From an optimization exercise on the open Yosys and OpenROAD flow, aimed at a short achievable clock period and few clock cycles; shortcuts taken in it are not production practice.
At most, simulation tests tie the RTL to the original design; equivalence was not proved.
Not every run is shown, and edits may drop behaviour that the tests do not exercise.
No functional check of the RTL was part of run 4.
No activity file was given, so power comes from the tool's default toggle rates.

`design/flow/design.v`:
```
module control_unit (op, regdst, regwrite, branch, jump, memread, memtoreg, memwrite, aluop, aluscr);
	input[5:0] 	op;
  	output reg [1:0] regdst;
  	output reg regwrite;
	output reg branch;
	output reg jump;
	output reg memread;
  	output reg [1:0]memtoreg;
  	output reg memwrite;
	output reg [1:0] aluop;
	output reg aluscr;
	always @(*) begin
		branch 		<= 1'b0;
		jump 		<= 1'b0;
		memread 	<= 1'b0;
		memtoreg[1:0]	<= 2'b00;
		memwrite	<= 1'b0;
		aluop[1:0]	<= 2'b10;
		aluscr		<= 1'b0;
		regdst[1:0] <= 2'b01;
		regwrite	<= 1'b1;
		case(op)
			6'b10_0011: 
			begin  
				regdst[1:0]		<= 2'b00;
				memread     	<= 1'b1;
            aluop[1:0]		<= 2'b00;
				aluscr			<= 1'b1;
            memtoreg[1:0]	<= 2'b01;
			end
			6'b10_1011: 
			begin  
            aluop[1]	<= 1'b0;
				aluscr	<= 1'b1;
				memwrite <= 1'b1;
				regwrite	<= 1'b0;
			end
			6'b00_0100: 
			begin  
				branch		<= 1'b1;
				aluop[1:0]	<= 2'b01;
				regwrite		<= 1'b0;
			end
			6'b00_1000: 
			begin  
            regdst[1:0] <= 2'b00;
				aluop[1] 	<= 1'b0;
				aluscr   	<= 1'b1;
			end
			6'b00_0010: 
			begin  
			  jump		<= 1'b1;
			  regwrite	<= 1'b0;
			end
			6'b00_0011: 
			begin
			  jump 				<= 1'b1;
			  regdst[1:0]		<= 2'b10;
			  memtoreg[1:0]	<= 2'b10;
			end
			6'b00_0000: 
			begin  
			end
		endcase
	end
endmodule 
module aludec(func, aluop, alucontrol);
input   [5:0] func;
input   [1:0] aluop;
output reg [2:0] alucontrol;
always @(*)
begin
    case(aluop)
      2'b00: alucontrol <= 3'b010;   
      2'b01: alucontrol <= 3'b110;   
      default: case(func)           
          6'b100000: alucontrol <= 3'b010;  
          6'b100010: alucontrol <= 3'b110;  
          6'b100100: alucontrol <= 3'b000;  
          6'b100101: alucontrol <= 3'b001;  
          6'b101011: alucontrol <= 3'b111;  
          default:   alucontrol <= 3'b011;  
        endcase
    endcase
end
endmodule
module alu_mips(a, b, control, outalu, zero);
input [31:0] a, b;
input [2:0] control;
output reg [31:0] outalu;
output zero;
always@(*)
begin
	case(control)
		0 : outalu=a&b;
		1 : outalu= a|b;
		2 : outalu=a+b;
		6 : outalu=a-b;
		7 : outalu=a<b?1:0;
		12 : outalu=~(a|b);
		default : outalu=0;
	endcase
end
assign zero=outalu==0?1:0;
endmodule
module regmem(
	 clk,
    rst,
    rgr1,
    rgr2,
    write,
    rgw1,
    rgw1data,
    rg1data,
    rg2data
);
    input [4:0] rgr1;
    input [4:0] rgr2;
    input [4:0]     rgw1;
    input [31:0]  rgw1data;
    input clk;
    input rst;
    input write;
    output reg [31:0] rg1data;
    output reg [31:0] rg2data;
    reg [31:0] regMem [31:0];  
  always @(*)
  begin
    rg1data = regMem[rgr1];
    rg2data = regMem[rgr2];
  end
    integer i;
  always @(posedge clk)
    begin
        if(rst == 1'b1)
        begin 
            for( i = 0; i < 32; i = i + 1 )
                regMem[i] <= i;
        end
        else if(write == 1'b1 && rgw1 != 5'd0)  
            regMem[rgw1] <= rgw1data;
    end
endmodule
module sign_ex(in, out);
input [15:0] in;
output [31:0] out;
assign out = {{16{in[15]}}, in};
endmodule
module mux32_2to1 (out, in0, in1, sel);
	output reg  [31:0] out;
	input [31:0] in0;
	input [31:0] in1;
	input sel;
  	always @(*)
    begin
      if (sel == 0)
			out = in0;
      else
			out = in1;
    end
endmodule 
module mux32_3to1 (out, in0, in1, in2, sel);
  	output reg  [31:0] out;
	input [31:0] in0;
	input [31:0] in1;
	input [31:0] in2;
  	input [1:0] sel;
  	always @(*)
		 begin
			case (sel)
				2'b00: out = in0;
				2'b01: out = in1;
				2'b10: out = in2;
				default: out = in0;
			endcase
		 end
endmodule 
module mux5_3to1 (out, in0, in1, in2, sel);
	output reg  [4:0] out;
	input [4:0] in0;
	input [4:0] in1;
	input [4:0] in2;
  	input [1:0] sel;
  	always @(*)
	begin
		case (sel)
			2'b00: out = in0;
			2'b01: out = in1;
			2'b10: out = in2;
			default: out = in0;
		endcase
	end
endmodule 
module cpu (rst, clk, addr, instruction,
            dmem_addr, dmem_wdata, dmem_write, dmem_read, dmem_readdata);
  	  input rst,clk;
  	  output reg [31:0] addr;
	  input  [31:0] instruction;
	  output [31:0] dmem_addr;
	  output [31:0] dmem_wdata;
	  output dmem_write, dmem_read;
	  input  [31:0] dmem_readdata;
	  wire [1:0] cu_regdst;
	  wire cu_jump, cu_branch, cu_memread;
	  wire [1:0] cu_memtoreg;
	  wire [1:0] cu_aluop;
	  wire cu_memwrite, cu_aluscr, cu_regwrite;
	  wire [4:0] mux1_regwrite;
	  wire [31:0] memdata;
	  wire [31:0] reg_readdata1, reg_readdata2;
	  wire [31:0] signext_out;
	  wire [31:0] mux2_out;
	  wire [31:0] alu_out;
	  wire alu_zero;
	  wire [2:0] aluctrl_out;
	  wire [31:0] dmem_readdata;
	  wire bBranch;
     wire [31:0] j_addr;
     wire [31:0] next_pc;
    wire [31:0] pc;
	 always @(posedge clk)
		if (rst)
			addr <= 32'h00000000;
		else
			addr <= next_pc;
    parameter ra_addr = 5'b11111;
    assign pc = addr + 4;
    control_unit contrlu (instruction[31:26], cu_regdst, cu_regwrite, cu_branch, cu_jump, cu_memread, cu_memtoreg, cu_memwrite, cu_aluop, cu_aluscr);
    mux5_3to1 mux01 (mux1_regwrite, instruction[20:16], instruction[15:11], ra_addr, cu_regdst[1:0]);
    regmem rmem (.clk(clk), .rst(rst), .rgr1(instruction[25:21]), .rgr2(instruction[20:16]), .write(cu_regwrite),
                 .rgw1(mux1_regwrite), .rgw1data(memdata), .rg1data(reg_readdata1), .rg2data(reg_readdata2));
    aludec aluctrl (instruction[5:0], cu_aluop, aluctrl_out);
    sign_ex signext (instruction[15:0], signext_out[31:0]);
    mux32_2to1 mux02 (mux2_out, reg_readdata2, signext_out, cu_aluscr);
    alu_mips ALU (reg_readdata1, mux2_out, aluctrl_out, alu_out, alu_zero);
    assign dmem_addr  = alu_out;
    assign dmem_wdata = reg_readdata2;
    assign dmem_write = cu_memwrite;
    assign dmem_read  = cu_memread;
    mux32_3to1 memmux(memdata, alu_out, dmem_readdata, pc, cu_memtoreg);
    and AND1(bBranch, cu_branch, alu_zero );
    wire [31:0] branch_shiftl2_result;
    wire [31:0] b_addr;
    wire [31:0] mux04_result;
    assign branch_shiftl2_result = signext_out << 2;
    assign b_addr = pc + branch_shiftl2_result;
    assign j_addr = {pc[31:28], instruction[25:0], 2'b00};
    mux32_2to1 mux04 (mux04_result, pc, b_addr, bBranch);
    mux32_2to1 mux05 (next_pc, mux04_result, j_addr, cu_jump);
endmodule
```
`design/flow/run.sh`:
```
#!/bin/bash
# synth_recipe.tcl (not shown) runs the flow's synth.tcl, then flattens the netlist and writes it again
# the make line also repeats each setting of config.mk as NAME=value (left out here)
make -C /OpenROAD-flow-scripts/flow DESIGN_CONFIG=/design/flow/config.mk WORK_HOME=/design/flow/orfs CLKGATE_MAP_FILE= SYNTH_SCRIPT=/design/flow/synth_recipe.tcl finish
```
`design/flow/config.mk`:
```
export PLATFORM = sky130hd
export DESIGN_NAME = cpu
export DESIGN_NICKNAME = cpu
export VERILOG_FILES = /design/flow/design.v
export SDC_FILE = /design/flow/constraint.sdc
export NUM_CORES = 4
export LEC_CHECK = 0
export CAP_MARGIN = 20
export CORE_MARGIN = 2
export CORE_UTILIZATION = 40
export SLEW_MARGIN = 20
```
`design/flow/constraint.sdc`:
```
create_clock -name core_clock -period 10.0 [get_ports {clk}]
set_input_delay 2.0000 -clock core_clock [delete_from_list [all_inputs] [get_ports {clk}]]
set_output_delay 2.0000 -clock core_clock [all_outputs]
set_load 0.01 [all_outputs]
```
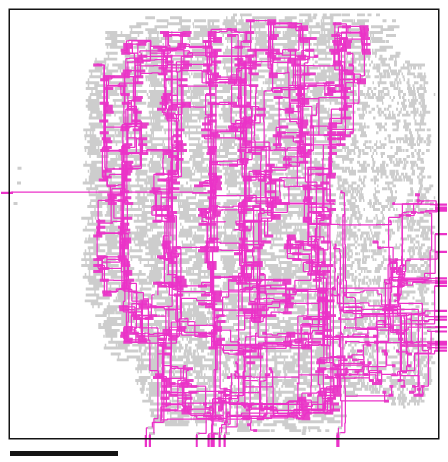
Fig. 1. Wires at chosen ports, followed through buffers (run 1).
The bar under the picture is 100 µm long.
Key: magenta = instruction [direction input, edge 20 east, 11 south, 1 west, end cells 828, buffers 119, wire 29.5 mm]

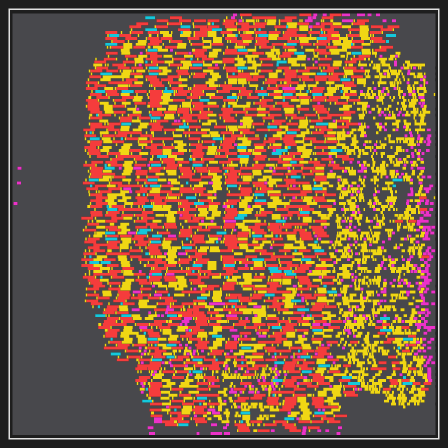
Fig. 2. Placement by cell class (run 1).
Fill, decap, tap and diode cells in gray.
Key: magenta = remaining buffers and delay cells [cells 521]; cyan = clock drivers and dummy loads [cells 198]; yellow = remaining logic cells [cells 3206]; red = registers [cells 1054]

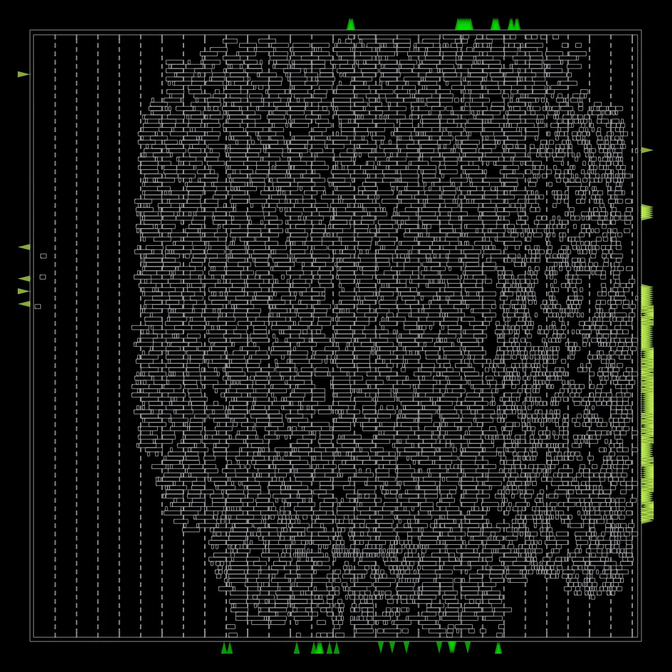
Fig. 3. Cell placement (run 1).
Core ar.: 152000 µm²
Seq cells: 1054

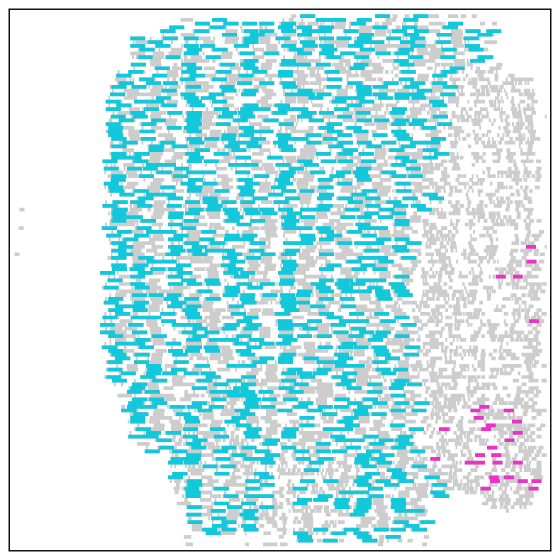
Fig. 4. Where the registers sit (run 1).
Other cells in gray.
Key: magenta = addr [flops 30, where south-east]; cyan = rmem.regMem [flops 1024]

==> notes.md, run 1 <==
status finished clean; Area Overhead vs Synth 15.8%; DP Area 67000 µm²; Design Power 12100 µW; Overflow after GRT 0; count of final hold-check violations 0; Filler cells 13400; clock group power just over 4000 µW; Setup TNS Final 0 ns; max-slew violation count 0; top cells by count, synth nor2_1 (1056), edfxtp_1 (1024), mux4_2 (620); Setup violations, final 0; Synth top area share around half; I/O pin total 164; Die Ht 395 µm; crit start category input pin; Arrival @ worst endpoint just under 8 ns; Cells after DPL just under 7000; initial core utilization between 40 and 50%; Place WS -0.0860 ns; die area approximately 160000 µm²; largest family of logic cells by synthesized area multiplexers; First DRT Iteration DRCs between 6000 and 7000; Synth Area in Compound Gates under 10%; final RePlAce weighted congestion just under 1; Hold Path End addr[31]; WL final 227 mm; share of layout cells above drive strength 1 a little over a quarter; Die X between 300 and 400 µm; first-pass GRT wire length between 300 and 400 mm; crit path to dmem_addr[29]; setup ws final ~0.18 ns; setup bufs post-CTS 0; RSZ-0062 raised after global routing yes; WHS about 0.65 ns; Reg clk slew, reported paths approximately 0.080 ns; cell area after synthesis between 60000 and 70000 µm²; Rel. slew slack between 10 and 15%; total CTS buffers 106; post-synthesis adder-cell area fraction 2.78%; GRT Overall Usage between 20 and 30%; Critical Path End Type output port; Flop pwr share ~42%; Finished Layout Cells ~7000; post-synthesis xor/xnor area fraction 0.975%; Max VDD drop ~140 µV; crit path kind in -> out; Primary FF master, synth edfxtp_1; Net Sw Power roughly 3700 µW; crit path from instruction[16]; Clk network pwr share 33.8%; Yosys cell types 86; antenna violations before repair 15; Combinational Power Share around a quarter; Reg2Reg Depth 24; top cell type by total area after synthesis edfxtp_1; hold path startpoint addr[31]; commonest cells after routing, fill and taps aside nor2_1 (1056), edfxtp_1 (1024), mux4_2 (620); HP Class reg -> reg; commonest non-fill, non-tap cell in the layout nor2_1; clock buffer depth 3; Post-Route Utilization about 47%; Post-Synth Simple-Gate Area 11.1%; cell-internal power 8430 µW; syn_area_per_cell about 13 µm²; R2R Setup Slk a little over 3 ns; max reg flops approximately 1000; Detail Placement HPWL roughly 150 mm; CP required approximately 8.0 ns; Async S/R FF share, synth 0%; CP max FO 45; Peak Freq slightly above 100 MHz; DRC 0; crit-path max cell delay roughly 0.60 ns; largest net degree at the start of global routing 57; r2r endpoint addr[17]; PwrDens 171 nW/µm²; Power Combinational approximately 2900 µW; Worst Hold Depth 3; Largest delay share family, worst path compound AO/OA/AOI/OAI gates; CP max-delay cell clkdlybuf4s50_1; Total Nets Final 5089; Post-synth EDFFs a little over 1000; Initial DRT Pass Iterations 6; Post-CTS Hold Fix Bufs 0; cells along the critical path buf_8, buf_12, mux4_2, mux4_2, mux2_2, nand2b_1, o21ai_0, ha_1, buf_4, nand2_1, o21ai_0, inv_1, and3_1, o21ai_1, a21oi_1, o22ai_1, mux2i_1, o2111ai_1, clkdlybuf4s50_1; Top Registers rmem.regMem (1024), addr (30); P_seq around 5000 µW; Buf/Inv on CP 5; Post-CTS Resized 4; largest reg by FF count rmem.regMem; top-count cell post-synth nor2_1; # clock sinks 1054; Root Buffer Master clkbuf_16; post-synthesis mux area share ~25%; clk latency of the worst-skew pair approximately 0.76 ns; synth top area cells edfxtp_1 (50%), mux4_2 (23%), nor2_1 (6.5%); PortBufs approximately 160; vias per std cell ~6.4; Syn Inst Count approximately 4700; worst slew pin tran between 1 and 1.5 ns; Site Rows 143; vias in the first global route between 40000 and 50000; Sw Share a little under a third; Final ANT Viol Nets 0; reg2reg start rmem.regMem[15][0]; Non-Filler Cell Area, Final between 70000 and 80000 µm²; Top pwr grp registers; sequential fraction of the synthesis area 51.3%; max_cap viols 0; Lkg Pwr 0.0247 µW; crit share post-route between 90% and 100%; Final min period 9.82 ns; Vias 44600; synth warn 8; wire length per cell around 32 µm; clock skew between 0.04 and 0.05 ns; Yosys reg bits around 1100; Levels on crit path 19; # H-tree levels 3; CTS tree yes
Testbench counts for the RTL of run 1, summed over its fixed seeds: cycles 90,589.
-- run 1: cell families (layout without fill, tap and decap cells) --
logic type,after synthesis,after routing
AOI/OAI and AO/OA,505,505
xor gates and xnor gates,68,68
adders and majority gates,134,134
buffers and inverters,549,835
DFF,1054,1054
muxes,725,725
other,1,35
and+or+nand+nor,1624,1624
-- run 1: layout make-up --
| class | instances | area [µm²] | area share [%] |
|---|---|---|---|
| Antenna cell | 1 | 2.50 | 0.00354 |
| Tap cell | 2030 | 2540 | 3.59 |
| Clock buffer | 119 | 2740 | 3.88 |
| Sequential cell | 1054 | 31400 | 44.3 |
| Inverter | 116 | 440 | 0.622 |
| Timing Repair Buffer | 521 | 4730 | 6.69 |
| Clock inverter | 79 | 741 | 1.05 |
| Multi-Input combinational cell | 3090 | 28200 | 39.9 |
-- run 1: per-layer routing --
| metal | track usage, % | vias to the layer above | part of all wire (%) |
|---|---|---|---|
| met1 | 36.4 | 22800 | 36 |
| met5 | 0 | - | 0.052 |
| met3 | 5.95 | 575 | 11 |
| li1 | - | 18200 | - |
| met4 | 12.7 | 18 | 4.9 |
| met2 | 47.6 | 2949 | 49 |
## Run 2: files that changed since run 1, shown whole
==> design/flow/design.v <==
module cpu (rst, clk, addr, instruction,
            dmem_addr, dmem_wdata, dmem_write, dmem_read, dmem_readdata);
  input rst, clk;
  output reg [31:0] addr;
  input  [31:0] instruction;
  output [31:0] dmem_addr;
  output [31:0] dmem_wdata;
  output dmem_write, dmem_read;
  input  [31:0] dmem_readdata;
  reg [31:0] rf [1:31];
  reg        d_v;
  reg [31:0] d_ir;
  reg [31:0] d_pc;
  reg [31:0] e_a, e_b, e_st;
  reg        e_fa, e_fb, e_fs;
  reg        e_add, e_sub, e_and, e_or, e_sltu;
  reg        e_beq, e_pt;
  reg [31:0] e_alt;
  reg [4:0]  e_dst;
  reg        e_we, e_rd, e_wr;
  reg [31:0] m_res, m_st;
  reg        m_we, m_rd, m_wr;
  reg [4:0]  m_dst;
  assign dmem_addr  = m_res;
  assign dmem_wdata = m_st;
  assign dmem_write = m_we;
  assign dmem_read  = m_rd;
  wire [31:0] m_wdata = m_rd ? dmem_readdata : m_res;
  wire [31:0] ea = e_fa ? m_res : e_a;
  wire [31:0] eb = e_fb ? m_res : e_b;
  wire [31:0] es = e_fs ? m_res : e_st;
  wire [31:0] e_sum = ea + eb;
  wire [32:0] e_dif = {1'b0, ea} - {1'b0, eb};
  wire [31:0] e_res = ({32{e_add}}  & e_sum)
                    | ({32{e_sub}}  & e_dif[31:0])
                    | ({32{e_and}}  & (ea & eb))
                    | ({32{e_or}}   & (ea | eb))
                    | {31'd0, e_sltu & e_dif[32]};
  wire e_eq = (ea == eb);
  wire e_mis = e_beq & (e_eq ^ e_pt);
  wire [5:0]  d_op  = d_ir[31:26];
  wire [4:0]  d_rs  = d_ir[25:21];
  wire [4:0]  d_rt  = d_ir[20:16];
  wire [4:0]  d_rdf = d_ir[15:11];
  wire [5:0]  d_fn  = d_ir[5:0];
  wire [31:0] d_imm = {{16{d_ir[15]}}, d_ir[15:0]};
  wire d_isR    = (d_op == 6'h00);
  wire d_isAddi = (d_op == 6'h08);
  wire d_isLw   = (d_op == 6'h23);
  wire d_isSw   = (d_op == 6'h2b);
  wire d_isBeq  = (d_op == 6'h04);
  wire d_isJal  = (d_op == 6'h03);
  wire d_useRs = d_isR | d_isAddi | d_isLw | d_isSw | d_isBeq;
  wire d_useRt = d_isR | d_isSw | d_isBeq;
  wire [31:0] rf_rs = (d_rs == 5'd0) ? 32'd0 : rf[d_rs];
  wire [31:0] rf_rt = (d_rt == 5'd0) ? 32'd0 : rf[d_rt];
  wire [31:0] d_rsv = (m_wr && m_dst == d_rs) ? m_wdata : rf_rs;
  wire [31:0] d_rtv = (m_wr && m_dst == d_rt) ? m_wdata : rf_rt;
  wire d_fwa = e_wr && (e_dst == d_rs);
  wire d_fwt = e_wr && (e_dst == d_rt);
  wire d_stall = d_v && e_rd && e_wr &&
                 ((d_useRs && e_dst == d_rs) || (d_useRt && e_dst == d_rt));
  wire [31:0] d_pc4 = d_pc + 32'd4;
  wire [31:0] d_tgt = d_pc4 + {d_imm[29:0], 2'b00};
  wire d_pt = d_isBeq && ((d_rs == d_rt) || d_ir[15]);
  wire d_redir = d_v && d_pt && !d_stall;
  wire [4:0] d_dst = d_isR ? d_rdf : d_isJal ? 5'd31 : d_rt;
  wire d_wr = (d_isR | d_isAddi | d_isLw | d_isJal) && (d_dst != 5'd0);
  wire [31:0] f_pc4 = addr + 32'd4;
  wire f_j = (instruction[31:27] == 5'b00001);
  wire [31:0] f_jt = {f_pc4[31:28], instruction[25:0], 2'b00};
  always @(posedge clk) begin
    if (rst)
      addr <= 32'd0;
    else if (e_mis)
      addr <= e_alt;
    else if (d_stall)
      addr <= addr;
    else if (d_redir)
      addr <= d_tgt;
    else if (f_j)
      addr <= f_jt;
    else
      addr <= f_pc4;
  end
  always @(posedge clk) begin
    if (rst || e_mis || d_redir)
      d_v <= 1'b0;
    else if (!d_stall)
      d_v <= 1'b1;
    if (!d_stall) begin
      d_ir <= instruction;
      d_pc <= addr;
    end
  end
  wire d_go = d_v && !d_stall && !e_mis;
  always @(posedge clk) begin
    e_a   <= d_isJal ? 32'd0 : d_rsv;
    e_fa  <= d_fwa && !d_isJal;
    e_b   <= d_isJal ? d_pc4 : (d_isR || d_isBeq) ? d_rtv : d_imm;
    e_fb  <= d_fwt && (d_isR || d_isBeq);
    e_st  <= d_rtv;
    e_fs  <= d_fwt;
    e_add <= d_isAddi | d_isLw | d_isSw | d_isJal | (d_isR && d_fn == 6'h20);
    e_sub <= d_isR && d_fn == 6'h22;
    e_and <= d_isR && d_fn == 6'h24;
    e_or  <= d_isR && d_fn == 6'h25;
    e_sltu <= d_isR && d_fn == 6'h2b;
    e_pt  <= d_pt;
    e_alt <= d_pt ? d_pc4 : d_tgt;
    e_dst <= d_dst;
    if (rst || !d_go) begin
      e_beq <= 1'b0;
      e_we  <= 1'b0;
      e_rd  <= 1'b0;
      e_wr  <= 1'b0;
    end else begin
      e_beq <= d_isBeq;
      e_we  <= d_isSw;
      e_rd  <= d_isLw;
      e_wr  <= d_wr;
    end
  end
  always @(posedge clk) begin
    m_res <= e_res;
    m_st  <= es;
    m_dst <= e_dst;
    if (rst) begin
      m_we <= 1'b0;
      m_rd <= 1'b0;
      m_wr <= 1'b0;
    end else begin
      m_we <= e_we;
      m_rd <= e_rd;
      m_wr <= e_wr;
    end
  end
  integer i;
  always @(posedge clk) begin
    if (rst) begin
      for (i = 1; i < 32; i = i + 1)
        rf[i] <= i;
    end else if (m_wr) begin
      rf[m_dst] <= m_wdata;
    end
  end
endmodule
==> design/flow/config.mk <==
export PLATFORM = sky130hd
export DESIGN_NAME = cpu
export DESIGN_NICKNAME = cpu
export VERILOG_FILES = /design/flow/design.v
export SDC_FILE = /design/flow/constraint.sdc
export NUM_CORES = 4
export LEC_CHECK = 0
export ABC_CLOCK_PERIOD_IN_PS = 2500
export CAP_MARGIN = 20
export CORE_MARGIN = 2
export CORE_UTILIZATION = 40
export SETUP_SLACK_MARGIN = 5
export SLEW_MARGIN = 20
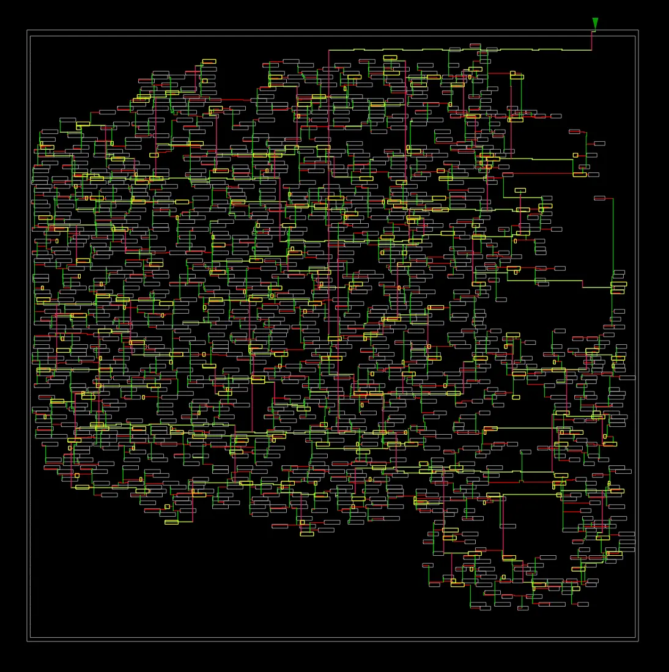
Fig. 5. Clock nets (run 2).
total CTS buffers: 152
Seq cells: 1349
clkbuf count: 198
clock skew: 0.0347 ns
clock group power: 5480 µW

==> run 2 against run 1 <==
Effect of this change:
- sequential share of layout area up 3.0 points
- highest routed layer unchanged
- combinational power down 23%
- non-clock buffer count down 231
- via count up 9.4%
- fmax up 110%
- synthesized cell count up 18%
- register-to-register slack better by 2.2 ns
- still clean on timing, DRC and antenna
- clock-buffer cell count up 79
- setup slack better by 5.1 ns
- utilization down 1.2 points
==> notes.md, run 2 <==
met1 usage 35.5% (-0.84 points); Worst Hold Depth 0 (-3); Arrival @ worst endpoint 5.28 ns (-2.54 ns); DRC 0 (unchanged); max reg flops 1024 (unchanged); Hold Path End m_dst[0]; initial core utilization 40.3% (+0.057 points); vias in the first global route 47400 (+8.1%); Non-Filler Cell Area, Final 80200 µm² (+13%); Synth top area share 45.9% (-4.4 points); M3 GR Usage 6.86% (+0.90 points); first-pass GRT wire length 341 mm (+6.0%); max_cap viols 0 (unchanged); status finished clean; crit share post-route 47.6% (-51 points); Filler cells 15900 (+19%); sequential fraction of the synthesis area 53.2% (+1.9 points); PortBufs 163 (+1.2%); CP required 10.52 ns (+2.52 ns); Power Combinational 2230 µW (-23%); Reg2Reg Depth 8 (-67%); Total Nets Final 5647 (+11%); largest reg by FF count rf; # H-tree levels 4 (+1); crit start category flip-flop; wire length per cell 30.3 µm (-6.3%); Cells after DPL 7629 (+12%); met3 wire len 26.3 mm (+7.6%); max-slew violation count 0 (unchanged); Die Ht 426 µm (+7.9%); vias per std cell 6.17 (-3.0%); PwrDens 178 nW/µm² (+4.0%); Async S/R FF share, synth 0% (unchanged); Yosys cell types 85 (-1.2%); Detail Placement HPWL 159 mm (+6.7%); Buf/Inv on CP 2 (-3); WL met2 109 mm (-0.64%); HP Class reg -> reg; Lkg Pwr 0.0280 µW (+13%); final RePlAce weighted congestion 0.938 (-3.1%); Max VDD drop 167 µV (+20%); Net Sw Power 4050 µW (+9.5%); CP max FO 40 (-11%); CTS tree yes; worst slew pin tran 1.15 ns (-0.117 ns); top cells by count, synth nor2_1 (1169), edfxtp_1 (1088), mux4_2 (640); WL final 240 mm (+5.7%); Primary FF master, synth edfxtp_1; die area 181000 µm² (+16%); synth top area cells edfxtp_1 (46%), mux4_2 (20%), dfxtp_1 (7.3%); Clk network pwr share 38.3% (+4.5 points); Combinational Power Share 15.6% (-8.4 points); Place WS 4.68 ns (+4.76 ns); setup bufs post-CTS 0 (unchanged); # clock sinks 1349 (+28%); cell-internal power 10200 µW (+22%); Setup TNS Final 0 ns (unchanged); Yosys reg bits 1349 (+28%); Vias 48800 (+9.4%); Critical Path End Type flip-flop; register area 37900 µm² (+21%); Peak Freq 210 MHz (+110%)
Testbench counts for the RTL of run 2, summed over its fixed seeds: cycles 101,064.
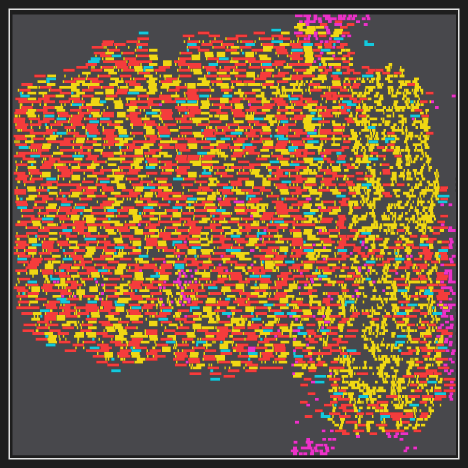
Fig. 6. Placement by cell class (run 2).
Fill, decap, tap and diode cells in gray.
Site Rows: 154
sequential cell area share: 47.3%

run 2: cell count changes in the layout (fill, tap and decap cells not counted), sizes merged, moves of 55 or more:
cell,before,now
edfxtp,1024,1088
clkbuf,119,198
nor2,1056,1170
a21oi,112,172
buf,368,128
dfxtp,30,261
mux2i,50,180
inv,121,176
run 2: area by class of cell:
| type | instances | share of cell area, % |
|---|---|---|
| Timing Repair Buffer | 290 | 3.31 |
| Inverter | 168 | 0.786 |
| Tap cell | 2340 | 3.65 |
| Sequential cell | 1349 | 47.3 |
| Antenna cell | 1 | 0.00312 |
| Multi-Input combinational cell | 3482 | 39.0 |
| Clock inverter | 79 | 0.801 |
| Clock buffer | 198 | 5.13 |
run 2: cell families (layout without fill, tap and decap cells):
logic type | Yosys count | count (layout) | synth area share, %
fa+ha+maj | 138 | 138 | 2.46
flops | 1349 | 1349 | 53.2
compound gates | 612 | 612 | 5.73
simple gates | 1760 | 1760 | 10.2
other cells | 0 | 1 | 0
xor+xnor | 109 | 109 | 1.34
buf+inv | 655 | 735 | 3.54
mux | 863 | 863 | 23.5
run 2: what timing repair did:
action	in CTS	in global routing
endpoints found under the hold margin	0	0
resized for setup	0	2
setup endpoints to repair	0	1
hold buffers	0	0
## Run 3: files that changed since run 2, shown whole
removed: design/flow/run.sh
==> design/flow/design.v <==
module ks_add #(parameter W = 32, parameter L = 5) (a, b, cin, s, cout);
  input  [W-1:0] a, b;
  input          cin;
  output [W-1:0] s;
  output         cout;
  wire [W-1:0] p  = a ^ b;
  wire [W-1:0] g0 = a & b;
  wire [(L+1)*W-1:0] gg, pp;
  assign gg[W-1:0] = {g0[W-1:1], g0[0] | (p[0] & cin)};
  assign pp[W-1:0] = p;
  genvar l, i;
  generate
    for (l = 0; l < L; l = l + 1) begin : lvl
      for (i = 0; i < W; i = i + 1) begin : col
        if (i >= (1 << l)) begin : comb
          assign gg[(l+1)*W + i] = gg[l*W + i] | (pp[l*W + i] & gg[l*W + i - (1 << l)]);
          assign pp[(l+1)*W + i] = pp[l*W + i] & pp[l*W + i - (1 << l)];
        end else begin : pass
          assign gg[(l+1)*W + i] = gg[l*W + i];
          assign pp[(l+1)*W + i] = pp[l*W + i];
        end
      end
    end
  endgenerate
  wire [W:0] c = {gg[L*W +: W], cin};
  assign s = p ^ c[W-1:0];
  assign cout = c[W];
endmodule
module cpu (rst, clk, addr, instruction,
            dmem_addr, dmem_wdata, dmem_write, dmem_read, dmem_readdata);
  input rst, clk;
  output reg [31:0] addr;
  input  [31:0] instruction;
  output [31:0] dmem_addr;
  output [31:0] dmem_wdata;
  output dmem_write, dmem_read;
  input  [31:0] dmem_readdata;
  reg [31:0] rf [1:31];
  reg [31:0] e_a, e_b, e_st;
  reg        e_fa, e_fb, e_fs;
  reg        e_add, e_sub, e_and, e_or, e_sltu;
  reg        e_beq, e_pt, e_again;
  reg [31:0] e_pc;
  reg [15:0] e_off;
  reg [4:0]  e_dst;
  reg        e_we, e_rd, e_wr;
  reg [31:0] m_res, m_st;
  reg        m_we, m_rd, m_wr, m_ldw;
  reg [4:0]  m_dst;
  assign dmem_addr  = m_res;
  assign dmem_wdata = m_st;
  assign dmem_write = m_we;
  assign dmem_read  = m_rd;
  wire [31:0] ea = e_fa ? m_res : e_a;
  wire [31:0] eb = e_fb ? m_res : e_b;
  wire [31:0] es = e_fs ? m_res : e_st;
  wire [31:0] s00, s10, s01, d00, d10, d01;
  wire        sc00, sc10, sc01, dc00, dc10, dc01;
  ks_add #(32) add00 (.a(e_a),   .b(e_b),    .cin(1'b0), .s(s00), .cout(sc00));
  ks_add #(32) add10 (.a(m_res), .b(e_b),    .cin(1'b0), .s(s10), .cout(sc10));
  ks_add #(32) add01 (.a(e_a),   .b(m_res),  .cin(1'b0), .s(s01), .cout(sc01));
  ks_add #(32) sub00 (.a(e_a),   .b(~e_b),   .cin(1'b1), .s(d00), .cout(dc00));
  ks_add #(32) sub10 (.a(m_res), .b(~e_b),   .cin(1'b1), .s(d10), .cout(dc10));
  ks_add #(32) sub01 (.a(e_a),   .b(~m_res), .cin(1'b1), .s(d01), .cout(dc01));
  wire [31:0] e_sum = e_fa ? (e_fb ? {m_res[30:0], 1'b0} : s10) : (e_fb ? s01 : s00);
  wire [31:0] e_dif = e_fa ? (e_fb ? 32'd0 : d10) : (e_fb ? d01 : d00);
  wire        e_dc  = e_fa ? (e_fb ? 1'b1 : dc10) : (e_fb ? dc01 : dc00);
  wire [31:0] e_res = ({32{e_add}}  & e_sum)
                    | ({32{e_sub}}  & e_dif)
                    | ({32{e_and}}  & (ea & eb))
                    | ({32{e_or}}   & (ea | eb))
                    | {31'd0, e_sltu & ~e_dc};
  wire e_eq00 = (e_a == e_b);
  wire e_eq10 = (m_res == e_b);
  wire e_eq01 = (e_a == m_res);
  wire e_eq = e_fa ? (e_fb ? 1'b1 : e_eq10) : (e_fb ? e_eq01 : e_eq00);
  wire [31:0] e_pc4 = e_pc + 32'd4;
  wire [29:0] e_tgt;
  wire        e_tc;
  ks_add #(30) add_t (.a(e_pc[31:2]), .b({{14{e_off[15]}}, e_off}), .cin(1'b1), .s(e_tgt), .cout(e_tc));
  wire [31:0] e_alt = e_again ? e_pc : e_pt ? e_pc4 : {e_tgt, 2'b00};
  wire e_mis = (e_beq & (e_eq ^ e_pt)) | e_again;
  wire [5:0]  f_op  = instruction[31:26];
  wire [4:0]  f_rs  = instruction[25:21];
  wire [4:0]  f_rt  = instruction[20:16];
  wire [4:0]  f_rdf = instruction[15:11];
  wire [5:0]  f_fn  = instruction[5:0];
  wire [15:0] f_im  = instruction[15:0];
  wire [31:0] f_imm = {{16{f_im[15]}}, f_im};
  wire f_isR    = (f_op == 6'h00);
  wire f_isAddi = (f_op == 6'h08);
  wire f_isLw   = (f_op == 6'h23);
  wire f_isSw   = (f_op == 6'h2b);
  wire f_isBeq  = (f_op == 6'h04);
  wire f_isJal  = (f_op == 6'h03);
  wire f_isJ    = (f_op[5:1] == 5'b00001);
  wire f_useRs = f_isR | f_isAddi | f_isLw | f_isSw | f_isBeq;
  wire f_useRt = f_isR | f_isSw | f_isBeq;
  wire [31:0] rf_rs = (f_rs == 5'd0) ? 32'd0 : rf[f_rs];
  wire [31:0] rf_rt = (f_rt == 5'd0) ? 32'd0 : rf[f_rt];
  wire [31:0] m_wdata = m_ldw ? dmem_readdata : m_res;
  wire m_any = m_wr | m_ldw;
  wire [31:0] f_rsv = (m_any && m_dst == f_rs) ? m_wdata : rf_rs;
  wire [31:0] f_rtv = (m_any && m_dst == f_rt) ? m_wdata : rf_rt;
  wire f_fwa = e_wr && (e_dst == f_rs);
  wire f_fwt = e_wr && (e_dst == f_rt);
  wire f_again = e_rd && ((f_useRs && e_dst == f_rs) || (f_useRt && e_dst == f_rt));
  wire [31:0] f_pc4 = addr + 32'd4;
  wire [31:0] f_jt  = {f_pc4[31:28], instruction[25:0], 2'b00};
  wire [7:0]  f_lo;
  wire        f_lc;
  ks_add #(8) add_f (.a(addr[9:2]), .b(f_im[7:0]), .cin(1'b1), .s(f_lo), .cout(f_lc));
  wire [21:0] f_hi  = addr[31:10];
  wire [21:0] f_hip = f_hi + 22'd1;
  wire [21:0] f_him = f_hi - 22'd1;
  wire [21:0] f_bhi = f_im[15] ? (f_lc ? f_hi : f_him)
                               : (f_lc ? f_hip : f_hi);
  wire [31:0] f_bt  = {f_bhi, f_lo, 2'b00};
  wire f_near = (f_im[15:7] == 9'h000) || (f_im[15:7] == 9'h1ff);
  wire f_pt = f_isBeq && ((f_rs == f_rt) || f_im[15]) && f_near;
  wire [4:0] f_dst = f_isR ? f_rdf : f_isJal ? 5'd31 : f_rt;
  wire f_wr  = (f_isR | f_isAddi | f_isJal) && (f_dst != 5'd0);
  wire f_ldw = f_isLw && (f_dst != 5'd0);
  wire f_kill = rst || e_mis;
  always @(posedge clk) begin
    if (rst)
      addr <= 32'd0;
    else if (e_mis)
      addr <= e_alt;
    else if (f_isJ)
      addr <= f_jt;
    else if (f_pt)
      addr <= f_bt;
    else
      addr <= f_pc4;
  end
  always @(posedge clk) begin
    e_a   <= f_isJal ? 32'd0 : f_rsv;
    e_fa  <= f_fwa && !f_isJal;
    e_b   <= f_isJal ? f_pc4 : (f_isR || f_isBeq) ? f_rtv : f_imm;
    e_fb  <= f_fwt && (f_isR || f_isBeq);
    e_st  <= f_rtv;
    e_fs  <= f_fwt;
    e_add <= f_isAddi | f_isLw | f_isSw | f_isJal | (f_isR && f_fn == 6'h20);
    e_sub <= f_isR && f_fn == 6'h22;
    e_and <= f_isR && f_fn == 6'h24;
    e_or  <= f_isR && f_fn == 6'h25;
    e_sltu <= f_isR && f_fn == 6'h2b;
    e_pt  <= f_pt;
    e_pc  <= addr;
    e_off <= f_im;
    e_dst <= f_dst;
    if (f_kill || f_again) begin
      e_beq <= 1'b0;
      e_we  <= 1'b0;
      e_rd  <= 1'b0;
      e_wr  <= 1'b0;
    end else begin
      e_beq <= f_isBeq;
      e_we  <= f_isSw;
      e_rd  <= f_ldw;
      e_wr  <= f_wr;
    end
    e_again <= !f_kill && f_again;
  end
  always @(posedge clk) begin
    m_res <= e_res;
    m_st  <= es;
    m_dst <= e_dst;
    if (rst) begin
      m_we  <= 1'b0;
      m_rd  <= 1'b0;
      m_wr  <= 1'b0;
      m_ldw <= 1'b0;
    end else begin
      m_we  <= e_we;
      m_rd  <= e_rd;
      m_wr  <= e_wr;
      m_ldw <= e_rd;
    end
  end
  integer i;
  always @(posedge clk) begin
    for (i = 1; i < 32; i = i + 1) begin
      if (rst)
        rf[i] <= i;
      else if (m_any && m_dst == i)
        rf[i] <= m_wdata;
    end
  end
endmodule
==> design/flow/flow/run.sh <==
#!/bin/bash
set -euo pipefail
export SETUP_SLACK_MARGIN=6.8
bash standard.sh > standard.log 2>&1
==> design/flow/standard.sh <==
#!/bin/bash
# synth_recipe.tcl (not shown) runs the flow's synth.tcl, then flattens the netlist and writes it again
# the make line also repeats each setting of config.mk as NAME=value (left out here)
make -C /OpenROAD-flow-scripts/flow DESIGN_CONFIG=/design/flow/config.mk WORK_HOME=/design/flow/orfs CLKGATE_MAP_FILE= SYNTH_SCRIPT=/design/flow/synth_recipe.tcl "${@:-finish}"
==> design/flow/config.mk <==
export PLATFORM = sky130hd
export DESIGN_NAME = cpu
export DESIGN_NICKNAME = cpu
export VERILOG_FILES = /design/flow/design.v
export SDC_FILE = /design/flow/constraint.sdc
export NUM_CORES = 4
export LEC_CHECK = 0
export ABC_CLOCK_PERIOD_IN_PS = 1500
export CAP_MARGIN = 20
export CORE_MARGIN = 2
export CORE_UTILIZATION = 30
export PLACE_DENSITY = 0.35
export SLEW_MARGIN = 20
export TNS_END_PERCENT = 0
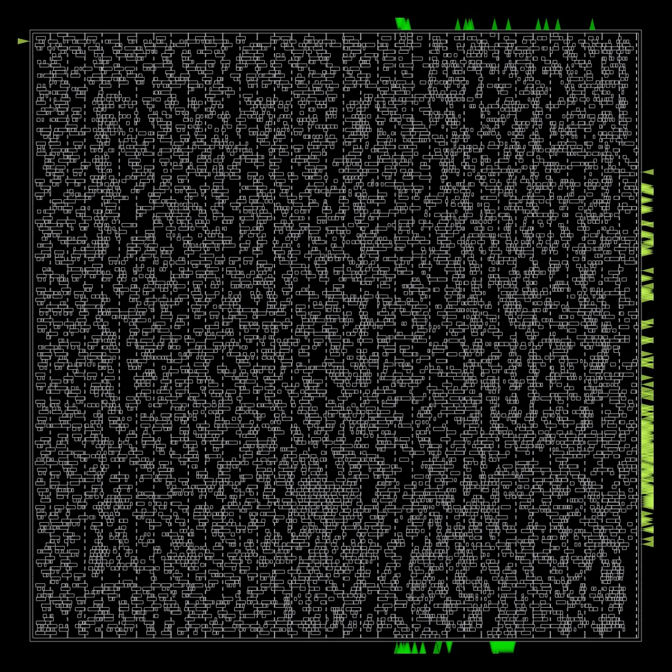
Fig. 7. Cell placement (run 3).
Well Taps: 3150
Filler cells: 24400

==> run 3 against run 2 <==
Effect of this change:
- still clean on timing, DRC and antenna
- final cell count increased by 51%
- wire length grew 93%
- synthesized cell count is 59% higher
- sequential share of layout area is 17 points lower
- register-to-register slack improved by 0.51 ns
- clock skew is 0.040 ns higher
- first-iteration DRC count grew 69%
- global-route usage up 11 points
- sequential power is 21% lower
- critical path type is now in -> reg
- largest power group is now the clock network
- highest routed layer unchanged
==> notes.md, run 3 <==
Detail Placement HPWL 301 mm (+89%); Max VDD drop 128 µV (-23%); Reg clk slew, reported paths roughly 0.06 ns; antenna violations before repair 35; max reg flops 992 (-3.1%); Initial DRT Pass Iterations 11; Sw Share between 20 and 30%; Arrival @ worst endpoint 5.10 ns (-0.18 ns); Inserted Diodes 16 (+15); worst slew pin tran 1.29 ns (+0.136 ns); share of layout cells above drive strength 1 between 10% and 20%; largest net degree at the start of global routing ~190; cell-internal power 8990 µW (-12%); First DRT Iteration DRCs roughly 10000; Seq cells 1259 (-6.7%); post-synthesis mux area share 2.46% (-21 points); crit share post-route 43.4% (-4.2 points); crit path kind in -> reg; setup ws final between 5 and 6 ns; total CTS buffers 158 (+3.9%); crit start category input pin; Yosys cell types 88 (+3.5%); Critical Path End Type flip-flop; Post-Route Utilization a little over a third; count of final hold-check violations 0; post-synthesis xor/xnor area fraction 3.57% (+2.2 points); WHS approximately 0.41 ns; Total Nets Final 8958 (+59%); # H-tree levels 4 (unchanged); Site Rows 178 (+16%); CTS tree yes; multi-input logic portion of the cell area 51.6% (+13 points); Combinational Power Share 12.7% (-2.9 points); WL final 463 mm (+93%); clock skew 0.0749 ns (+0.0402 ns); Async S/R FF share, synth 0% (unchanged); Finished Layout Cells around 12000; Layout non-clock buf frac 6.72% (+3.4 points); reg2reg start e_a[12]; Non-Filler Cell Area, Final 84700 µm² (+5.5%); cells along the critical path clkdlybuf4s15_2, or2_4, nor3_2, buf_4, buf_4, a21oi_1, nand4_1, nor3_1, o32a_2, nor2_1; synth warn 34; sequential fraction of the synthesis area 35.7% (-18 points); CP max-delay cell buf_4; CP required 10.77 ns (+0.25 ns); Core ar. about 230000 µm²; clk tree area frac 6.30% (+0.37 points); top cells by count, synth nor2_1 (1357), dfxtp_1 (1259), a211oi_1 (953); post-synthesis adder-cell area fraction 4.70% (+2.2 points); crit-path max cell delay 0.58 ns; synth top area cells dfxtp_1 (36%), a211oi_1 (10%), nor2_1 (7.2%); vias per std cell 6.34 (+2.8%); Final min period around 4.3 ns; status finished clean; top cell type by total area after synthesis dfxtp_1; Peak Freq 231 MHz (+9.8%); max-slew violation count 0 (unchanged); Synth top area share 35.7% (-10 points); # clock sinks 1259 (-6.7%); Cells after DPL 11500 (+50%); PwrDens 151 nW/µm² (-15%); Non-CTS buffers 568 (+96%); DP Area approximately 77000 µm²; clock buffer depth 3; inverters 185 (+10%); first-pass GRT wire length 622 mm (+82%); Final ANT Viol Nets 0; GRT Overall Usage between 30% and 40%; Syn Inst Count around 8700; CP max FO 17 (-57%); Vias 75600 (+55%); Net Sw Power 3820 µW (-5.7%); Post-Synth Simple-Gate Area 16.1% (+5.9 points); wire length per cell 38.9 µm (+28%); I/O pin total 164; Yosys reg bits 1259 (-6.7%); register area 25300 µm² (-33%); Power Combinational 1630 µW (-27%); commonest non-fill, non-tap cell in the layout nor2_1; Area Overhead vs Synth 19.8%; Rel. slew slack about 14%; max_cap viols 0 (unchanged); Largest cell class multi-input gates; Place WS 3.27 ns (-1.41 ns); HP Class reg -> reg; PortBufs 163 (unchanged); Synth Area in Compound Gates 32.2% (+26 points); Setup TNS Final 0 ns (unchanged); clock group power 6000 µW (+9.5%); clkbuf count 229 (+16%); Top pwr grp the clock network; commonest cells after routing, fill and taps aside nor2_1 (1262), dfxtp_1 (1220), a211oi_1 (951); Overflow after GRT 0; Die Ht 489 µm (+15%); syn_area_per_cell around 8.1 µm²; cell area after synthesis slightly above 70000 µm²; RSZ-0062 raised after global routing yes; clk latency of the worst-skew pair 0.88 ns; top-count cell post-synth nor2_1; largest reg by FF count rf; Clk network pwr share 46.8% (+8.5 points); die area 240000 µm² (+32%); number of multi-input combinational cells 6460 (+86%); Post-synth EDFFs 0; Design Power 12800 µW; Die X ~490 µm; crit path from instruction[25]; P_seq between 5000 and 6000 µW; Setup violations, final 0; final RePlAce weighted congestion 0.918 (-2.2%); Critical Path Most Common Cell buf_4; vias in the first global route 70300 (+48%); footprint of the multi-input gates between 40000 and 50000 µm²; Flop pwr share between 40% and 50%; Root Buffer Master clkbuf_16; Primary FF master, synth dfxtp_1; initial core utilization 30.1% (-10 points); DRC 0 (unchanged); largest family of logic cells by synthesized area compound AO/OA/AOI/OAI gates; Lkg Pwr 0.0288 µW (+2.9%); hold path startpoint e_dst[0]; sequential cell area share 29.8% (-17 points)
Testbench counts for the RTL of run 3, summed over its fixed seeds: cycles 93,515.
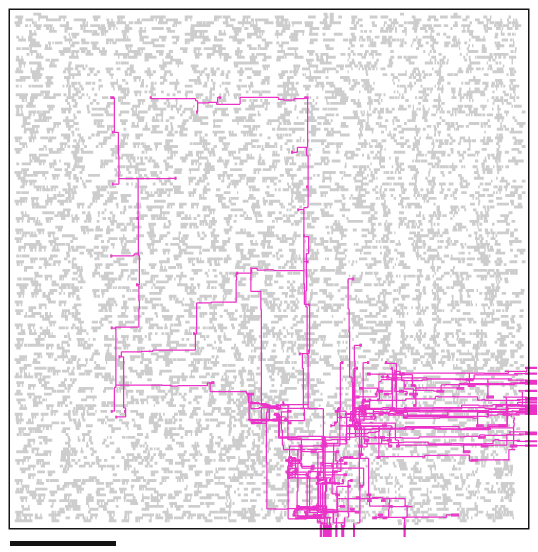
Fig. 8. Wires at chosen ports, followed through buffers (run 3).
The bar under the picture is 100 µm long.
Key: magenta = instruction [direction input, edge 20 east, 12 south, end cells 214, buffers 42, wire 9760 µm]

==> run 3: path summary, 6_finish.rpt <==
| check | slack, ns | depth (start not counted) | end |
|---|---|---|---|
| worst max register to register | 5.75 | 10 | m_res[31] |
| worst max-delay path | 5.66 | 10 | e_a[31] |
| worst min register to register | 0.41 | 0 | m_dst[0] |
| worst min-delay path | 0.41 | 0 | m_dst[0] |
==> run 3: layer usage <==
metal	vias up	GRT usage, %	wire (µm)
li1	32600	-	-
met4	8	18.9	28900
met5	-	0.161	98
met1	37000	49.5	195000
met2	4630	56.7	198000
met3	1303	8.01	40800
==> run 3: critical path, delay by kind of cell <==
| family | cells | cell delay, ns |
|---|---|---|
| compound gates | 2 | 0.58 |
| buf+inv | 3 | 1.46 |
| simple gates | 5 | 1.03 |
==> run 3: timing repair <==
action / 4_1_cts / 5_1_grt
hold buffers: 0 / 0
resized for setup: 315 / 106
buffers inserted: 116 / 21
setup endpoints to repair: 992 / 960
pin swaps: 68 / 22
cloned: 6 / 3
==> run 3 -> run 4 <==
--- a/design/flow/design.v
+++ b/design/flow/design.v
@@ -25,6 +25,12 @@
   wire [W:0] c = {gg[L*W +: W], cin};
   assign s = p ^ c[W-1:0];
   assign cout = c[W];
+endmodule
+module mux2w #(parameter W = 32) (s, a, b, y);
+  input          s;
+  input  [W-1:0] a, b;
+  output [W-1:0] y;
+  assign y = s ? b : a;
 endmodule
 module cpu (rst, clk, addr, instruction,
             dmem_addr, dmem_wdata, dmem_write, dmem_read, dmem_readdata);
@@ -113,27 +119,24 @@
   wire [21:0] f_hi  = addr[31:10];
   wire [21:0] f_hip = f_hi + 22'd1;
   wire [21:0] f_him = f_hi - 22'd1;
-  wire [21:0] f_bhi = f_im[15] ? (f_lc ? f_hi : f_him)
-                               : (f_lc ? f_hip : f_hi);
-  wire [31:0] f_bt  = {f_bhi, f_lo, 2'b00};
   wire f_near = (f_im[15:7] == 9'h000) || (f_im[15:7] == 9'h1ff);
   wire f_pt = f_isBeq && ((f_rs == f_rt) || f_im[15]) && f_near;
   wire [4:0] f_dst = f_isR ? f_rdf : f_isJal ? 5'd31 : f_rt;
   wire f_wr  = (f_isR | f_isAddi | f_isJal) && (f_dst != 5'd0);
   wire f_ldw = f_isLw && (f_dst != 5'd0);
   wire f_kill = rst || e_mis;
-  always @(posedge clk) begin
-    if (rst)
-      addr <= 32'd0;
-    else if (e_mis)
-      addr <= e_alt;
-    else if (f_isJ)
-      addr <= f_jt;
-    else if (f_pt)
-      addr <= f_bt;
-    else
-      addr <= f_pc4;
-  end
+  wire [31:0] f_early = rst ? 32'd0 : e_mis ? e_alt : f_pc4;
+  wire        f_take  = !f_kill && (f_isJ || f_pt);
+  wire [7:0]  f_llo   = f_isJ ? instruction[7:0] : f_lo;
+  wire [21:0] f_jhi   = {f_pc4[31:28], instruction[25:8]};
+  wire [21:0] f_l0    = f_isJ ? f_jhi : (f_im[15] ? f_him : f_hi);
+  wire [21:0] f_l1    = f_isJ ? f_jhi : (f_im[15] ? f_hi : f_hip);
+  wire [21:0] f_lhi;
+  wire [31:0] f_next;
+  mux2w #(22) mux_c (.s(f_lc),   .a(f_l0),    .b(f_l1),                  .y(f_lhi));
+  mux2w #(32) mux_t (.s(f_take), .a(f_early), .b({f_lhi, f_llo, 2'b00}), .y(f_next));
+  always @(posedge clk)
+    addr <= f_next;
   always @(posedge clk) begin
     e_a   <= f_isJal ? 32'd0 : f_rsv;
     e_fa  <= f_fwa && !f_isJal;
--- a/design/flow/config.mk
+++ b/design/flow/config.mk
@@ -11,4 +11,5 @@
 export CORE_UTILIZATION = 30
 export PLACE_DENSITY = 0.35
 export SLEW_MARGIN = 20
+export SYNTH_HIERARCHICAL = 1
 export TNS_END_PERCENT = 0
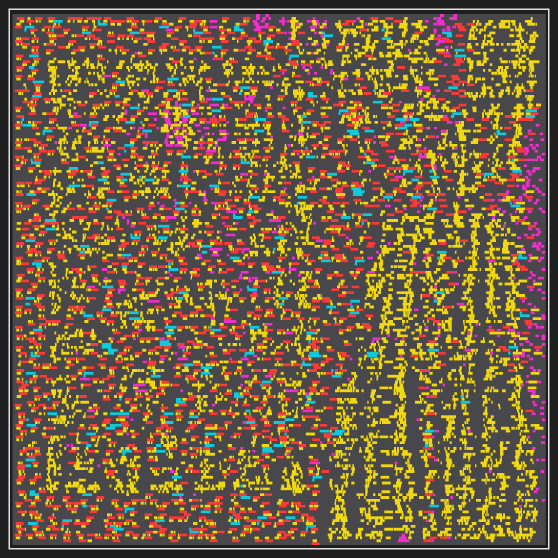
Fig. 9. Placement by cell class (run 4).
Fill, decap, tap and diode cells in gray.
Core ar.: 251000 µm²
Post-Route Utilization: 35.6%
Site Rows: 184
Non-Filler Cell Area, Final: 89600 µm²
sequential cell area share: 28.2%

==> run 4 against run 3 <==
Effect of this change:
- clock skew decreased by 0.021 ns
- sequential share of layout area decreased by 1.6 points
- final cell count increased by 8.1%
- still clean
- register-to-register slack improved by 0.11 ns
- fmax increased by 0.26%
- total power increased by 4.5%
- utilization decreased by 0.44 points
- non-clock buffer count decreased by 26
==> notes.md, run 4 <==
clk latency of the worst-skew pair 0.88 ns (about the same); crit-path max cell delay 0.70 ns (+0.12 ns); Buf/Inv on CP 2 (-1); Sw Share 29.8% (about the same); met1 usage 47.5% (-2.1 points); Filler cells 26100 (+6.8%); met3 wire len 37.3 mm (-8.8%); setup ws final 5.67 ns (+0.0111 ns); Critical Path End Type flip-flop; DRT met1 WL 203 mm (+4.1%); M3 GR Usage 5.71% (-2.3 points); CP max-delay cell and3_4; wire length per cell 37.3 µm (-4.0%); Net Sw Power 3990 µW (+4.5%); clock buffer depth 3 (unchanged); Post-CTS Hold Fix Bufs 0 (unchanged); first-pass GRT wire length 649 mm (+4.4%); Clk network pwr share 47.5% (+0.7 points); Initial DRT Pass Iterations 8 (-3); Syn Inst Count 9603 (+10%); PwrDens 149 nW/µm² (-1.3%); crit share post-route 43.3% (-0.11 points); RSZ-0062 raised after global routing yes; DR top layer met5; Rel. slew slack 8.68% (-5.6 points); cells along the critical path buf_6, and3_4, buf_12, and3_1, a221o_1, nor4_1, a21oi_2, a211oi_1, o21ai_0; r2r endpoint addr[25]; cell area after synthesis 75900 µm² (+7.4%); status finished clean; Flop pwr share 38.7% (-1.7 points); count of final hold-check violations 0 (unchanged); antenna violations before repair 28 (-20%); Overflow after GRT 0 (unchanged); P_seq 5180 µW (about the same); synth warn 40 (+18%); Reg2Reg Depth 12 (+2); M2 GR Usage 56.4% (-0.30 points); DRC 0 (unchanged); crit path from instruction[16]; HP Class reg -> reg; Die X 507 µm (+3.6%); Reg clk slew, reported paths 0.06 ns (about the same); Combinational Power Share 13.8% (+1.1 points); largest reg by FF count rf; max_cap viols 0 (unchanged); Levels on crit path 9 (-1); worst slew pin tran 1.37 ns (+0.0845 ns); share of layout cells above drive strength 1 11.9% (-0.54 points); Area Overhead vs Synth 18.0%; crit path kind in -> reg; CP required 10.78 ns (about the same); Peak Freq 231 MHz (+0.26%); WL final 481 mm (+3.8%); # H-tree levels 4 (unchanged); Worst Hold Depth 0 (unchanged); R2R Setup Slk 5.86 ns (+0.11 ns); Total Nets Final 9706 (+8.4%); CTS tree yes; # clock sinks 1259 (unchanged); final RePlAce weighted congestion 0.911 (-0.80%); Power Combinational 1840 µW (+13%); Finished Layout Cells 12900 (+8.1%); CP max FO 89 (+72); max-slew violation count 0 (unchanged); PortBufs 163 (unchanged); Setup TNS Final 0 ns (unchanged); Final ANT Viol Nets 0 (unchanged); largest net degree at the start of global routing 190 (+2.7%); crit path to e_b[29]; Setup violations, final 0 (unchanged); GRT Overall Usage 35.7% (-1.6 points); Die Ht 507 µm (+3.6%); Hold Path End m_dst[1]; GR peak layer met2; Largest delay share family, worst path simple AND/OR/NAND/NOR gates; max reg flops 992 (unchanged); Arrival @ worst endpoint 5.10 ns (about the same); Detail Placement HPWL 311 mm (+3.4%)
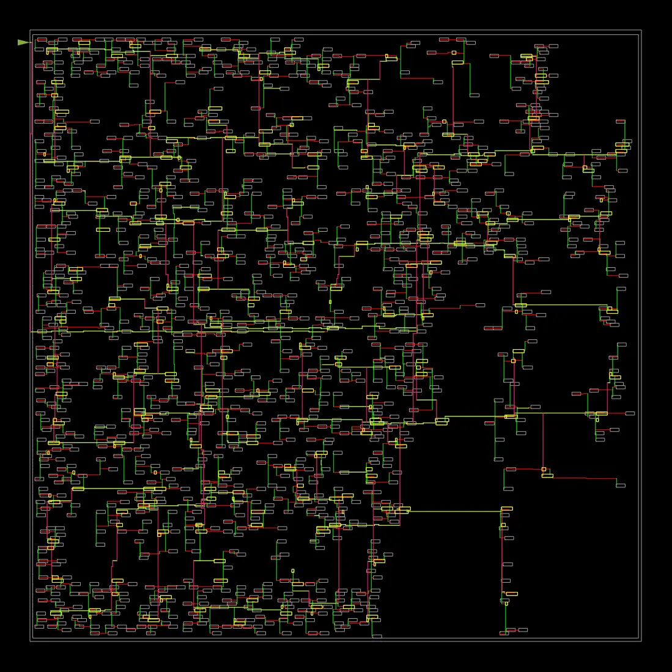
Fig. 10. Clock nets (run 4).
total CTS buffers: 161
Seq cells: 1259
clock skew: 0.0536 ns

## run 4: changes by cell type in the layout (fill, tap and decap cells not counted), moves of 44 or more
cell,change
nand2_1,+71
nor2_1,-92
a22o_1,-121
a21o_1,+55
a22oi_1,-155
nand3_1,+794
nor4_1,+53
and3_1,+69
a221oi_1,-118
nand4_1,+161
o211ai_1,-44
## run 4: cell type report
cell class / instances / area [µm²] / share of cell area [%]
clock inverter: 73 / 1110 / 1.23
timing repair buffer: 542 / 5600 / 6.25
clock buffer: 224 / 4600 / 5.13
sequential: 1259 / 25300 / 28.2
tap: 3348 / 4190 / 4.68
antenna: 12 / 30.0 / 0.0335
multi-input combinational: 7300 / 48300 / 53.9
inverter: 134 / 504 / 0.563
## run 4: timing repair
item                       in CTS  in global routing
gates resized for setup       211                 92
pin swaps                      41                 25
buffers inserted               57                 33
setup endpoints to repair     999               1031
cloned                         10                  5
## run 4: metrics by stage
stage	utilization (%)	hold WS [ns]	instance area [µm²]
floorplan	-	0.373	76000
global placement	32.4	0.386	81400
detailed placement	32.4	0.386	81500
CTS	35.3	0.397	88800
global route	35.6	0.405	89600
finish	35.6	0.396	89600
==> run 4 -> run 5 <==
--- a/design/flow/design.v
+++ b/design/flow/design.v
@@ -31,6 +31,16 @@
   input  [W-1:0] a, b;
   output [W-1:0] y;
   assign y = s ? b : a;
+endmodule
+module dec5 (a, y);
+  input  [4:0]  a;
+  output [31:1] y;
+  genvar k;
+  generate
+    for (k = 1; k < 32; k = k + 1) begin : d
+      assign y[k] = (a == k);
+    end
+  endgenerate
 endmodule
 module cpu (rst, clk, addr, instruction,
             dmem_addr, dmem_wdata, dmem_write, dmem_read, dmem_readdata);
@@ -102,8 +112,27 @@
   wire f_isJ    = (f_op[5:1] == 5'b00001);
   wire f_useRs = f_isR | f_isAddi | f_isLw | f_isSw | f_isBeq;
   wire f_useRt = f_isR | f_isSw | f_isBeq;
-  wire [31:0] rf_rs = (f_rs == 5'd0) ? 32'd0 : rf[f_rs];
-  wire [31:0] rf_rt = (f_rt == 5'd0) ? 32'd0 : rf[f_rt];
+  wire [31:0] rf_rs, rf_rt;
+  genvar g;
+  generate
+    for (g = 0; g < 4; g = g + 1) begin : slice
+      wire [31:1] rs1h, rt1h;
+      dec5 dec_rs (.a(f_rs), .y(rs1h));
+      dec5 dec_rt (.a(f_rt), .y(rt1h));
+      reg [7:0] vs, vt;
+      integer k;
+      always @(*) begin
+        vs = 8'd0;
+        vt = 8'd0;
+        for (k = 1; k < 32; k = k + 1) begin
+          vs = vs | ({8{rs1h[k]}} & rf[k][8*g +: 8]);
+          vt = vt | ({8{rt1h[k]}} & rf[k][8*g +: 8]);
+        end
+      end
+      assign rf_rs[8*g +: 8] = vs;
+      assign rf_rt[8*g +: 8] = vt;
+    end
+  endgenerate
   wire [31:0] m_wdata = m_ldw ? dmem_readdata : m_res;
   wire m_any = m_wr | m_ldw;
   wire [31:0] f_rsv = (m_any && m_dst == f_rs) ? m_wdata : rf_rs;
--- a/design/flow/config.mk
+++ b/design/flow/config.mk
@@ -8,8 +8,8 @@
 export ABC_CLOCK_PERIOD_IN_PS = 1500
 export CAP_MARGIN = 20
 export CORE_MARGIN = 2
-export CORE_UTILIZATION = 30
-export PLACE_DENSITY = 0.35
+export CORE_UTILIZATION = 35
+export PLACE_DENSITY = 0.45
 export SLEW_MARGIN = 20
 export SYNTH_HIERARCHICAL = 1
 export TNS_END_PERCENT = 0
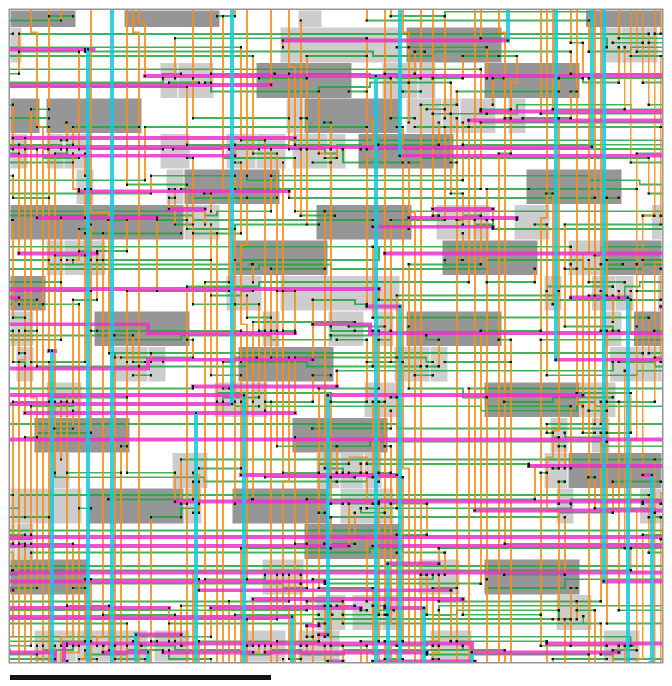
Fig. 11. Layout detail (run 5).
The bar under the picture is 20 µm long. Window x 207 to 257, y 207 to 257 µm. Cells in gray, sequential cells in the stronger gray; small squares are vias.
Key: orange = M2; cyan = M4; magenta = M3; green = M1
Most frequent: dfxtp_1 (26), nand2_1 (17). Netlist names of flops here include rf (25), e_b (1). 106 logic cells have their middle in the window. Sequential cells in the window: 26.

==> run 5 against run 4 <==
Effect of this change:
- the layout now fails its checks (max-capacitance violations, max-slew violations)
- clock power is 6.8% lower
- critical path depth is 3 lower
- largest cell class unchanged
- non-clock buffer count is 139 higher
==> notes.md, run 5 <==
# clock sinks 1259 (unchanged); Finished Layout Cells 11800 (-8.2%); Buf/Inv on CP 1 (-1); Place WS about 4.2 ns; Levels on crit path 6 (-3); layout check faults max-capacitance violations, max-slew violations; met3 wire len 46.1 mm (+24%); M3 GR Usage 9.30% (+3.6 points); max_cap viols 5 (+5); Area Overhead vs Synth 20.1%; clock buffer depth 3 (unchanged); crit path to rf[26][11]; antenna violations before repair 32 (+14%); PortBufs 163 (unchanged); Max VDD drop about 200 µV; Initial DRT Pass Iterations 10 (+2); DRT met1 WL 185 mm (-9.0%); Die Ht 463 µm (-8.6%); total CTS buffers 152 (-5.6%); count of final hold-check violations 0 (unchanged); crit path kind reg -> reg; max-slew violation count 65 (+65); First DRT Iteration DRCs 11100; DP Area 79400 µm² (-2.5%); vias per std cell approximately 6.7; GRT Overall Usage 40.0% (+4.3 points); WHS 0.422 ns (+0.0260 ns); RSZ-0062 raised after global routing yes; R2R Setup Slk 5.90 ns (+0.04 ns); crit share post-route 41.0% (-2.3 points); WL final 464 mm (-3.5%); HP Class reg -> reg; cells along the critical path buf_12, nor2_1, nor2_1, nand3_1, nor2_2, a211oi_1; CP max-delay cell nor2_2; share of layout cells above drive strength 1 16.8% (+4.9 points); Critical Path End Type flip-flop; CTS tree yes; largest net degree at the start of global routing 205 (+7.9%); PwrDens 142 nW/µm² (-5.1%); Total Nets Final 9213 (-5.1%); CP max FO 12 (-87%); cell area after synthesis 73900 µm² (-2.7%); Critical Path Most Common Cell nor2_1; Rel. slew slack -23.7% (-32 points); Core ar. 210000 µm² (-17%); Final ANT Viol Nets 0 (unchanged); Detail Placement HPWL 308 mm (-0.95%); syn_area_per_cell between 8 and 9 µm²; Non-Filler Cell Area, Final 88800 µm² (-0.91%); commonest non-fill, non-tap cell in the layout nor2_1; Peak Freq 244 MHz (+5.6%); Setup TNS Final 0 ns (unchanged); crit path from m_ldw; GR peak layer met2; final RePlAce weighted congestion 1.05 (+15%); clk latency of the worst-skew pair 0.86 ns (-0.02 ns); M2 GR Usage 61.4% (+5.0 points); Largest delay share family, worst path simple AND/OR/NAND/NOR gates; DRC 0 (unchanged); Arrival @ worst endpoint 4.74 ns (-0.36 ns); synth warn 8 (-80%); Overflow after GRT 0 (unchanged); Reg clk slew, reported paths 0.06 ns (about the same); met1 usage 51.2% (+3.7 points); Site Rows 168 (-8.7%); Reg2Reg Depth 6 (-6); DR top layer met5; first-pass GRT wire length 611 mm (-5.9%); Syn Inst Count 8900 (-7.3%); wire length per cell 39.2 µm (+5.1%); commonest cells after routing, fill and taps aside nor2_1 (1244), dfxtp_1 (1180), a211oi_1 (965); Post-Route Utilization 42.3% (+6.7 points); setup ws final 5.90 ns (+0.229 ns); # H-tree levels 4 (unchanged); worst slew pin tran 1.85 ns (+0.483 ns); Setup violations, final 0 (unchanged); max reg flops 992 (unchanged); status failed layout checks; initial core utilization between 30% and 40%; largest reg by FF count rf; Post-CTS Hold Fix Bufs 0 (unchanged); clock skew 0.0439 ns (-0.00967 ns); Vias about 80000; Filler cells 21200 (-19%); crit-path max cell delay 1.64 ns (+0.94 ns); r2r endpoint rf[26][11]; CP required 10.64 ns (-0.14 ns); Die X 463 µm (-8.6%)
Testbench counts for the RTL of run 5, summed over its fixed seeds: cycles 93,515.
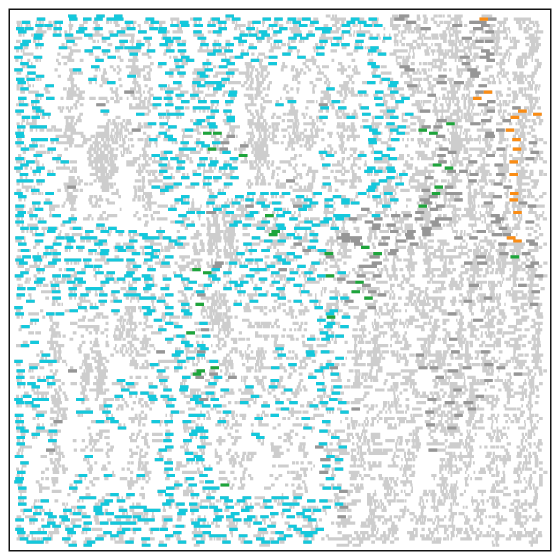
Fig. 12. Where the registers sit (run 5).
Other sequential cells in the stronger gray, the rest of the logic in the fainter gray.
Key: orange = e_off [flops 16, where north-east]; green = e_st [flops 32]; cyan = rf [flops 992]
Another 219 sequential cells are not colored.

-- run 5: worst min-delay path by stage --
stage / to / slack [ns] / cells past startpoint
2_1_floorplan: m_dst[0] / 0.37 / 0
4_1_cts: e_pc[8] / 0.42 / 0
3_5_place_dp: m_dst[1] / 0.40 / 0
3_3_place_gp: m_dst[2] / 0.40 / 0
5_1_grt: m_dst[0] / 0.43 / 0
6_report: m_dst[1] / 0.42 / 0
-- run 5: report_power, final --
part	total (µW)	internal, µW	switching [µW]
clock	5930	3480	2450
combinational	1510	546	963
sequential	5130	5050	85.9
total	12600	9080	3500
-- run 5: cell type report --
cell class,count,area (µm²),share of cell area [%]
Tap cell,2805,3510,3.95
Inverter,121,454,0.512
Clock buffer,217,4420,4.98
Clock inverter,54,845,0.951
Sequential cell,1259,25400,28.6
Timing Repair Buffer,681,6570,7.40
Multi-Input combinational cell,6690,47500,53.6
Antenna cell,14,35.0,0.0395
-- run 5: what timing repair did --
item | CTS | global route
setup buffers | 97 | 51
cloned | 8 | 23
pin swaps | 58 | 78
gates resized for setup | 578 | 127
setup endpoints to repair | 1033 | 1009
==> run 5 -> run 6 <==
--- a/design/flow/config.mk
+++ b/design/flow/config.mk
@@ -8,8 +8,8 @@
 export ABC_CLOCK_PERIOD_IN_PS = 1500
 export CAP_MARGIN = 20
 export CORE_MARGIN = 2
-export CORE_UTILIZATION = 35
-export PLACE_DENSITY = 0.45
+export CORE_UTILIZATION = 30
+export PLACE_DENSITY = 0.35
 export SLEW_MARGIN = 20
 export SYNTH_HIERARCHICAL = 1
 export TNS_END_PERCENT = 0
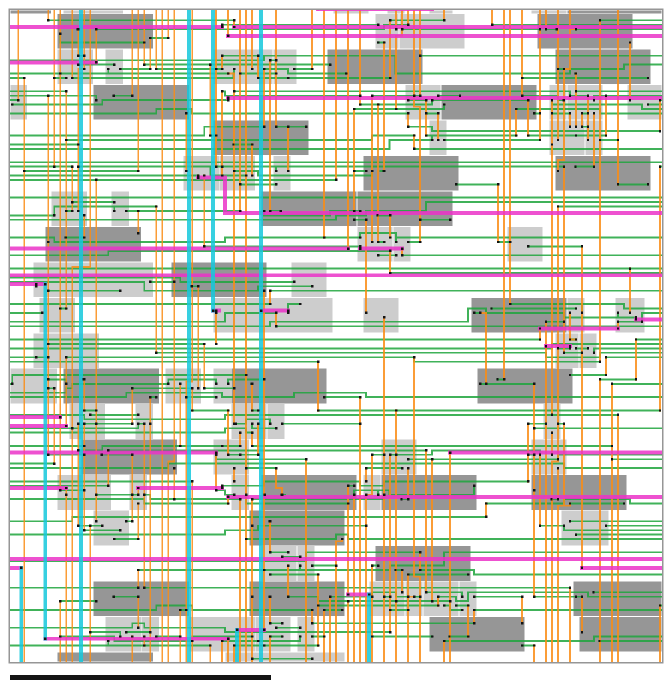
Fig. 13. Layout detail (run 6).
The bar under the picture is 20 µm long. Window x 225 to 275, y 225 to 275 µm. Cells in gray, sequential cells in the stronger gray; small squares are vias.
Key: orange = M2; cyan = M4; green = M1; magenta = M3
Netlist names of flops here include rf (22), e_b (5). Sequential cells in the window: 28. 87 logic cells have their middle in the window. Most frequent: dfxtp_1 (28), nor2_1 (19), a211oi_1 (19).

==> run 6 against run 5 <==
Effect of this change:
- the run now finishes clean
- critical path depth is 4 higher
- utilization fell by 5.4 points
- clock skew up 0.0022 ns
- first-iteration DRC count decreased by 1.3%
- worst hold slack better by 0.0060 ns
- sequential cell count unchanged
- register-to-register slack improved by 0.27 ns
- critical path type is now in -> reg
- highest routed layer unchanged
==> notes.md, run 6 <==
PortBufs 163 (unchanged); Post-CTS Resized 619 (+7.1%); count of final hold-check violations 0 (unchanged); WL met2 211 mm; initial core utilization 30.1% (-5.1 points); max_cap viols 0 (-5); Vias 78600 (-1.2%); Die X 500 µm (+7.9%); Peak Freq 252 MHz (+3.2%); crit path kind in -> reg; Die Ht 500 µm (+7.9%); Buf/Inv on CP 3 (+2); CP max-delay cell nor2_1; die area ~250000 µm²; crit share post-route 39.7% (-1.3 points); cell-internal power 9090 µW (+0.13%); CTS tree yes; Syn Inst Count 8900 (unchanged); CP max FO 36 (+24); Combinational Power Share 12.4% (+0.4 points); Reg2Reg Depth 12 (+6); Area Overhead vs Synth 22.6%; r2r endpoint addr[29]; commonest cells after routing, fill and taps aside nor2_1 (1234), dfxtp_1 (1181), a211oi_1 (960); Post-CTS Hold Fix Bufs 0 (unchanged); wire length per cell 39.3 µm (+0.20%); vias per std cell 6.37 (-5.3%); CP required 10.75 ns (+0.11 ns); setup bufs post-CTS 112 (+15%); total CTS buffers 158 (+3.9%); Sw Share 28.7% (+0.87 points); final RePlAce weighted congestion 0.998 (-4.7%); reg2reg start e_fb; worst slew pin tran 1.25 ns (-0.606 ns); cell area after synthesis 73900 µm² (unchanged); DRC 0 (unchanged); Root Buffer Master clkbuf_16; clock skew 0.0462 ns (+0.00224 ns); cells along the critical path buf_2, buf_6, or3b_4, nor2_1, buf_4, a22oi_1, nand4_1, nor4_2, mux2_2, nor2_1; largest net degree at the start of global routing 176 (-14%); R2R Setup Slk 6.17 ns (+0.27 ns); Critical Path Most Common Cell nor2_1; Overflow after GRT 0 (unchanged); crit start category input pin; synth warn 8 (unchanged); Top pwr grp the clock network; Final ANT Viol Nets 0 (unchanged); status finished clean; Worst Hold Depth 0 (unchanged); Power Combinational 1580 µW (+5%); clock group power 6040 µW (+2%); max-slew violation count 0 (-100%); RSZ-0062 raised after global routing yes; Net Sw Power 3660 µW (+4.5%); Detail Placement HPWL 327 mm (+6.1%); WL final 485 mm (+4.5%); Critical Path End Type flip-flop; Core ar. 245000 µm² (+17%); met3 wire len 39.9 mm (-13%); Max VDD drop 121 µV (-40%); Arrival @ worst endpoint 4.72 ns (-0.02 ns); I/O pin total 164; crit-path max cell delay 0.53 ns (-1.11 ns); Reg clk slew, reported paths 0.06 ns (about the same); hold path startpoint e_dst[3]; Largest delay share family, worst path simple AND/OR/NAND/NOR gates; antenna violations before repair 25 (-22%); Total Nets Final 9294 (+0.88%); first-pass GRT wire length 646 mm (+5.8%); largest reg by FF count rf; vias in the first global route approximately 73000; max reg flops 992 (unchanged); DR top layer met5; GRT Overall Usage 36.9% (-3.1 points); PwrDens 141 nW/µm² (-0.66%); P_seq 5120 µW (about the same); syn_area_per_cell 8.30 µm² (unchanged); HP Class reg -> reg; Design Power ~13000 µW; clock buffer depth 3 (unchanged); Lkg Pwr roughly 0.032 µW; DRT met1 WL 204 mm (+10%); Final min period roughly 4 ns; Clk network pwr share 47.4% (+0.2 points); Initial DRT Pass Iterations 9 (-1); clk latency of the worst-skew pair 0.85 ns (about the same); # H-tree levels 4 (unchanged); First DRT Iteration DRCs 10900 (-1.3%); commonest non-fill, non-tap cell in the layout nor2_1; Hold Path End m_dst[3]; Setup TNS Final 0 ns (unchanged); Setup violations, final 0 (unchanged); Rel. slew slack 16.8% (+40 points); share of layout cells above drive strength 1 18.3% (+1.5 points); # clock sinks 1259 (unchanged); Flop pwr share 40.2% (-0.6 points)
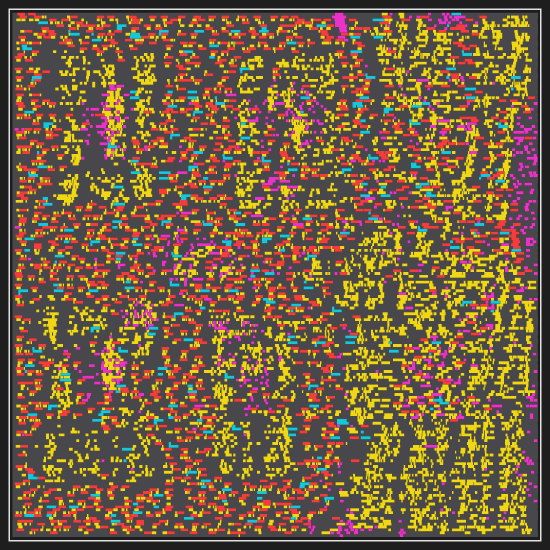
Fig. 14. Placement by cell class (run 6).
Fill, decap, tap and diode cells in gray.
Site Rows: 182
sequential cell area share: 28.0%
Post-Route Utilization: 36.9%
Non-Filler Cell Area, Final: 90600 µm²

## run 6: layout make-up
type / instances / area (µm²)
diodes: 14 / 35.0
multi-input cells: 6685 / 47800
repair buffers: 761 / 7440
clock buffers: 225 / 4680
inverters: 121 / 455
fillers: 25100 / 155000
well taps: 3220 / 4030
flip-flops and latches: 1259 / 25400
clock inverters: 63 / 733
## run 6: per-stage QoR
step / hold slack [ns] / setup WS (ns) / cell area [µm²] / std cells
global route: 0.435 / 6.06 / 90500 / 12300
floorplan: 0.373 / 5.67 / 74000 / 8908
detailed placement: 0.418 / 3.99 / 80300 / 11800
CTS: 0.429 / 6.18 / 88900 / 12300
global placement: 0.435 / 3.78 / 79900 / 11800
finish: 0.428 / 6.03 / 90600 / 12300
## run 6: worst max-delay path by stage
stage	end	start	depth (start not counted)
floorplan	addr[30]	instruction[15]	11
global placement	e_b[31]	instruction[19]	10
detailed placement	e_b[30]	instruction[19]	10
CTS	m_res[28]	e_a[0]	12
global route	e_b[30]	instruction[17]	14
finish	e_a[15]	instruction[23]	10
## run 6: routing by layer
metal,up-vias,global-route usage (%)
met5,-,0
met4,22,18.4
met3,1371,7.83
met2,4475,57.3
met1,38900,48.2
li1,33800,-
==> run 6 -> run 7 <==
--- a/design/flow/design.v
+++ b/design/flow/design.v
@@ -115,22 +115,22 @@
   wire [31:0] rf_rs, rf_rt;
   genvar g;
   generate
-    for (g = 0; g < 4; g = g + 1) begin : slice
+    for (g = 0; g < 8; g = g + 1) begin : slice
       wire [31:1] rs1h, rt1h;
       dec5 dec_rs (.a(f_rs), .y(rs1h));
       dec5 dec_rt (.a(f_rt), .y(rt1h));
-      reg [7:0] vs, vt;
+      reg [3:0] vs, vt;
       integer k;
       always @(*) begin
-        vs = 8'd0;
-        vt = 8'd0;
+        vs = 4'd0;
+        vt = 4'd0;
         for (k = 1; k < 32; k = k + 1) begin
-          vs = vs | ({8{rs1h[k]}} & rf[k][8*g +: 8]);
-          vt = vt | ({8{rt1h[k]}} & rf[k][8*g +: 8]);
+          vs = vs | ({4{rs1h[k]}} & rf[k][4*g +: 4]);
+          vt = vt | ({4{rt1h[k]}} & rf[k][4*g +: 4]);
         end
       end
-      assign rf_rs[8*g +: 8] = vs;
-      assign rf_rt[8*g +: 8] = vt;
+      assign rf_rs[4*g +: 4] = vs;
+      assign rf_rt[4*g +: 4] = vt;
     end
   endgenerate
   wire [31:0] m_wdata = m_ldw ? dmem_readdata : m_res;
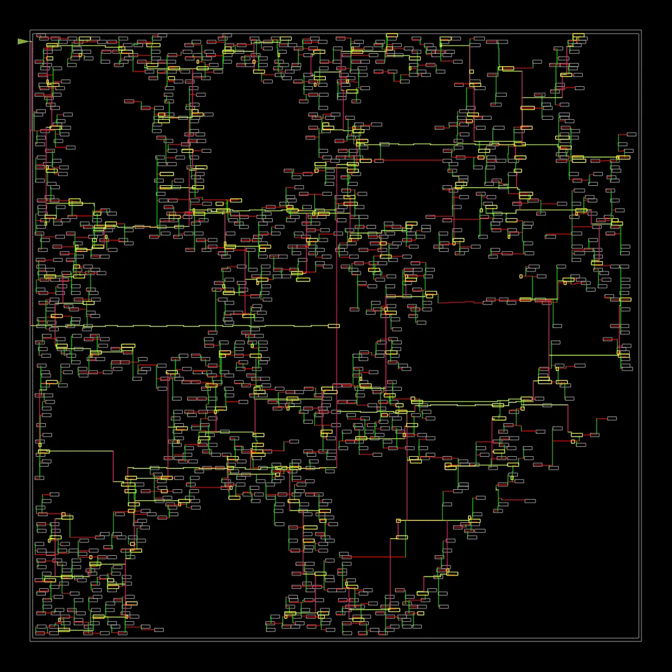
Fig. 15. Clock nets (run 7).
clock skew: 0.0534 ns
# clock sinks: 1259

==> run 7 against run 6 <==
Effect of this change:
- critical path depth is 1 higher
- sequential share of layout area is 0.29 points higher
- total power is 1.9% lower
- critical endpoint is now e_b[18]
- largest cell class unchanged
- largest power group unchanged
==> notes.md, run 7 <==
Rel. slew slack 16.6% (-0.22 points); crit-path max cell delay 0.47 ns (-0.06 ns); crit share post-route 40.3% (+0.59 points); Well Taps 3330 (+3.4%); Levels on crit path 11 (+1); Setup TNS Final 0 ns (unchanged); cells along the critical path buf_8, buf_16, or3b_4, nor2_1, a22o_1, a221oi_2, nand4_1, nor3_2, mux2i_2, a21oi_1, o21ai_0; Site Rows 183 (+0.55%); Post-Route Utilization 36.1% (-0.82 points); First DRT Iteration DRCs 9449 (-14%); PwrDens 139 nW/µm² (-0.86%); cell area after synthesis 74800 µm² (+1.3%); WL final 471 mm (-2.9%); Cells after DPL 12100 (+2.3%); footprint of the multi-input gates 48900 µm² (+2.2%); max_cap viols 0 (unchanged); Reg clk slew, reported paths 0.07 ns (about the same); WHS 0.410 ns (-0.0177 ns); Seq cells 1259 (unchanged); number of multi-input combinational cells 7024 (+5.1%); CP required 10.72 ns (-0.03 ns); die area 254000 µm² (+1.3%); syn_area_per_cell 8.30 µm² (about the same); Lkg Pwr 0.0302 µW (-4.4%); Reg2Reg Depth 13 (+1); Sw Share 27.9% (-0.82 points); status finished clean; CTS tree yes; vias per std cell 6.31 (-0.85%); Peak Freq 248 MHz (-1.5%); clkbuf count 208 (-7.6%); Vias 79200 (+0.68%); CP max-delay cell nor2_1; Max VDD drop 131 µV (+8.7%); Syn Inst Count 9023 (+1.4%); multi-input logic portion of the cell area 54.5% (+1.7 points); DRC 0 (unchanged); max reg flops 992 (unchanged); Die Ht 503 µm (+0.64%); largest net degree at the start of global routing 194 (+10%); Setup violations, final 0 (unchanged); Net Sw Power 3480 µW (-4.7%); cell-internal power 9020 µW (-0.78%); Combinational Power Share 12.4% (about the same); Final min period 4.03 ns (+0.0585 ns); Detail Placement HPWL 338 mm (+3.3%); Flop pwr share 41.0% (+0.8 points); total CTS buffers 152 (-3.8%); antenna violations before repair 32 (+28%); Post-CTS Hold Fix Bufs 0 (unchanged); Die X 503 µm (+0.64%); clk latency of the worst-skew pair 0.84 ns (about the same); initial core utilization 30.1% (about the same); count of final hold-check violations 0 (unchanged); HP Class reg -> reg; synth warn 8 (unchanged); clock buffer depth 3 (unchanged); commonest cells after routing, fill and taps aside nor2_1 (1626), dfxtp_1 (1191), a211oi_1 (960); crit start category input pin; vias in the first global route 72700 (-0.66%); Buf/Inv on CP 2 (-1); I/O pin total 164 (unchanged); clk tree area frac 5.81% (-0.16 points); inverters 128 (+5.8%); first-pass GRT wire length 632 mm (-2.2%); # H-tree levels 4 (unchanged); Clk network pwr share 46.6% (-0.8 points); Non-CTS buffers 513 (-33%); Inserted Diodes 11 (-3); Filler cells 25600 (+1.9%); Critical Path End Type flip-flop; Root Buffer Master clkbuf_16; register area 25400 µm² (about the same); PortBufs 163 (unchanged); DP Area 80700 µm² (+0.45%); largest reg by FF count rf; Finished Layout Cells 12500 (+1.5%); max-slew violation count 0 (unchanged); Arrival @ worst endpoint 4.75 ns (+0.03 ns); worst slew pin tran 1.25 ns (+0.00336 ns); Final ANT Viol Nets 0 (unchanged); commonest non-fill, non-tap cell in the layout nor2_1; CP max FO 19 (-47%); Non-Filler Cell Area, Final 89600 µm² (-1.1%); Overflow after GRT 0 (unchanged); Total Nets Final 9386 (+0.99%); Largest cell class multi-input gates; Layout non-clock buf frac 6.13% (-2.1 points); crit path kind in -> reg; Initial DRT Pass Iterations 7 (-2); share of layout cells above drive strength 1 14.5% (-3.8 points); RSZ-0062 raised after global routing yes; GRT Overall Usage 35.5% (-1.4 points); wire length per cell 37.6 µm (-4.3%); Worst Hold Depth 0 (unchanged); final RePlAce weighted congestion 1.04 (+4.2%); Area Overhead vs Synth 19.7%; Largest delay share family, worst path simple AND/OR/NAND/NOR gates
Testbench counts for the RTL of run 7, summed over its fixed seeds: cycles 93,515.
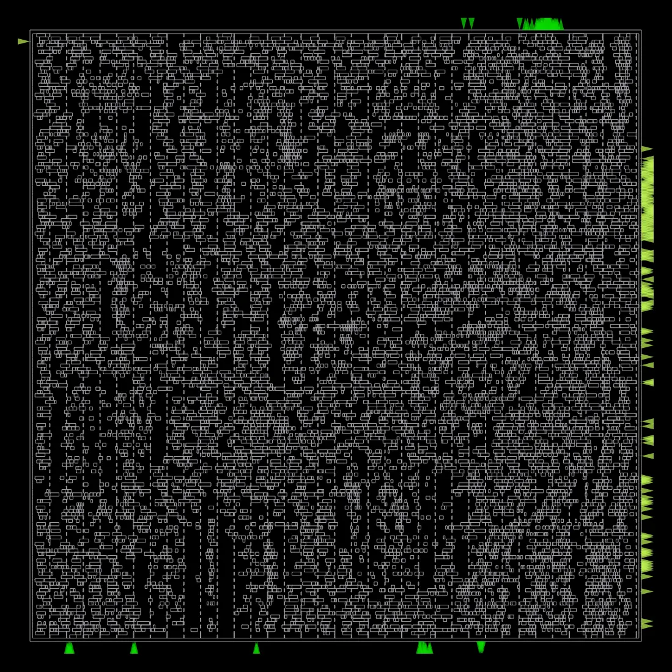
Fig. 16. Cell placement (run 7).
sequential cell area share: 28.3%
Core ar.: 248000 µm²

==> run 7: power groups by stage <==
stage               sequential, µW  combinational, µW  clock (µW)
floorplan                     5210                835           0
global placement              5240               1380           0
detailed placement            5240               1370           0
CTS                           5130               1460        5940
global route                  5130               1620        6120
finish                        5130               1550        5820
==> run 7: timing repair <==
| action | in CTS | in global routing |
|---|---|---|
| gates resized for setup | 447 | 226 |
| pin swaps | 21 | 79 |
| buffers inserted | 62 | 48 |
| setup endpoints to repair | 1116 | 1216 |
| gates cloned | 10 | 14 |
==> run 7: layer usage <==
metal	part of all wire, %	GRT usage [%]	up-vias
met2	44	55.3	4456
met1	43	47.1	39100
met3	7.4	6.15	1216
met5	0.024	0	-
met4	6.0	17.4	18
li1	-	-	34400
==> run 7: final timing paths <==
check                   from        end  slack [ns]
max          instruction[16]    e_b[18]        5.97
max reg2reg         m_res[0]  m_res[28]        6.16
min reg2reg         e_dst[0]   m_dst[0]        0.41
min                 e_dst[0]   m_dst[0]        0.41
==> run 7: stage by stage <==
stage | setup slack [ns] | total power [µW]
floorplan | 6.16 | 6050
global placement | 3.97 | 6620
detailed placement | 4.01 | 6610
CTS | 6.09 | 12500
global route | 6.10 | 12900
finish | 5.97 | 12500
==> run 7 -> run 8 <==
--- a/design/flow/design.v
+++ b/design/flow/design.v
@@ -54,7 +54,10 @@
   reg [31:0] rf [1:31];
   reg [31:0] e_a, e_b, e_st;
   reg        e_fa, e_fb, e_fs;
-  reg        e_add, e_sub, e_and, e_or, e_sltu;
+  reg        e_and, e_or;
+  reg        e_add00, e_add10, e_add01, e_add11;
+  reg        e_sub00, e_sub10, e_sub01;
+  reg        e_slt00, e_slt10, e_slt01;
   reg        e_beq, e_pt, e_again;
   reg [31:0] e_pc;
   reg [15:0] e_off;
@@ -78,14 +81,16 @@
   ks_add #(32) sub00 (.a(e_a),   .b(~e_b),   .cin(1'b1), .s(d00), .cout(dc00));
   ks_add #(32) sub10 (.a(m_res), .b(~e_b),   .cin(1'b1), .s(d10), .cout(dc10));
   ks_add #(32) sub01 (.a(e_a),   .b(~m_res), .cin(1'b1), .s(d01), .cout(dc01));
-  wire [31:0] e_sum = e_fa ? (e_fb ? {m_res[30:0], 1'b0} : s10) : (e_fb ? s01 : s00);
-  wire [31:0] e_dif = e_fa ? (e_fb ? 32'd0 : d10) : (e_fb ? d01 : d00);
-  wire        e_dc  = e_fa ? (e_fb ? 1'b1 : dc10) : (e_fb ? dc01 : dc00);
-  wire [31:0] e_res = ({32{e_add}}  & e_sum)
-                    | ({32{e_sub}}  & e_dif)
-                    | ({32{e_and}}  & (ea & eb))
-                    | ({32{e_or}}   & (ea | eb))
-                    | {31'd0, e_sltu & ~e_dc};
+  wire [31:0] e_res = ({32{e_add00}} & s00)
+                    | ({32{e_add10}} & s10)
+                    | ({32{e_add01}} & s01)
+                    | ({32{e_add11}} & {m_res[30:0], 1'b0})
+                    | ({32{e_sub00}} & d00)
+                    | ({32{e_sub10}} & d10)
+                    | ({32{e_sub01}} & d01)
+                    | ({32{e_and}}   & (ea & eb))
+                    | ({32{e_or}}    & (ea | eb))
+                    | {31'd0, (e_slt00 & ~dc00) | (e_slt10 & ~dc10) | (e_slt01 & ~dc01)};
   wire e_eq00 = (e_a == e_b);
   wire e_eq10 = (m_res == e_b);
   wire e_eq01 = (e_a == m_res);
@@ -154,6 +159,11 @@
   wire f_wr  = (f_isR | f_isAddi | f_isJal) && (f_dst != 5'd0);
   wire f_ldw = f_isLw && (f_dst != 5'd0);
   wire f_kill = rst || e_mis;
+  wire f_fa  = f_fwa && !f_isJal;
+  wire f_fb  = f_fwt && (f_isR || f_isBeq);
+  wire f_add = f_isAddi | f_isLw | f_isSw | f_isJal | (f_isR && f_fn == 6'h20);
+  wire f_sub = f_isR && f_fn == 6'h22;
+  wire f_slt = f_isR && f_fn == 6'h2b;
   wire [31:0] f_early = rst ? 32'd0 : e_mis ? e_alt : f_pc4;
   wire        f_take  = !f_kill && (f_isJ || f_pt);
   wire [7:0]  f_llo   = f_isJ ? instruction[7:0] : f_lo;
@@ -168,16 +178,23 @@
     addr <= f_next;
   always @(posedge clk) begin
     e_a   <= f_isJal ? 32'd0 : f_rsv;
-    e_fa  <= f_fwa && !f_isJal;
+    e_fa  <= f_fa;
     e_b   <= f_isJal ? f_pc4 : (f_isR || f_isBeq) ? f_rtv : f_imm;
-    e_fb  <= f_fwt && (f_isR || f_isBeq);
+    e_fb  <= f_fb;
     e_st  <= f_rtv;
     e_fs  <= f_fwt;
-    e_add <= f_isAddi | f_isLw | f_isSw | f_isJal | (f_isR && f_fn == 6'h20);
-    e_sub <= f_isR && f_fn == 6'h22;
+    e_add00 <= f_add && !f_fa && !f_fb;
+    e_add10 <= f_add &&  f_fa && !f_fb;
+    e_add01 <= f_add && !f_fa &&  f_fb;
+    e_add11 <= f_add &&  f_fa &&  f_fb;
+    e_sub00 <= f_sub && !f_fa && !f_fb;
+    e_sub10 <= f_sub &&  f_fa && !f_fb;
+    e_sub01 <= f_sub && !f_fa &&  f_fb;
+    e_slt00 <= f_slt && !f_fa && !f_fb;
+    e_slt10 <= f_slt &&  f_fa && !f_fb;
+    e_slt01 <= f_slt && !f_fa &&  f_fb;
     e_and <= f_isR && f_fn == 6'h24;
     e_or  <= f_isR && f_fn == 6'h25;
-    e_sltu <= f_isR && f_fn == 6'h2b;
     e_pt  <= f_pt;
     e_pc  <= addr;
     e_off <= f_im;
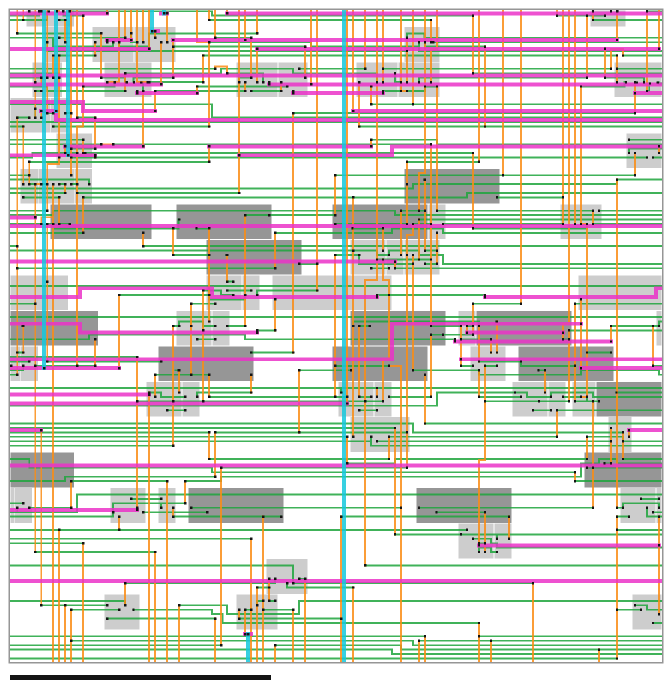
Fig. 17. Layout detail (run 8).
The bar under the picture is 20 µm long. Window x 226 to 276, y 226 to 276 µm. Cells in gray, sequential cells in the stronger gray; small squares are vias.
Key: green = M1; cyan = M4; magenta = M3; orange = M2
67 logic cells have their middle in the window. Most frequent: nor2_1 (15), dfxtp_1 (15), a211oi_1 (12). Netlist names of flops here include rf (13). Sequential cells in the window: 16.

==> run 8 against run 7 <==
Effect of this change:
- still clean
- clock power rose by 5.8%
- combinational power about the same
- non-clock buffer count did not move
==> notes.md, run 8 <==
setup ws final 6.14 ns (+0.171 ns); First DRT Iteration DRCs 10900 (+15%); share of layout cells above drive strength 1 15.2% (+0.67 points); # H-tree levels 4 (unchanged); M3 GR Usage 7.00% (+0.85 points); clock group power 6160 µW (+5.8%); commonest non-fill, non-tap cell in the layout nor2_1; Total Nets Final 9366 (-0.21%); Worst Hold Depth 0 (unchanged); initial core utilization 30.2% (+0.069 points); Critical Path End Type flip-flop; Power Combinational 1530 µW (about the same); largest net degree at the start of global routing 178 (-8.2%); WHS 0.432 ns (+0.0219 ns); GR peak layer met2; Design Power 12900 µW (+2.9%); count of final hold-check violations 0 (unchanged); Lkg Pwr 0.0312 µW (+3.5%); vias per std cell 6.35 (+0.62%); clk latency of the worst-skew pair 0.87 ns (+0.03 ns); Overflow after GRT 0 (unchanged); Initial DRT Pass Iterations 10 (+3); syn_area_per_cell 8.26 µm² (-0.41%); clock buffer depth 3 (unchanged); final RePlAce weighted congestion 1.05 (+0.77%); CTS tree yes; CP max FO 25 (+6); CP required 10.68 ns (-0.04 ns); Max VDD drop 150 µV (+14%); synth warn 8 (unchanged); PwrDens 143 nW/µm² (+2.7%); Die X 502 µm (-0.34%); PortBufs 163 (unchanged); met1 usage 51.7% (+4.6 points); DP Area 79800 µm² (-1.1%); Die Ht 502 µm (-0.34%); Top pwr grp the clock network; RSZ-0062 raised after global routing yes; Setup TNS Final 0 ns (unchanged); Place WS 4.23 ns (+0.225 ns); Reg2Reg Depth 11 (-2); Reg clk slew, reported paths 0.06 ns (about the same); HP Class reg -> reg; Net Sw Power 3700 µW (+6.1%); die area 252000 µm² (-0.68%); Arrival @ worst endpoint 4.54 ns (-0.21 ns); Final min period 3.86 ns (-0.171 ns); M2 GR Usage 53.2% (-2.1 points); Flop pwr share 40.2% (-0.8 points); Combinational Power Share 11.9% (-0.5 points); I/O pin total 164 (unchanged); P_seq 5170 µW (+0.8%); status finished clean; crit start category input pin; Rel. slew slack 15.2% (-1.4 points); vias in the first global route 73800 (+1.6%); Syn Inst Count 8998 (-0.28%); crit path kind in -> reg; first-pass GRT wire length 641 mm (+1.3%); WL final 477 mm (+1.2%); wire length per cell 38.1 µm (+1.4%); Root Buffer Master clkbuf_16; antenna violations before repair 28 (-13%); worst slew pin tran 1.27 ns (+0.0217 ns); max reg flops 992 (unchanged); Setup violations, final 0 (unchanged); largest reg by FF count rf; Final ANT Viol Nets 0 (unchanged); Sw Share 28.7% (+0.86 points)
Testbench counts for the RTL of run 8, summed over its fixed seeds: cycles 93,515.
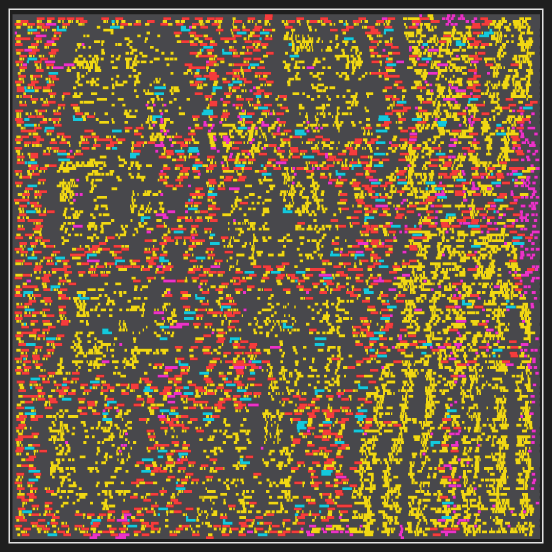
Fig. 18. Placement by cell class (run 8).
Fill, decap, tap and diode cells in gray.
Post-Route Utilization: 36.5%
Non-Filler Cell Area, Final: 89800 µm²
sequential cell area share: 28.5%
Core ar.: 246000 µm²

-- run 8: layout make-up --
cell class              count  area (µm²)
clock buffers             217        4420
well taps                3312        4140
diodes                     15        37.5
multi-input cells        6986       48500
inverters                 132         497
fillers                 25200      156000
flip-flops and latches   1266       25600
clock inverters            74        1090
repair buffers            513        5460
-- run 8: final timing paths --
check / to / slack (ns) / startpoint
max: e_b[27] / 6.14 / instruction[17]
min: e_pc[31] / 0.43 / addr[31]
max reg2reg: m_res[31] / 6.24 / m_res[7]
min reg2reg: e_pc[31] / 0.43 / addr[31]
-- run 8: what timing repair did --
item,CTS,global route
endpoints found under the setup margin,873,973
pin swaps,57,79
gates cloned,17,4
resized for setup,639,191
buffers inserted,123,31
-- run 8: per-layer routing --
metal | part of all wire, % | vias to the layer above
li1 | - | 34500
met2 | 42 | 4423
met3 | 8.7 | 902
met5 | 0.018 | -
met4 | 4.7 | 12
met1 | 45 | 39700
-- run 8: critical path, stage by stage --
cell and delay (ns):
buf_16 0.18, or3_1 0.23, nor2_2 0.12, a222oi_1 0.58
nand4_1 0.38, nor3_4 0.54, mux2i_2 0.18, a211oi_1 0.24
a21oi_1 0.05
==> run 8 -> run 9 <==
==> design/flow/flow/run.sh (replaced) <==
#!/bin/bash
set -euo pipefail
export SETUP_SLACK_MARGIN=6.8
export BUFFER_PORTS_ARGS="-buffer_cell sky130_fd_sc_hd__buf_4"
bash standard.sh > standard.log 2>&1
--- a/design/flow/config.mk
+++ b/design/flow/config.mk
@@ -12,4 +12,4 @@
 export PLACE_DENSITY = 0.35
 export SLEW_MARGIN = 20
 export SYNTH_HIERARCHICAL = 1
-export TNS_END_PERCENT = 0
+export TNS_END_PERCENT = 20
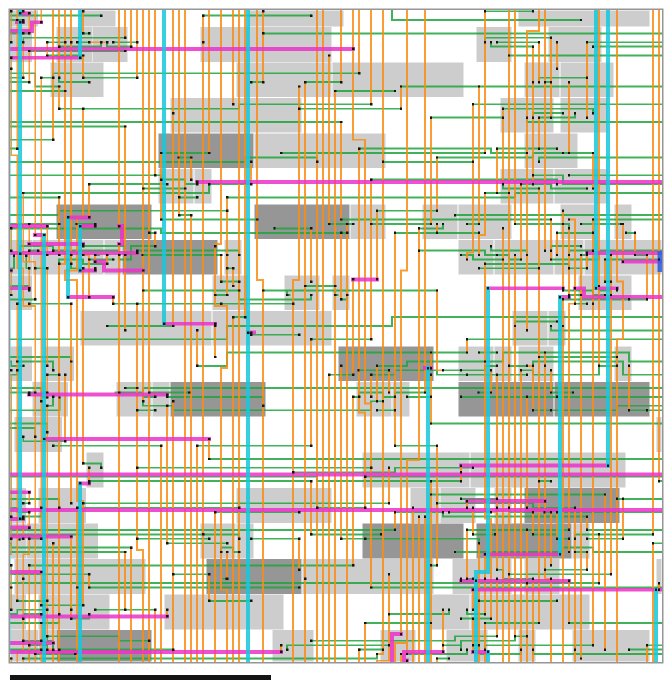
Fig. 19. Layout detail (run 9).
The bar under the picture is 20 µm long. Window x 226 to 276, y 226 to 276 µm. Cells in gray, sequential cells in the stronger gray; small squares are vias.

==> run 9 against run 8 <==
Effect of this change:
- total power is 2.3% higher
- synthesized cell count stayed put
- combinational power is about 20% higher
- fmax is 1.2% lower
- sequential cell count stayed put
- sequential power hardly changed
- non-clock buffer count is 324 higher
- clock-buffer cell count is 9 lower
- wire length is 2.7% higher
- clock power hardly changed
- highest routed layer unchanged
==> notes.md, run 9 <==
status finished clean; Rel. slew slack 6.37% (-8.8 points); syn_area_per_cell 8.26 µm² (unchanged); Buf/Inv on CP 5 (+4); I/O pin total 164 (unchanged); Largest delay share family, worst path simple AND/OR/NAND/NOR gates; crit-path max cell delay 0.41 ns (-0.17 ns); clk latency of the worst-skew pair 0.85 ns (-0.02 ns); die area 252000 µm² (unchanged); Setup violations, final 0 (unchanged); Core ar. 246000 µm² (unchanged); commonest non-fill, non-tap cell in the layout dfxtp_1; crit path from instruction[17]; HP Class reg -> reg; R2R Setup Slk 6.33 ns (+0.09 ns); hold path startpoint e_dst[3]; Hold Path End m_dst[3]; Non-Filler Cell Area, Final 98000 µm² (+9.1%); Design Power 13200 µW (+2.3%); r2r endpoint addr[13]; CP max-delay cell nor3_4; reg2reg start e_fb; # clock sinks roughly 1300; CTS tree yes; final RePlAce weighted congestion 1.04 (-1.1%); Die X 502 µm (unchanged); WHS 0.386 ns (-0.0462 ns); CP required 10.72 ns (+0.04 ns); crit path kind in -> reg; wire length per cell 38.1 µm (+0.10%); max reg flops 992 (unchanged); worst slew pin tran 1.40 ns (+0.131 ns); initial core utilization 30.2% (unchanged); Syn Inst Count 8998 (unchanged); Initial DRT Pass Iterations 10 (unchanged); Die Ht 502 µm (unchanged); largest reg by FF count rf; vias per std cell 6.33 (-0.33%); synth warn 8 (unchanged); clock buffer depth 3 (unchanged); Place WS 3.67 ns (-0.568 ns); Final ANT Viol Nets 0 (unchanged); max-slew violation count 0; Reg clk slew, reported paths 0.06 ns (about the same); WL final 490 mm (+2.7%); Lkg Pwr 0.0340 µW (+9.0%); setup bufs post-CTS 274 (+120%); crit start category input pin; Setup TNS Final 0 ns (unchanged); # H-tree levels 4 (unchanged); Levels on crit path 14 (+5); DP Area 80800 µm² (+1.2%); Final min period 3.90 ns (+0.0478 ns); cells along the critical path buf_16, buf_8, buf_16, buf_8, nand3b_1, buf_12, nor2_4, a22o_1, a221oi_2, nand4_1, nor3_4, mux2i_4, a211oi_2, a21oi_1; PortBufs 163 (unchanged); Reg2Reg Depth 17 (+6); PwrDens 134 nW/µm² (-6.2%); Post-CTS Resized 1099 (+72%); Critical Path End Type flip-flop; first-pass GRT wire length 662 mm (+3.3%); share of layout cells above drive strength 1 26.4% (+11 points); Post-Route Utilization 39.8% (+3.3 points); Max VDD drop 136 µV (-9.3%); Root Buffer Master clkbuf_16; Arrival @ worst endpoint 4.63 ns (+0.09 ns); vias in the first global route 76200 (+3.2%); largest net degree at the start of global routing 135 (-24%); Worst Hold Depth 0 (unchanged)
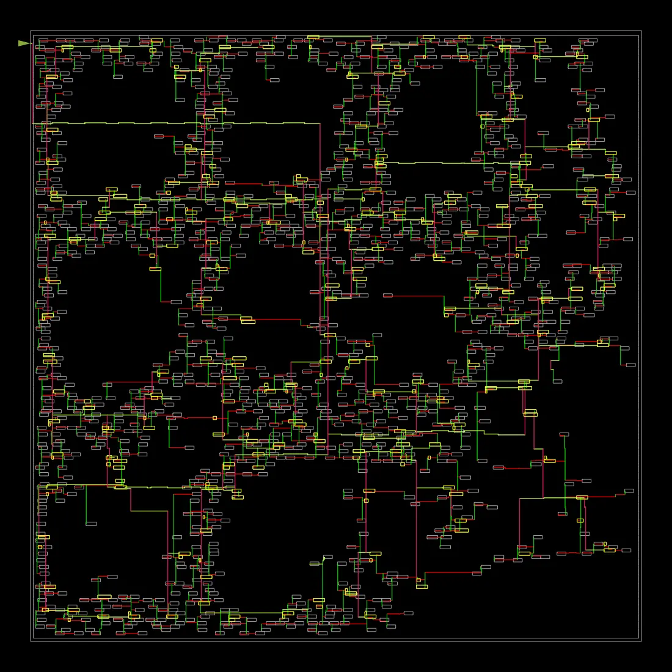
Fig. 20. Clock nets (run 9).
clock skew: 0.0536 ns
Seq cells: 1266
clkbuf count: 208

-- run 9: cell types whose count changed in the layout (fill, tap and decap cells not counted), sizes merged --
cell and change:
bufinv +2, nor2 +1, inv -4, bufbuf +2, clkdlybuf4s15 -8, clkbuf -10
dlymetal6s2s -3, dlygate4sd2 -98, clkdlybuf4s50 -37, clkinv +2, diode +2, clkinvlp +6
buf +469
-- run 9: area by class of cell --
cell class,instances,area [µm²]
Clock inverter,80,1110
Clock buffer,208,4400
Tap cell,3312,4140
Sequential cell,1266,25500
Fill cell,24700,148000
Inverter,132,505
Timing Repair Buffer,837,9340
Multi-Input combinational cell,6987,52900
Antenna cell,17,42.5
-- run 9: routing by layer --
metal  GRT usage (%)  vias up  share of wire, %
li1                -    35200                 -
met1            48.9    40700                42
met2            59.8     4261                45
met3            6.09     1130               7.0
met4            17.7       12               5.5
met5               0        -             0.018
-- run 9: power by group --
| part | leakage (µW) | internal, µW | total (µW) | switching (µW) |
|---|---|---|---|---|
| sequential | 0.0103 | 5080 | 5160 | 79.5 |
| clock | 0.00268 | 3600 | 6170 | 2570 |
| combinational | 0.0211 | 691 | 1830 | 1140 |
| total | 0.0340 | 9370 | 13200 | 3780 |
==> run 9 -> run 10 <==
--- a/design/flow/design.v
+++ b/design/flow/design.v
@@ -32,13 +32,14 @@
   output [W-1:0] y;
   assign y = s ? b : a;
 endmodule
-module dec5 (a, y);
+module dec5 (a, en, y);
   input  [4:0]  a;
+  input         en;
   output [31:1] y;
   genvar k;
   generate
     for (k = 1; k < 32; k = k + 1) begin : d
-      assign y[k] = (a == k);
+      assign y[k] = en && (a == k);
     end
   endgenerate
 endmodule
@@ -108,6 +109,7 @@
   wire [5:0]  f_fn  = instruction[5:0];
   wire [15:0] f_im  = instruction[15:0];
   wire [31:0] f_imm = {{16{f_im[15]}}, f_im};
+  wire [31:0] f_pc4 = addr + 32'd4;
   wire f_isR    = (f_op == 6'h00);
   wire f_isAddi = (f_op == 6'h08);
   wire f_isLw   = (f_op == 6'h23);
@@ -117,13 +119,19 @@
   wire f_isJ    = (f_op[5:1] == 5'b00001);
   wire f_useRs = f_isR | f_isAddi | f_isLw | f_isSw | f_isBeq;
   wire f_useRt = f_isR | f_isSw | f_isBeq;
+  wire [31:0] m_wdata = m_ldw ? dmem_readdata : m_res;
+  wire m_any = m_wr | m_ldw;
+  wire f_brs = m_any && (m_dst == f_rs);
+  wire f_brt = m_any && (m_dst == f_rt);
   wire [31:0] rf_rs, rf_rt;
+  wire f_ens = !f_isJal && !f_brs;
+  wire f_ent = !f_brt;
   genvar g;
   generate
     for (g = 0; g < 8; g = g + 1) begin : slice
       wire [31:1] rs1h, rt1h;
-      dec5 dec_rs (.a(f_rs), .y(rs1h));
-      dec5 dec_rt (.a(f_rt), .y(rt1h));
+      dec5 dec_rs (.a(f_rs), .en(f_ens), .y(rs1h));
+      dec5 dec_rt (.a(f_rt), .en(f_ent), .y(rt1h));
       reg [3:0] vs, vt;
       integer k;
       always @(*) begin
@@ -138,14 +146,16 @@
       assign rf_rt[4*g +: 4] = vt;
     end
   endgenerate
-  wire [31:0] m_wdata = m_ldw ? dmem_readdata : m_res;
-  wire m_any = m_wr | m_ldw;
-  wire [31:0] f_rsv = (m_any && m_dst == f_rs) ? m_wdata : rf_rs;
-  wire [31:0] f_rtv = (m_any && m_dst == f_rt) ? m_wdata : rf_rt;
+  wire f_rb = f_isR || f_isBeq;
+  wire [31:0] f_av  = rf_rs | ({32{!f_isJal && f_brs}} & m_wdata);
+  wire [31:0] f_rtv = rf_rt | ({32{f_brt}} & m_wdata);
+  wire [31:0] f_bv  = ({32{f_rb}} & rf_rt)
+                    | ({32{f_rb && f_brt}} & m_wdata)
+                    | ({32{f_isJal}} & f_pc4)
+                    | ({32{!f_rb && !f_isJal}} & f_imm);
   wire f_fwa = e_wr && (e_dst == f_rs);
   wire f_fwt = e_wr && (e_dst == f_rt);
   wire f_again = e_rd && ((f_useRs && e_dst == f_rs) || (f_useRt && e_dst == f_rt));
-  wire [31:0] f_pc4 = addr + 32'd4;
   wire [31:0] f_jt  = {f_pc4[31:28], instruction[25:0], 2'b00};
   wire [7:0]  f_lo;
   wire        f_lc;
@@ -177,9 +187,9 @@
   always @(posedge clk)
     addr <= f_next;
   always @(posedge clk) begin
-    e_a   <= f_isJal ? 32'd0 : f_rsv;
+    e_a   <= f_av;
     e_fa  <= f_fa;
-    e_b   <= f_isJal ? f_pc4 : (f_isR || f_isBeq) ? f_rtv : f_imm;
+    e_b   <= f_bv;
     e_fb  <= f_fb;
     e_st  <= f_rtv;
     e_fs  <= f_fwt;
==> design/flow/flow/run.sh (replaced) <==
#!/bin/bash
set -euo pipefail
export SETUP_SLACK_MARGIN=6.8
bash standard.sh > standard.log 2>&1
--- a/design/flow/config.mk
+++ b/design/flow/config.mk
@@ -12,4 +12,4 @@
 export PLACE_DENSITY = 0.35
 export SLEW_MARGIN = 20
 export SYNTH_HIERARCHICAL = 1
-export TNS_END_PERCENT = 20
+export TNS_END_PERCENT = 0
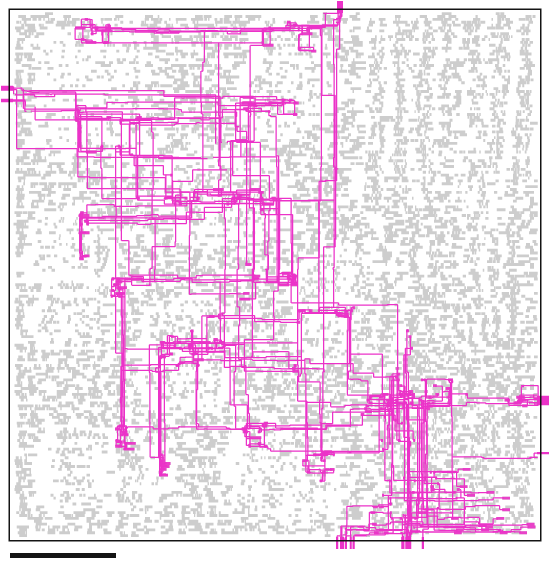
Fig. 21. Wires at chosen ports, followed through buffers (run 10).
The bar under the picture is 100 µm long.
Key: magenta = instruction [direction input, edge 15 south, 7 east, 5 west, 5 north, end cells 329, buffers 56, wire 25.3 mm]

==> run 10 against run 9 <==
Effect of this change:
- critical path type unchanged
- clock skew fell by 0.0058 ns
- fmax fell by 14%
- clock-buffer cell count increased by 7
- register-to-register slack got worse by 0.83 ns
- final area decreased by 11%
- sequential power hardly changed
- final cell count fell by 4.8%
- die area decreased by 0.80%
- wire length is 7.0% lower
- clock power down 3%
- via count shrank 3.9%
- sequential cell count stayed put
- largest power group unchanged
==> notes.md, run 10 <==
wire length per cell 37.3 µm (-2.3%); I/O pin total 164 (unchanged); Power Combinational 1420 µW (-22%); count of final hold-check violations 0; Clk network pwr share 47.6% (+0.7 points); GRT Overall Usage between 30% and 40%; max reg flops 992 (unchanged); Combinational Power Share 11.3% (-2.6 points); syn_area_per_cell 8.29 µm² (+0.30%); HP Class reg -> reg; antenna violations before repair 20; Sw Share 28.4% (-0.33 points); Critical Path End Type flip-flop; Arrival @ worst endpoint 5.26 ns (+0.63 ns); P_seq 5180 µW (about the same); commonest non-fill, non-tap cell in the layout nor2_1; first-pass GRT wire length 624 mm (-5.7%); Overflow after GRT 0; commonest cells after routing, fill and taps aside nor2_1 (1455), dfxtp_1 (1250), a211oi_1 (967); WL final 455 mm (-7.0%); cells along the critical path buf_16, xnor2_2, nand4_1, or3_4, buf_4, buf_8, nand4bb_1, nor2_1, a22oi_1, nand4_1, nor3_1, o21ai_0, buf_4, nand2_1, nand2_1; RSZ-0062 raised after global routing yes; Top pwr grp the clock network; First DRT Iteration DRCs about 9700; Lkg Pwr 0.0293 µW (-14%); cell-internal power 9020 µW (-3.8%); die area 250000 µm² (-0.80%); # clock sinks 1266 (unchanged); vias per std cell 6.39 (+0.96%); share of layout cells above drive strength 1 13.0% (-13 points); PwrDens 144 nW/µm² (+7.4%); status finished clean; Reg clk slew, reported paths 0.06 ns (about the same); max-slew violation count 0 (unchanged); worst slew pin tran 1.21 ns (-0.192 ns); Largest delay share family, worst path simple AND/OR/NAND/NOR gates; clock group power 6010 µW (-3%); Rel. slew slack 19.1% (+13 points); initial core utilization 30.1% (-0.13 points); synth warn 8 (unchanged); # H-tree levels 4 (unchanged); largest net degree at the start of global routing 165 (+22%); Design Power 12600 µW (-4.2%); WHS 0.396 ns (+0.0100 ns); register area 25400 µm² (-0.60%); Die X 500 µm (-0.40%); Initial DRT Pass Iterations 10 (unchanged); PortBufs 163 (unchanged); Max VDD drop 111 µV (-18%); clock skew 0.0479 ns (-0.00577 ns); vias in the first global route 73900 (-2.9%); Cells after DPL about 12000; Setup violations, final 0 (unchanged); CP max-delay cell a22oi_1; Final ANT Viol Nets 0 (unchanged); Site Rows around 180; Setup TNS Final 0 ns (unchanged); Net Sw Power 3580 µW (-5.3%); Area Overhead vs Synth 18.6%; footprint of the multi-input gates 48100 µm² (-9.1%); Post-CTS Hold Fix Bufs 0; Place WS 2.90 ns (-0.771 ns); Total Nets Final between 9000 and 10000; clock buffer depth 3 (unchanged); clk latency of the worst-skew pair 0.86 ns (about the same); CTS tree yes; Filler cells 25300 (+2.2%); Syn Inst Count 8899 (-1.1%); Final min period 4.53 ns (+0.628 ns); DP Area 79300 µm² (-1.8%); crit-path max cell delay 0.51 ns (+0.10 ns); crit start category input pin; final RePlAce weighted congestion 1.03 (-0.13%); Buf/Inv on CP 4 (-1); Root Buffer Master clkbuf_16; Die Ht 500 µm (-0.40%); crit share post-route a little under half; crit path kind in -> reg; Flop pwr share 41.1% (+1.9 points); CP required 10.72 ns (about the same); largest reg by FF count rf
Testbench counts for the RTL of run 10, summed over its fixed seeds: cycles 93,515.
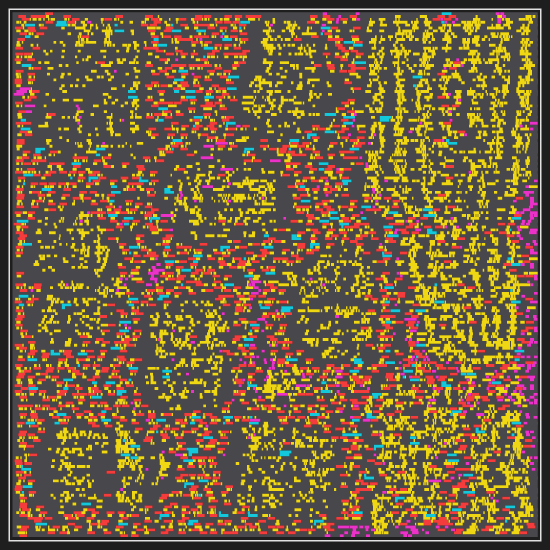
Fig. 22. Placement by cell class (run 10).
Fill, decap, tap and diode cells in gray.
sequential cell area share: 29.0%
Core ar.: 245000 µm²
Post-Route Utilization: 35.6%
Non-Filler Cell Area, Final: 87400 µm²

[run 10: routing by layer]
| layer | share of wire (%) | track usage, % | vias to the layer above |
|---|---|---|---|
| met1 | 44 | 47.9 | 38900 |
| met5 | 0.0072 | 0 | - |
| li1 | - | - | 34100 |
| met2 | 43 | 54.3 | 4102 |
| met3 | 7.5 | 6.16 | 939 |
| met4 | 4.9 | 14.7 | 6 |
[run 10: final timing paths]
path         cells after the start  slack (ns)       end            start
min reg2reg                      0        0.40  m_dst[0]         e_dst[0]
max reg2reg                     11        5.50  m_res[0]           e_a[4]
max                             15        5.47    e_b[3]  instruction[20]
min                              0        0.40  m_dst[0]         e_dst[0]
[run 10: cell type report]
class,instances,area share (%)
Sequential cell,1266,29.0
Inverter,121,0.521
Multi-Input combinational cell,6908,55.0
Tap cell,3220,4.61
Clock buffer,215,5.09
Timing Repair Buffer,417,4.71
Antenna cell,6,0.0172
Clock inverter,66,1.04
[run 10: timing repair]
| item | 4_1_cts | 5_1_grt |
|---|---|---|
| gates resized for setup | 324 | 101 |
| hold endpoints to repair | 0 | 0 |
| cloned | 11 | 1 |
| setup endpoints to repair | 1045 | 968 |
| buffers inserted | 52 | 10 |
| pin swaps | 69 | 46 |
==> run 10 -> run 11 <==
==> design/flow/flow/run.sh (replaced) <==
#!/bin/bash
set -euo pipefail
export SETUP_SLACK_MARGIN=6.8
export BUFFER_PORTS_ARGS="-buffer_cell sky130_fd_sc_hd__buf_4"
bash standard.sh > standard.log 2>&1
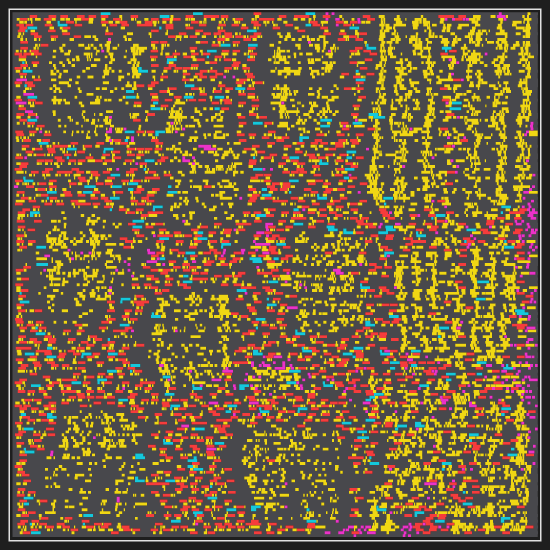
Fig. 23. Placement by cell class (run 11).
Fill, decap, tap and diode cells in gray.
Post-Route Utilization: 35.3%
Non-Filler Cell Area, Final: 86600 µm²

==> run 11 against run 10 <==
Effect of this change:
- clock-buffer cell count is 9 higher
- critical path type is now reg -> reg
- combinational power about the same
- global-route usage about the same
- clock power decreased by 1%
- area after synthesis is the same
- sequential power hardly changed
- clock skew is 0.0036 ns higher
- first-iteration DRC count grew 3.2%
==> notes.md, run 11 <==
Area Overhead vs Synth 17.4%; Detail Placement HPWL between 300 and 400 mm; syn_area_per_cell 8.29 µm² (unchanged); # H-tree levels 4 (unchanged); PwrDens 145 nW/µm² (+0.27%); GRT Overall Usage 35.1% (about the same); synth warn 8 (unchanged); DRC 0; Lkg Pwr 0.0294 µW (+0.18%); wire length per cell 37.3 µm (+0.22%); WL met2 202 mm (+2.1%); commonest cells after routing, fill and taps aside nor2_1 (1505), dfxtp_1 (1256), a211oi_1 (965); vias in the first global route 73600 (-0.52%); max-slew violation count 0 (unchanged); Buf/Inv on CP 1 (-3); clock buffer depth 3 (unchanged); count of final hold-check violations 0 (unchanged); Cells after DPL 11900 (-0.067%); share of layout cells above drive strength 1 13.7% (+0.69 points); Largest delay share family, worst path compound AO/OA/AOI/OAI gates; footprint of the multi-input gates 47900 µm² (-0.39%); Setup violations, final 0 (unchanged); Setup TNS Final 0 ns (unchanged); max_cap viols 0; DRT met1 WL 200 mm (-0.77%); worst slew pin tran 1.22 ns (+0.00618 ns); setup ws final between 5 and 6 ns; final RePlAce weighted congestion 1.04 (+0.75%); PortBufs 163 (unchanged); I/O pin total 164 (unchanged); Core ar. 245000 µm² (unchanged); Vias ~78000; Site Rows 182 (unchanged); Reg clk slew, reported paths 0.06 ns (about the same); GR peak layer met2; Critical Path Most Common Cell a221o_1; Critical Path End Type flip-flop; met3 wire len 33.3 mm (-2.2%); Rel. slew slack 18.8% (-0.22 points); Final ANT Viol Nets 0 (unchanged); M2 GR Usage 55.4% (+1.1 points); Overflow after GRT 0 (unchanged); DP Area 78900 µm² (-0.53%); cells along the critical path inv_1, ha_1, a21o_1, a221o_1, a41oi_4, nor4_2, o32ai_2, o21ai_2, o21ai_0, a221o_1, a221oi_1, nand4_1; Die X 500 µm (unchanged); Finished Layout Cells about 12000; initial core utilization 30.1% (unchanged); crit path kind reg -> reg; CP max-delay cell dfxtp_1; die area 250000 µm² (unchanged); cell area after synthesis roughly 74000 µm²; WL final 456 mm (+0.18%); Place WS 3.44 ns (+0.545 ns); CP required 10.71 ns (about the same); crit start category flip-flop; M3 GR Usage 5.34% (-0.82 points); Max VDD drop 116 µV (+4.1%); largest reg by FF count rf; Filler cells 25400 (+0.65%); Arrival @ worst endpoint 5.27 ns (about the same); Total Nets Final 9169 (-0.065%); # clock sinks 1266 (unchanged); register area 25400 µm² (about the same); crit share post-route 45.6% (+0.26 points); antenna violations before repair 24 (+20%); first-pass GRT wire length 624 mm (about the same); Peak Freq 219 MHz; largest net degree at the start of global routing 221 (+34%); CTS tree yes; First DRT Iteration DRCs 9970 (+3.2%); max reg flops 992 (unchanged); vias per std cell 6.39 (about the same); HP Class reg -> reg; Final min period 4.56 ns (+0.0258 ns); CP max FO 7; DR top layer met5; crit-path max cell delay 0.71 ns (+0.20 ns); RSZ-0062 raised after global routing yes; Initial DRT Pass Iterations 9 (-1); commonest non-fill, non-tap cell in the layout nor2_1; Die Ht 500 µm (unchanged); status finished clean; Root Buffer Master clkbuf_16; met1 usage 47.7% (-0.28 points); Syn Inst Count 8899 (unchanged)
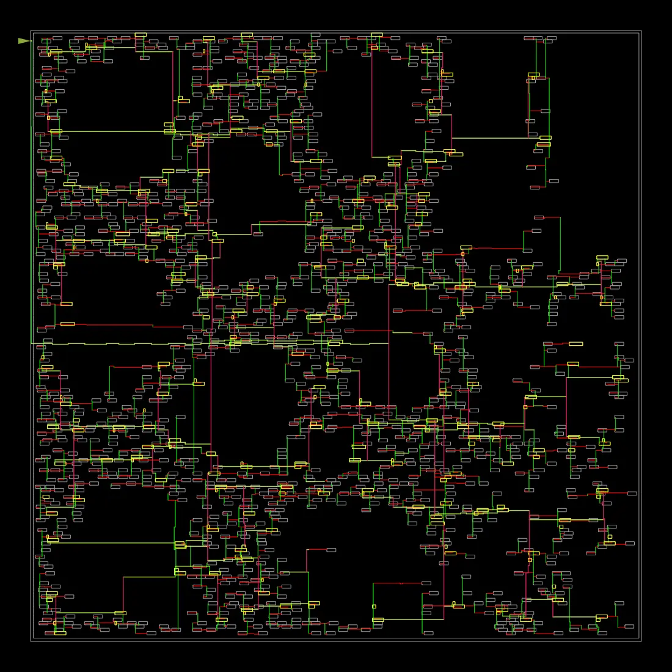
Fig. 24. Clock nets (run 11).
clock group power: 5920 µW
clock skew: 0.0515 ns
clk latency of the worst-skew pair: 0.88 ns
total CTS buffers: 158
clkbuf count: 224

run 11: timing repair:
item	in CTS	in global routing
buffers inserted	32	29
pin swaps	38	61
gates cloned	5	4
gates resized for setup	216	126
hold buffers	0	0
setup endpoints to repair	854	1031
run 11: final timing paths:
path | start | end | slack, ns | cells after the start
setup reg to reg | e_b[4] | m_res[0] | 5.44 | 12
hold reg to reg | e_dst[0] | m_dst[0] | 0.40 | 0
hold / removal | e_dst[0] | m_dst[0] | 0.40 | 0
setup / recovery | e_b[4] | m_res[0] | 5.44 | 12
run 11: metrics by stage:
stage               power, µW  hold slack (ns)
floorplan                6030            0.373
global placement         6610            0.385
detailed placement       6610            0.390
CTS                     12500            0.399
global route            12900            0.410
finish                  12500            0.399
run 11: final cells by class:
cell class / instances / share of cell area (%)
Clock inverter: 59 / 0.853
Antenna cell: 10 / 0.0289
Tap cell: 3220 / 4.65
Clock buffer: 224 / 5.19
Inverter: 121 / 0.526
Multi-Input combinational cell: 6906 / 55.3
Sequential cell: 1266 / 29.3
Timing Repair Buffer: 408 / 4.12
run 11: power by group:
part	leakage [µW]	internal [µW]	total (µW)	switching (µW)
Sequential	0.0102	5080	5190	107
Clock	0.00255	3370	5920	2550
Combinational	0.0166	459	1410	949

==> screenshots <==
Wires at chosen ports, followed through buffers.
picture 1
The bar under the picture is 200 µm long.
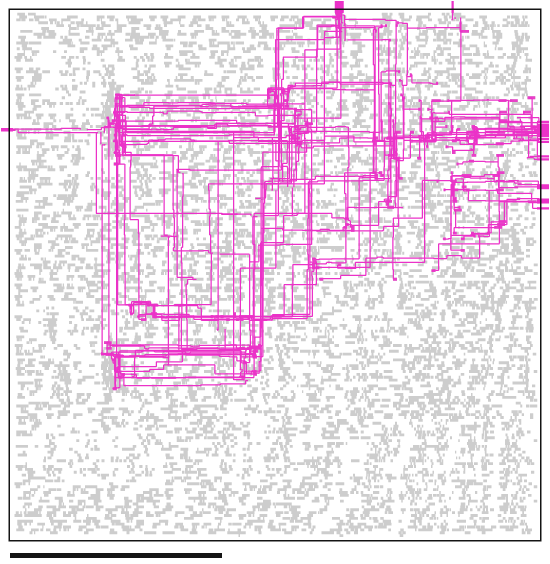
picture 2
The bar under the picture is 100 µm long.
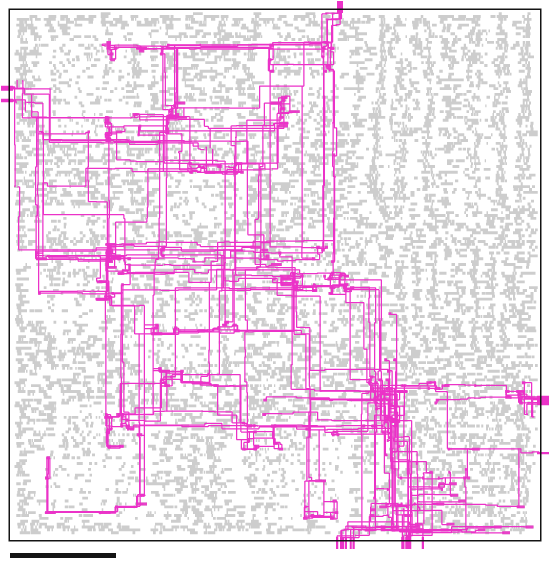
picture 3
The bar under the picture is 200 µm long.
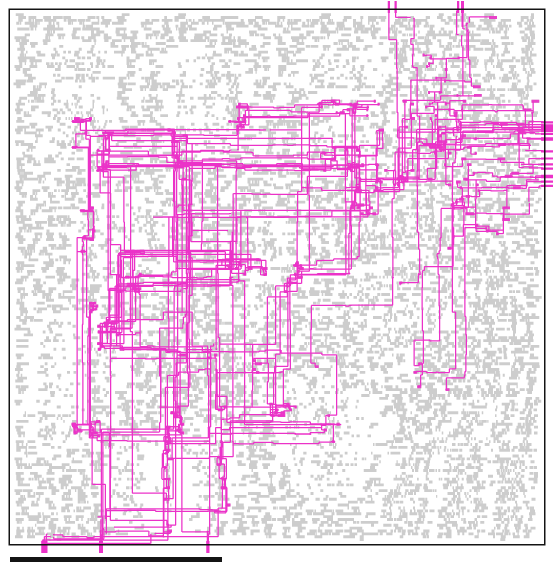
picture 4
The bar under the picture is 100 µm long.
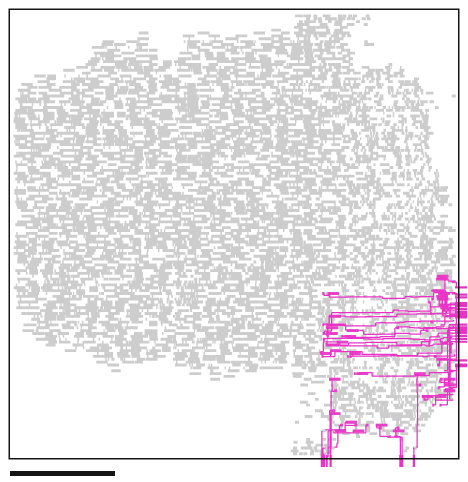
picture 5
The bar under the picture is 200 µm long.
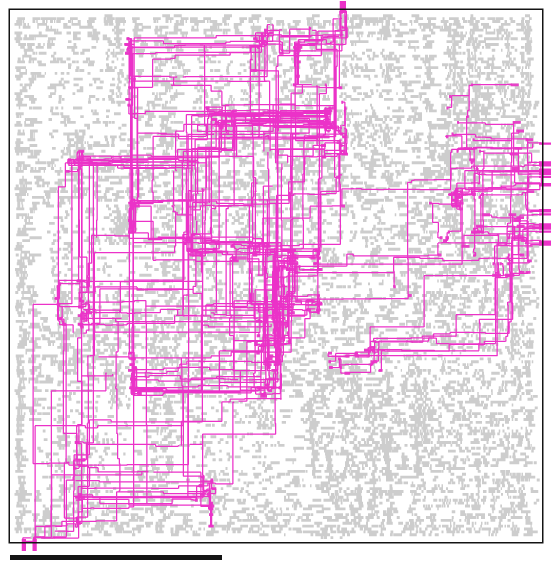
picture 6
The bar under the picture is 200 µm long.
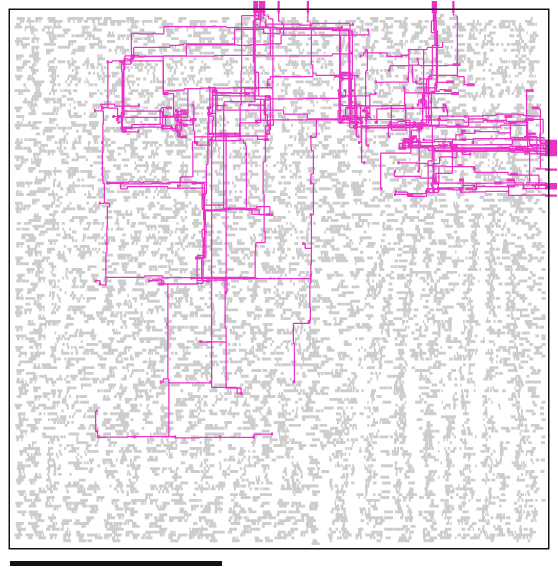
| from | picture |
|---|---|
| run 7 | picture 3 |
| run 6 | picture 1 |
| run 9 | picture 5 |
| run 11 | picture 2 |
| run 2 | picture 4 |
| run 4 | picture 6 |
The one with the fewest cells is picture 4.
The one with the smallest die is picture 4.


==> notes/layouts.md <==
Pictures saved along the way, in no particular order.

Placement by cell class.
Fill, decap, tap and diode cells in gray.
panel A
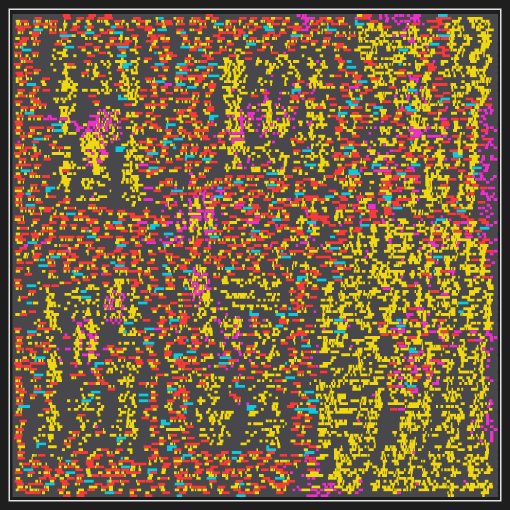
panel B
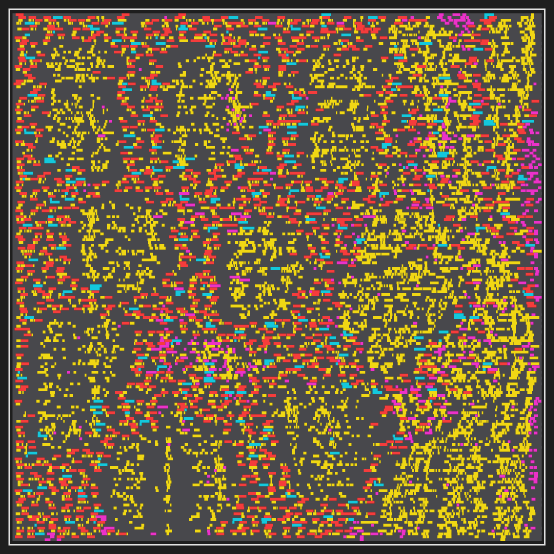
panel C
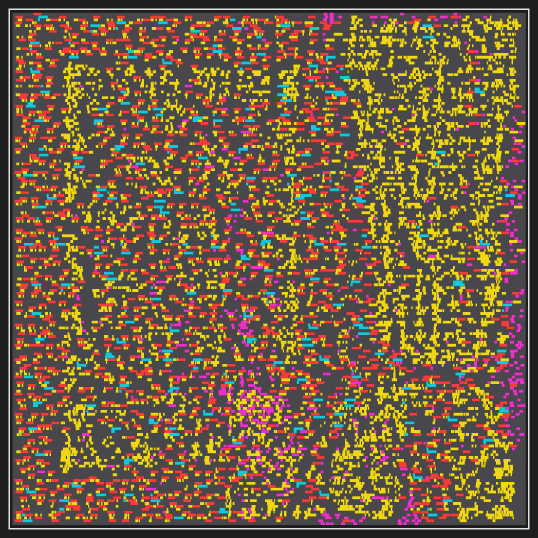
panel D
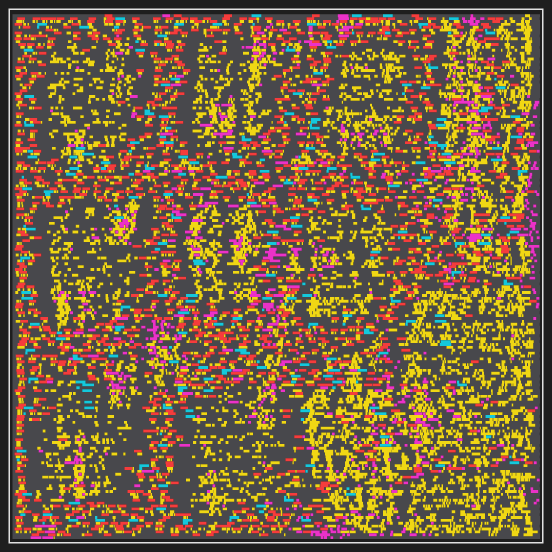
run 9: panel D
run 7: panel B
run 3: panel C
run 5: panel A

## what the ideal ports hide
No port has a modelled driver above. Below, the same layouts with a new extraction and two added sets of constraints. Step 1 (the two cells are an assumption about what drives the block):
set clk [get_ports {clk}]
set_driving_cell -lib_cell sky130_fd_sc_hd__clkbuf_16 $clk
set_driving_cell -lib_cell sky130_fd_sc_hd__buf_2 [delete_from_list [all_inputs] $clk]
Step 2 moves the port delays by t, midway between the first and last clock arrival at a register: inputs arrive t later, outputs are due t later. That takes back most of the time a late clock gives input paths. Three values: no drivers, after step 1, after step 2; two values: the first two.
run | t (ns) | setup slack, ns | worst setup path after step 2
run 1 | 0.811 | 0.175 / 0.127 / 0.127 | input to output
run 2 | 0.871 | 5.240 / 5.240 / 4.648 | input to register
run 3 | 0.930 | 5.664 / 5.733 / 4.802 | input to register
run 4 | 0.944 | 5.675 / 5.697 / 4.785 | input to register
run 5 | 0.922 | 5.903 / 5.903 / 5.118 | input to register
run 6 | 0.919 | 6.031 / 6.098 / 5.179 | input to register
run 7 | 0.901 | 5.973 / 5.972 / 5.070 | input to register
run 8 | 0.930 | 6.144 / 5.950 / 5.020 | input to register
run 9 | 0.932 | 6.096 / 5.929 / 4.997 | input to register
run 10 | 0.919 | 5.468 / 5.318 / 4.399 | input to register
run 11 | 0.937 | 5.442 / 5.335 / 4.398 | input to register
The setup slack of run 8, which loses most, moves by -0.194 ns with the drivers and by -1.124 ns with both steps.
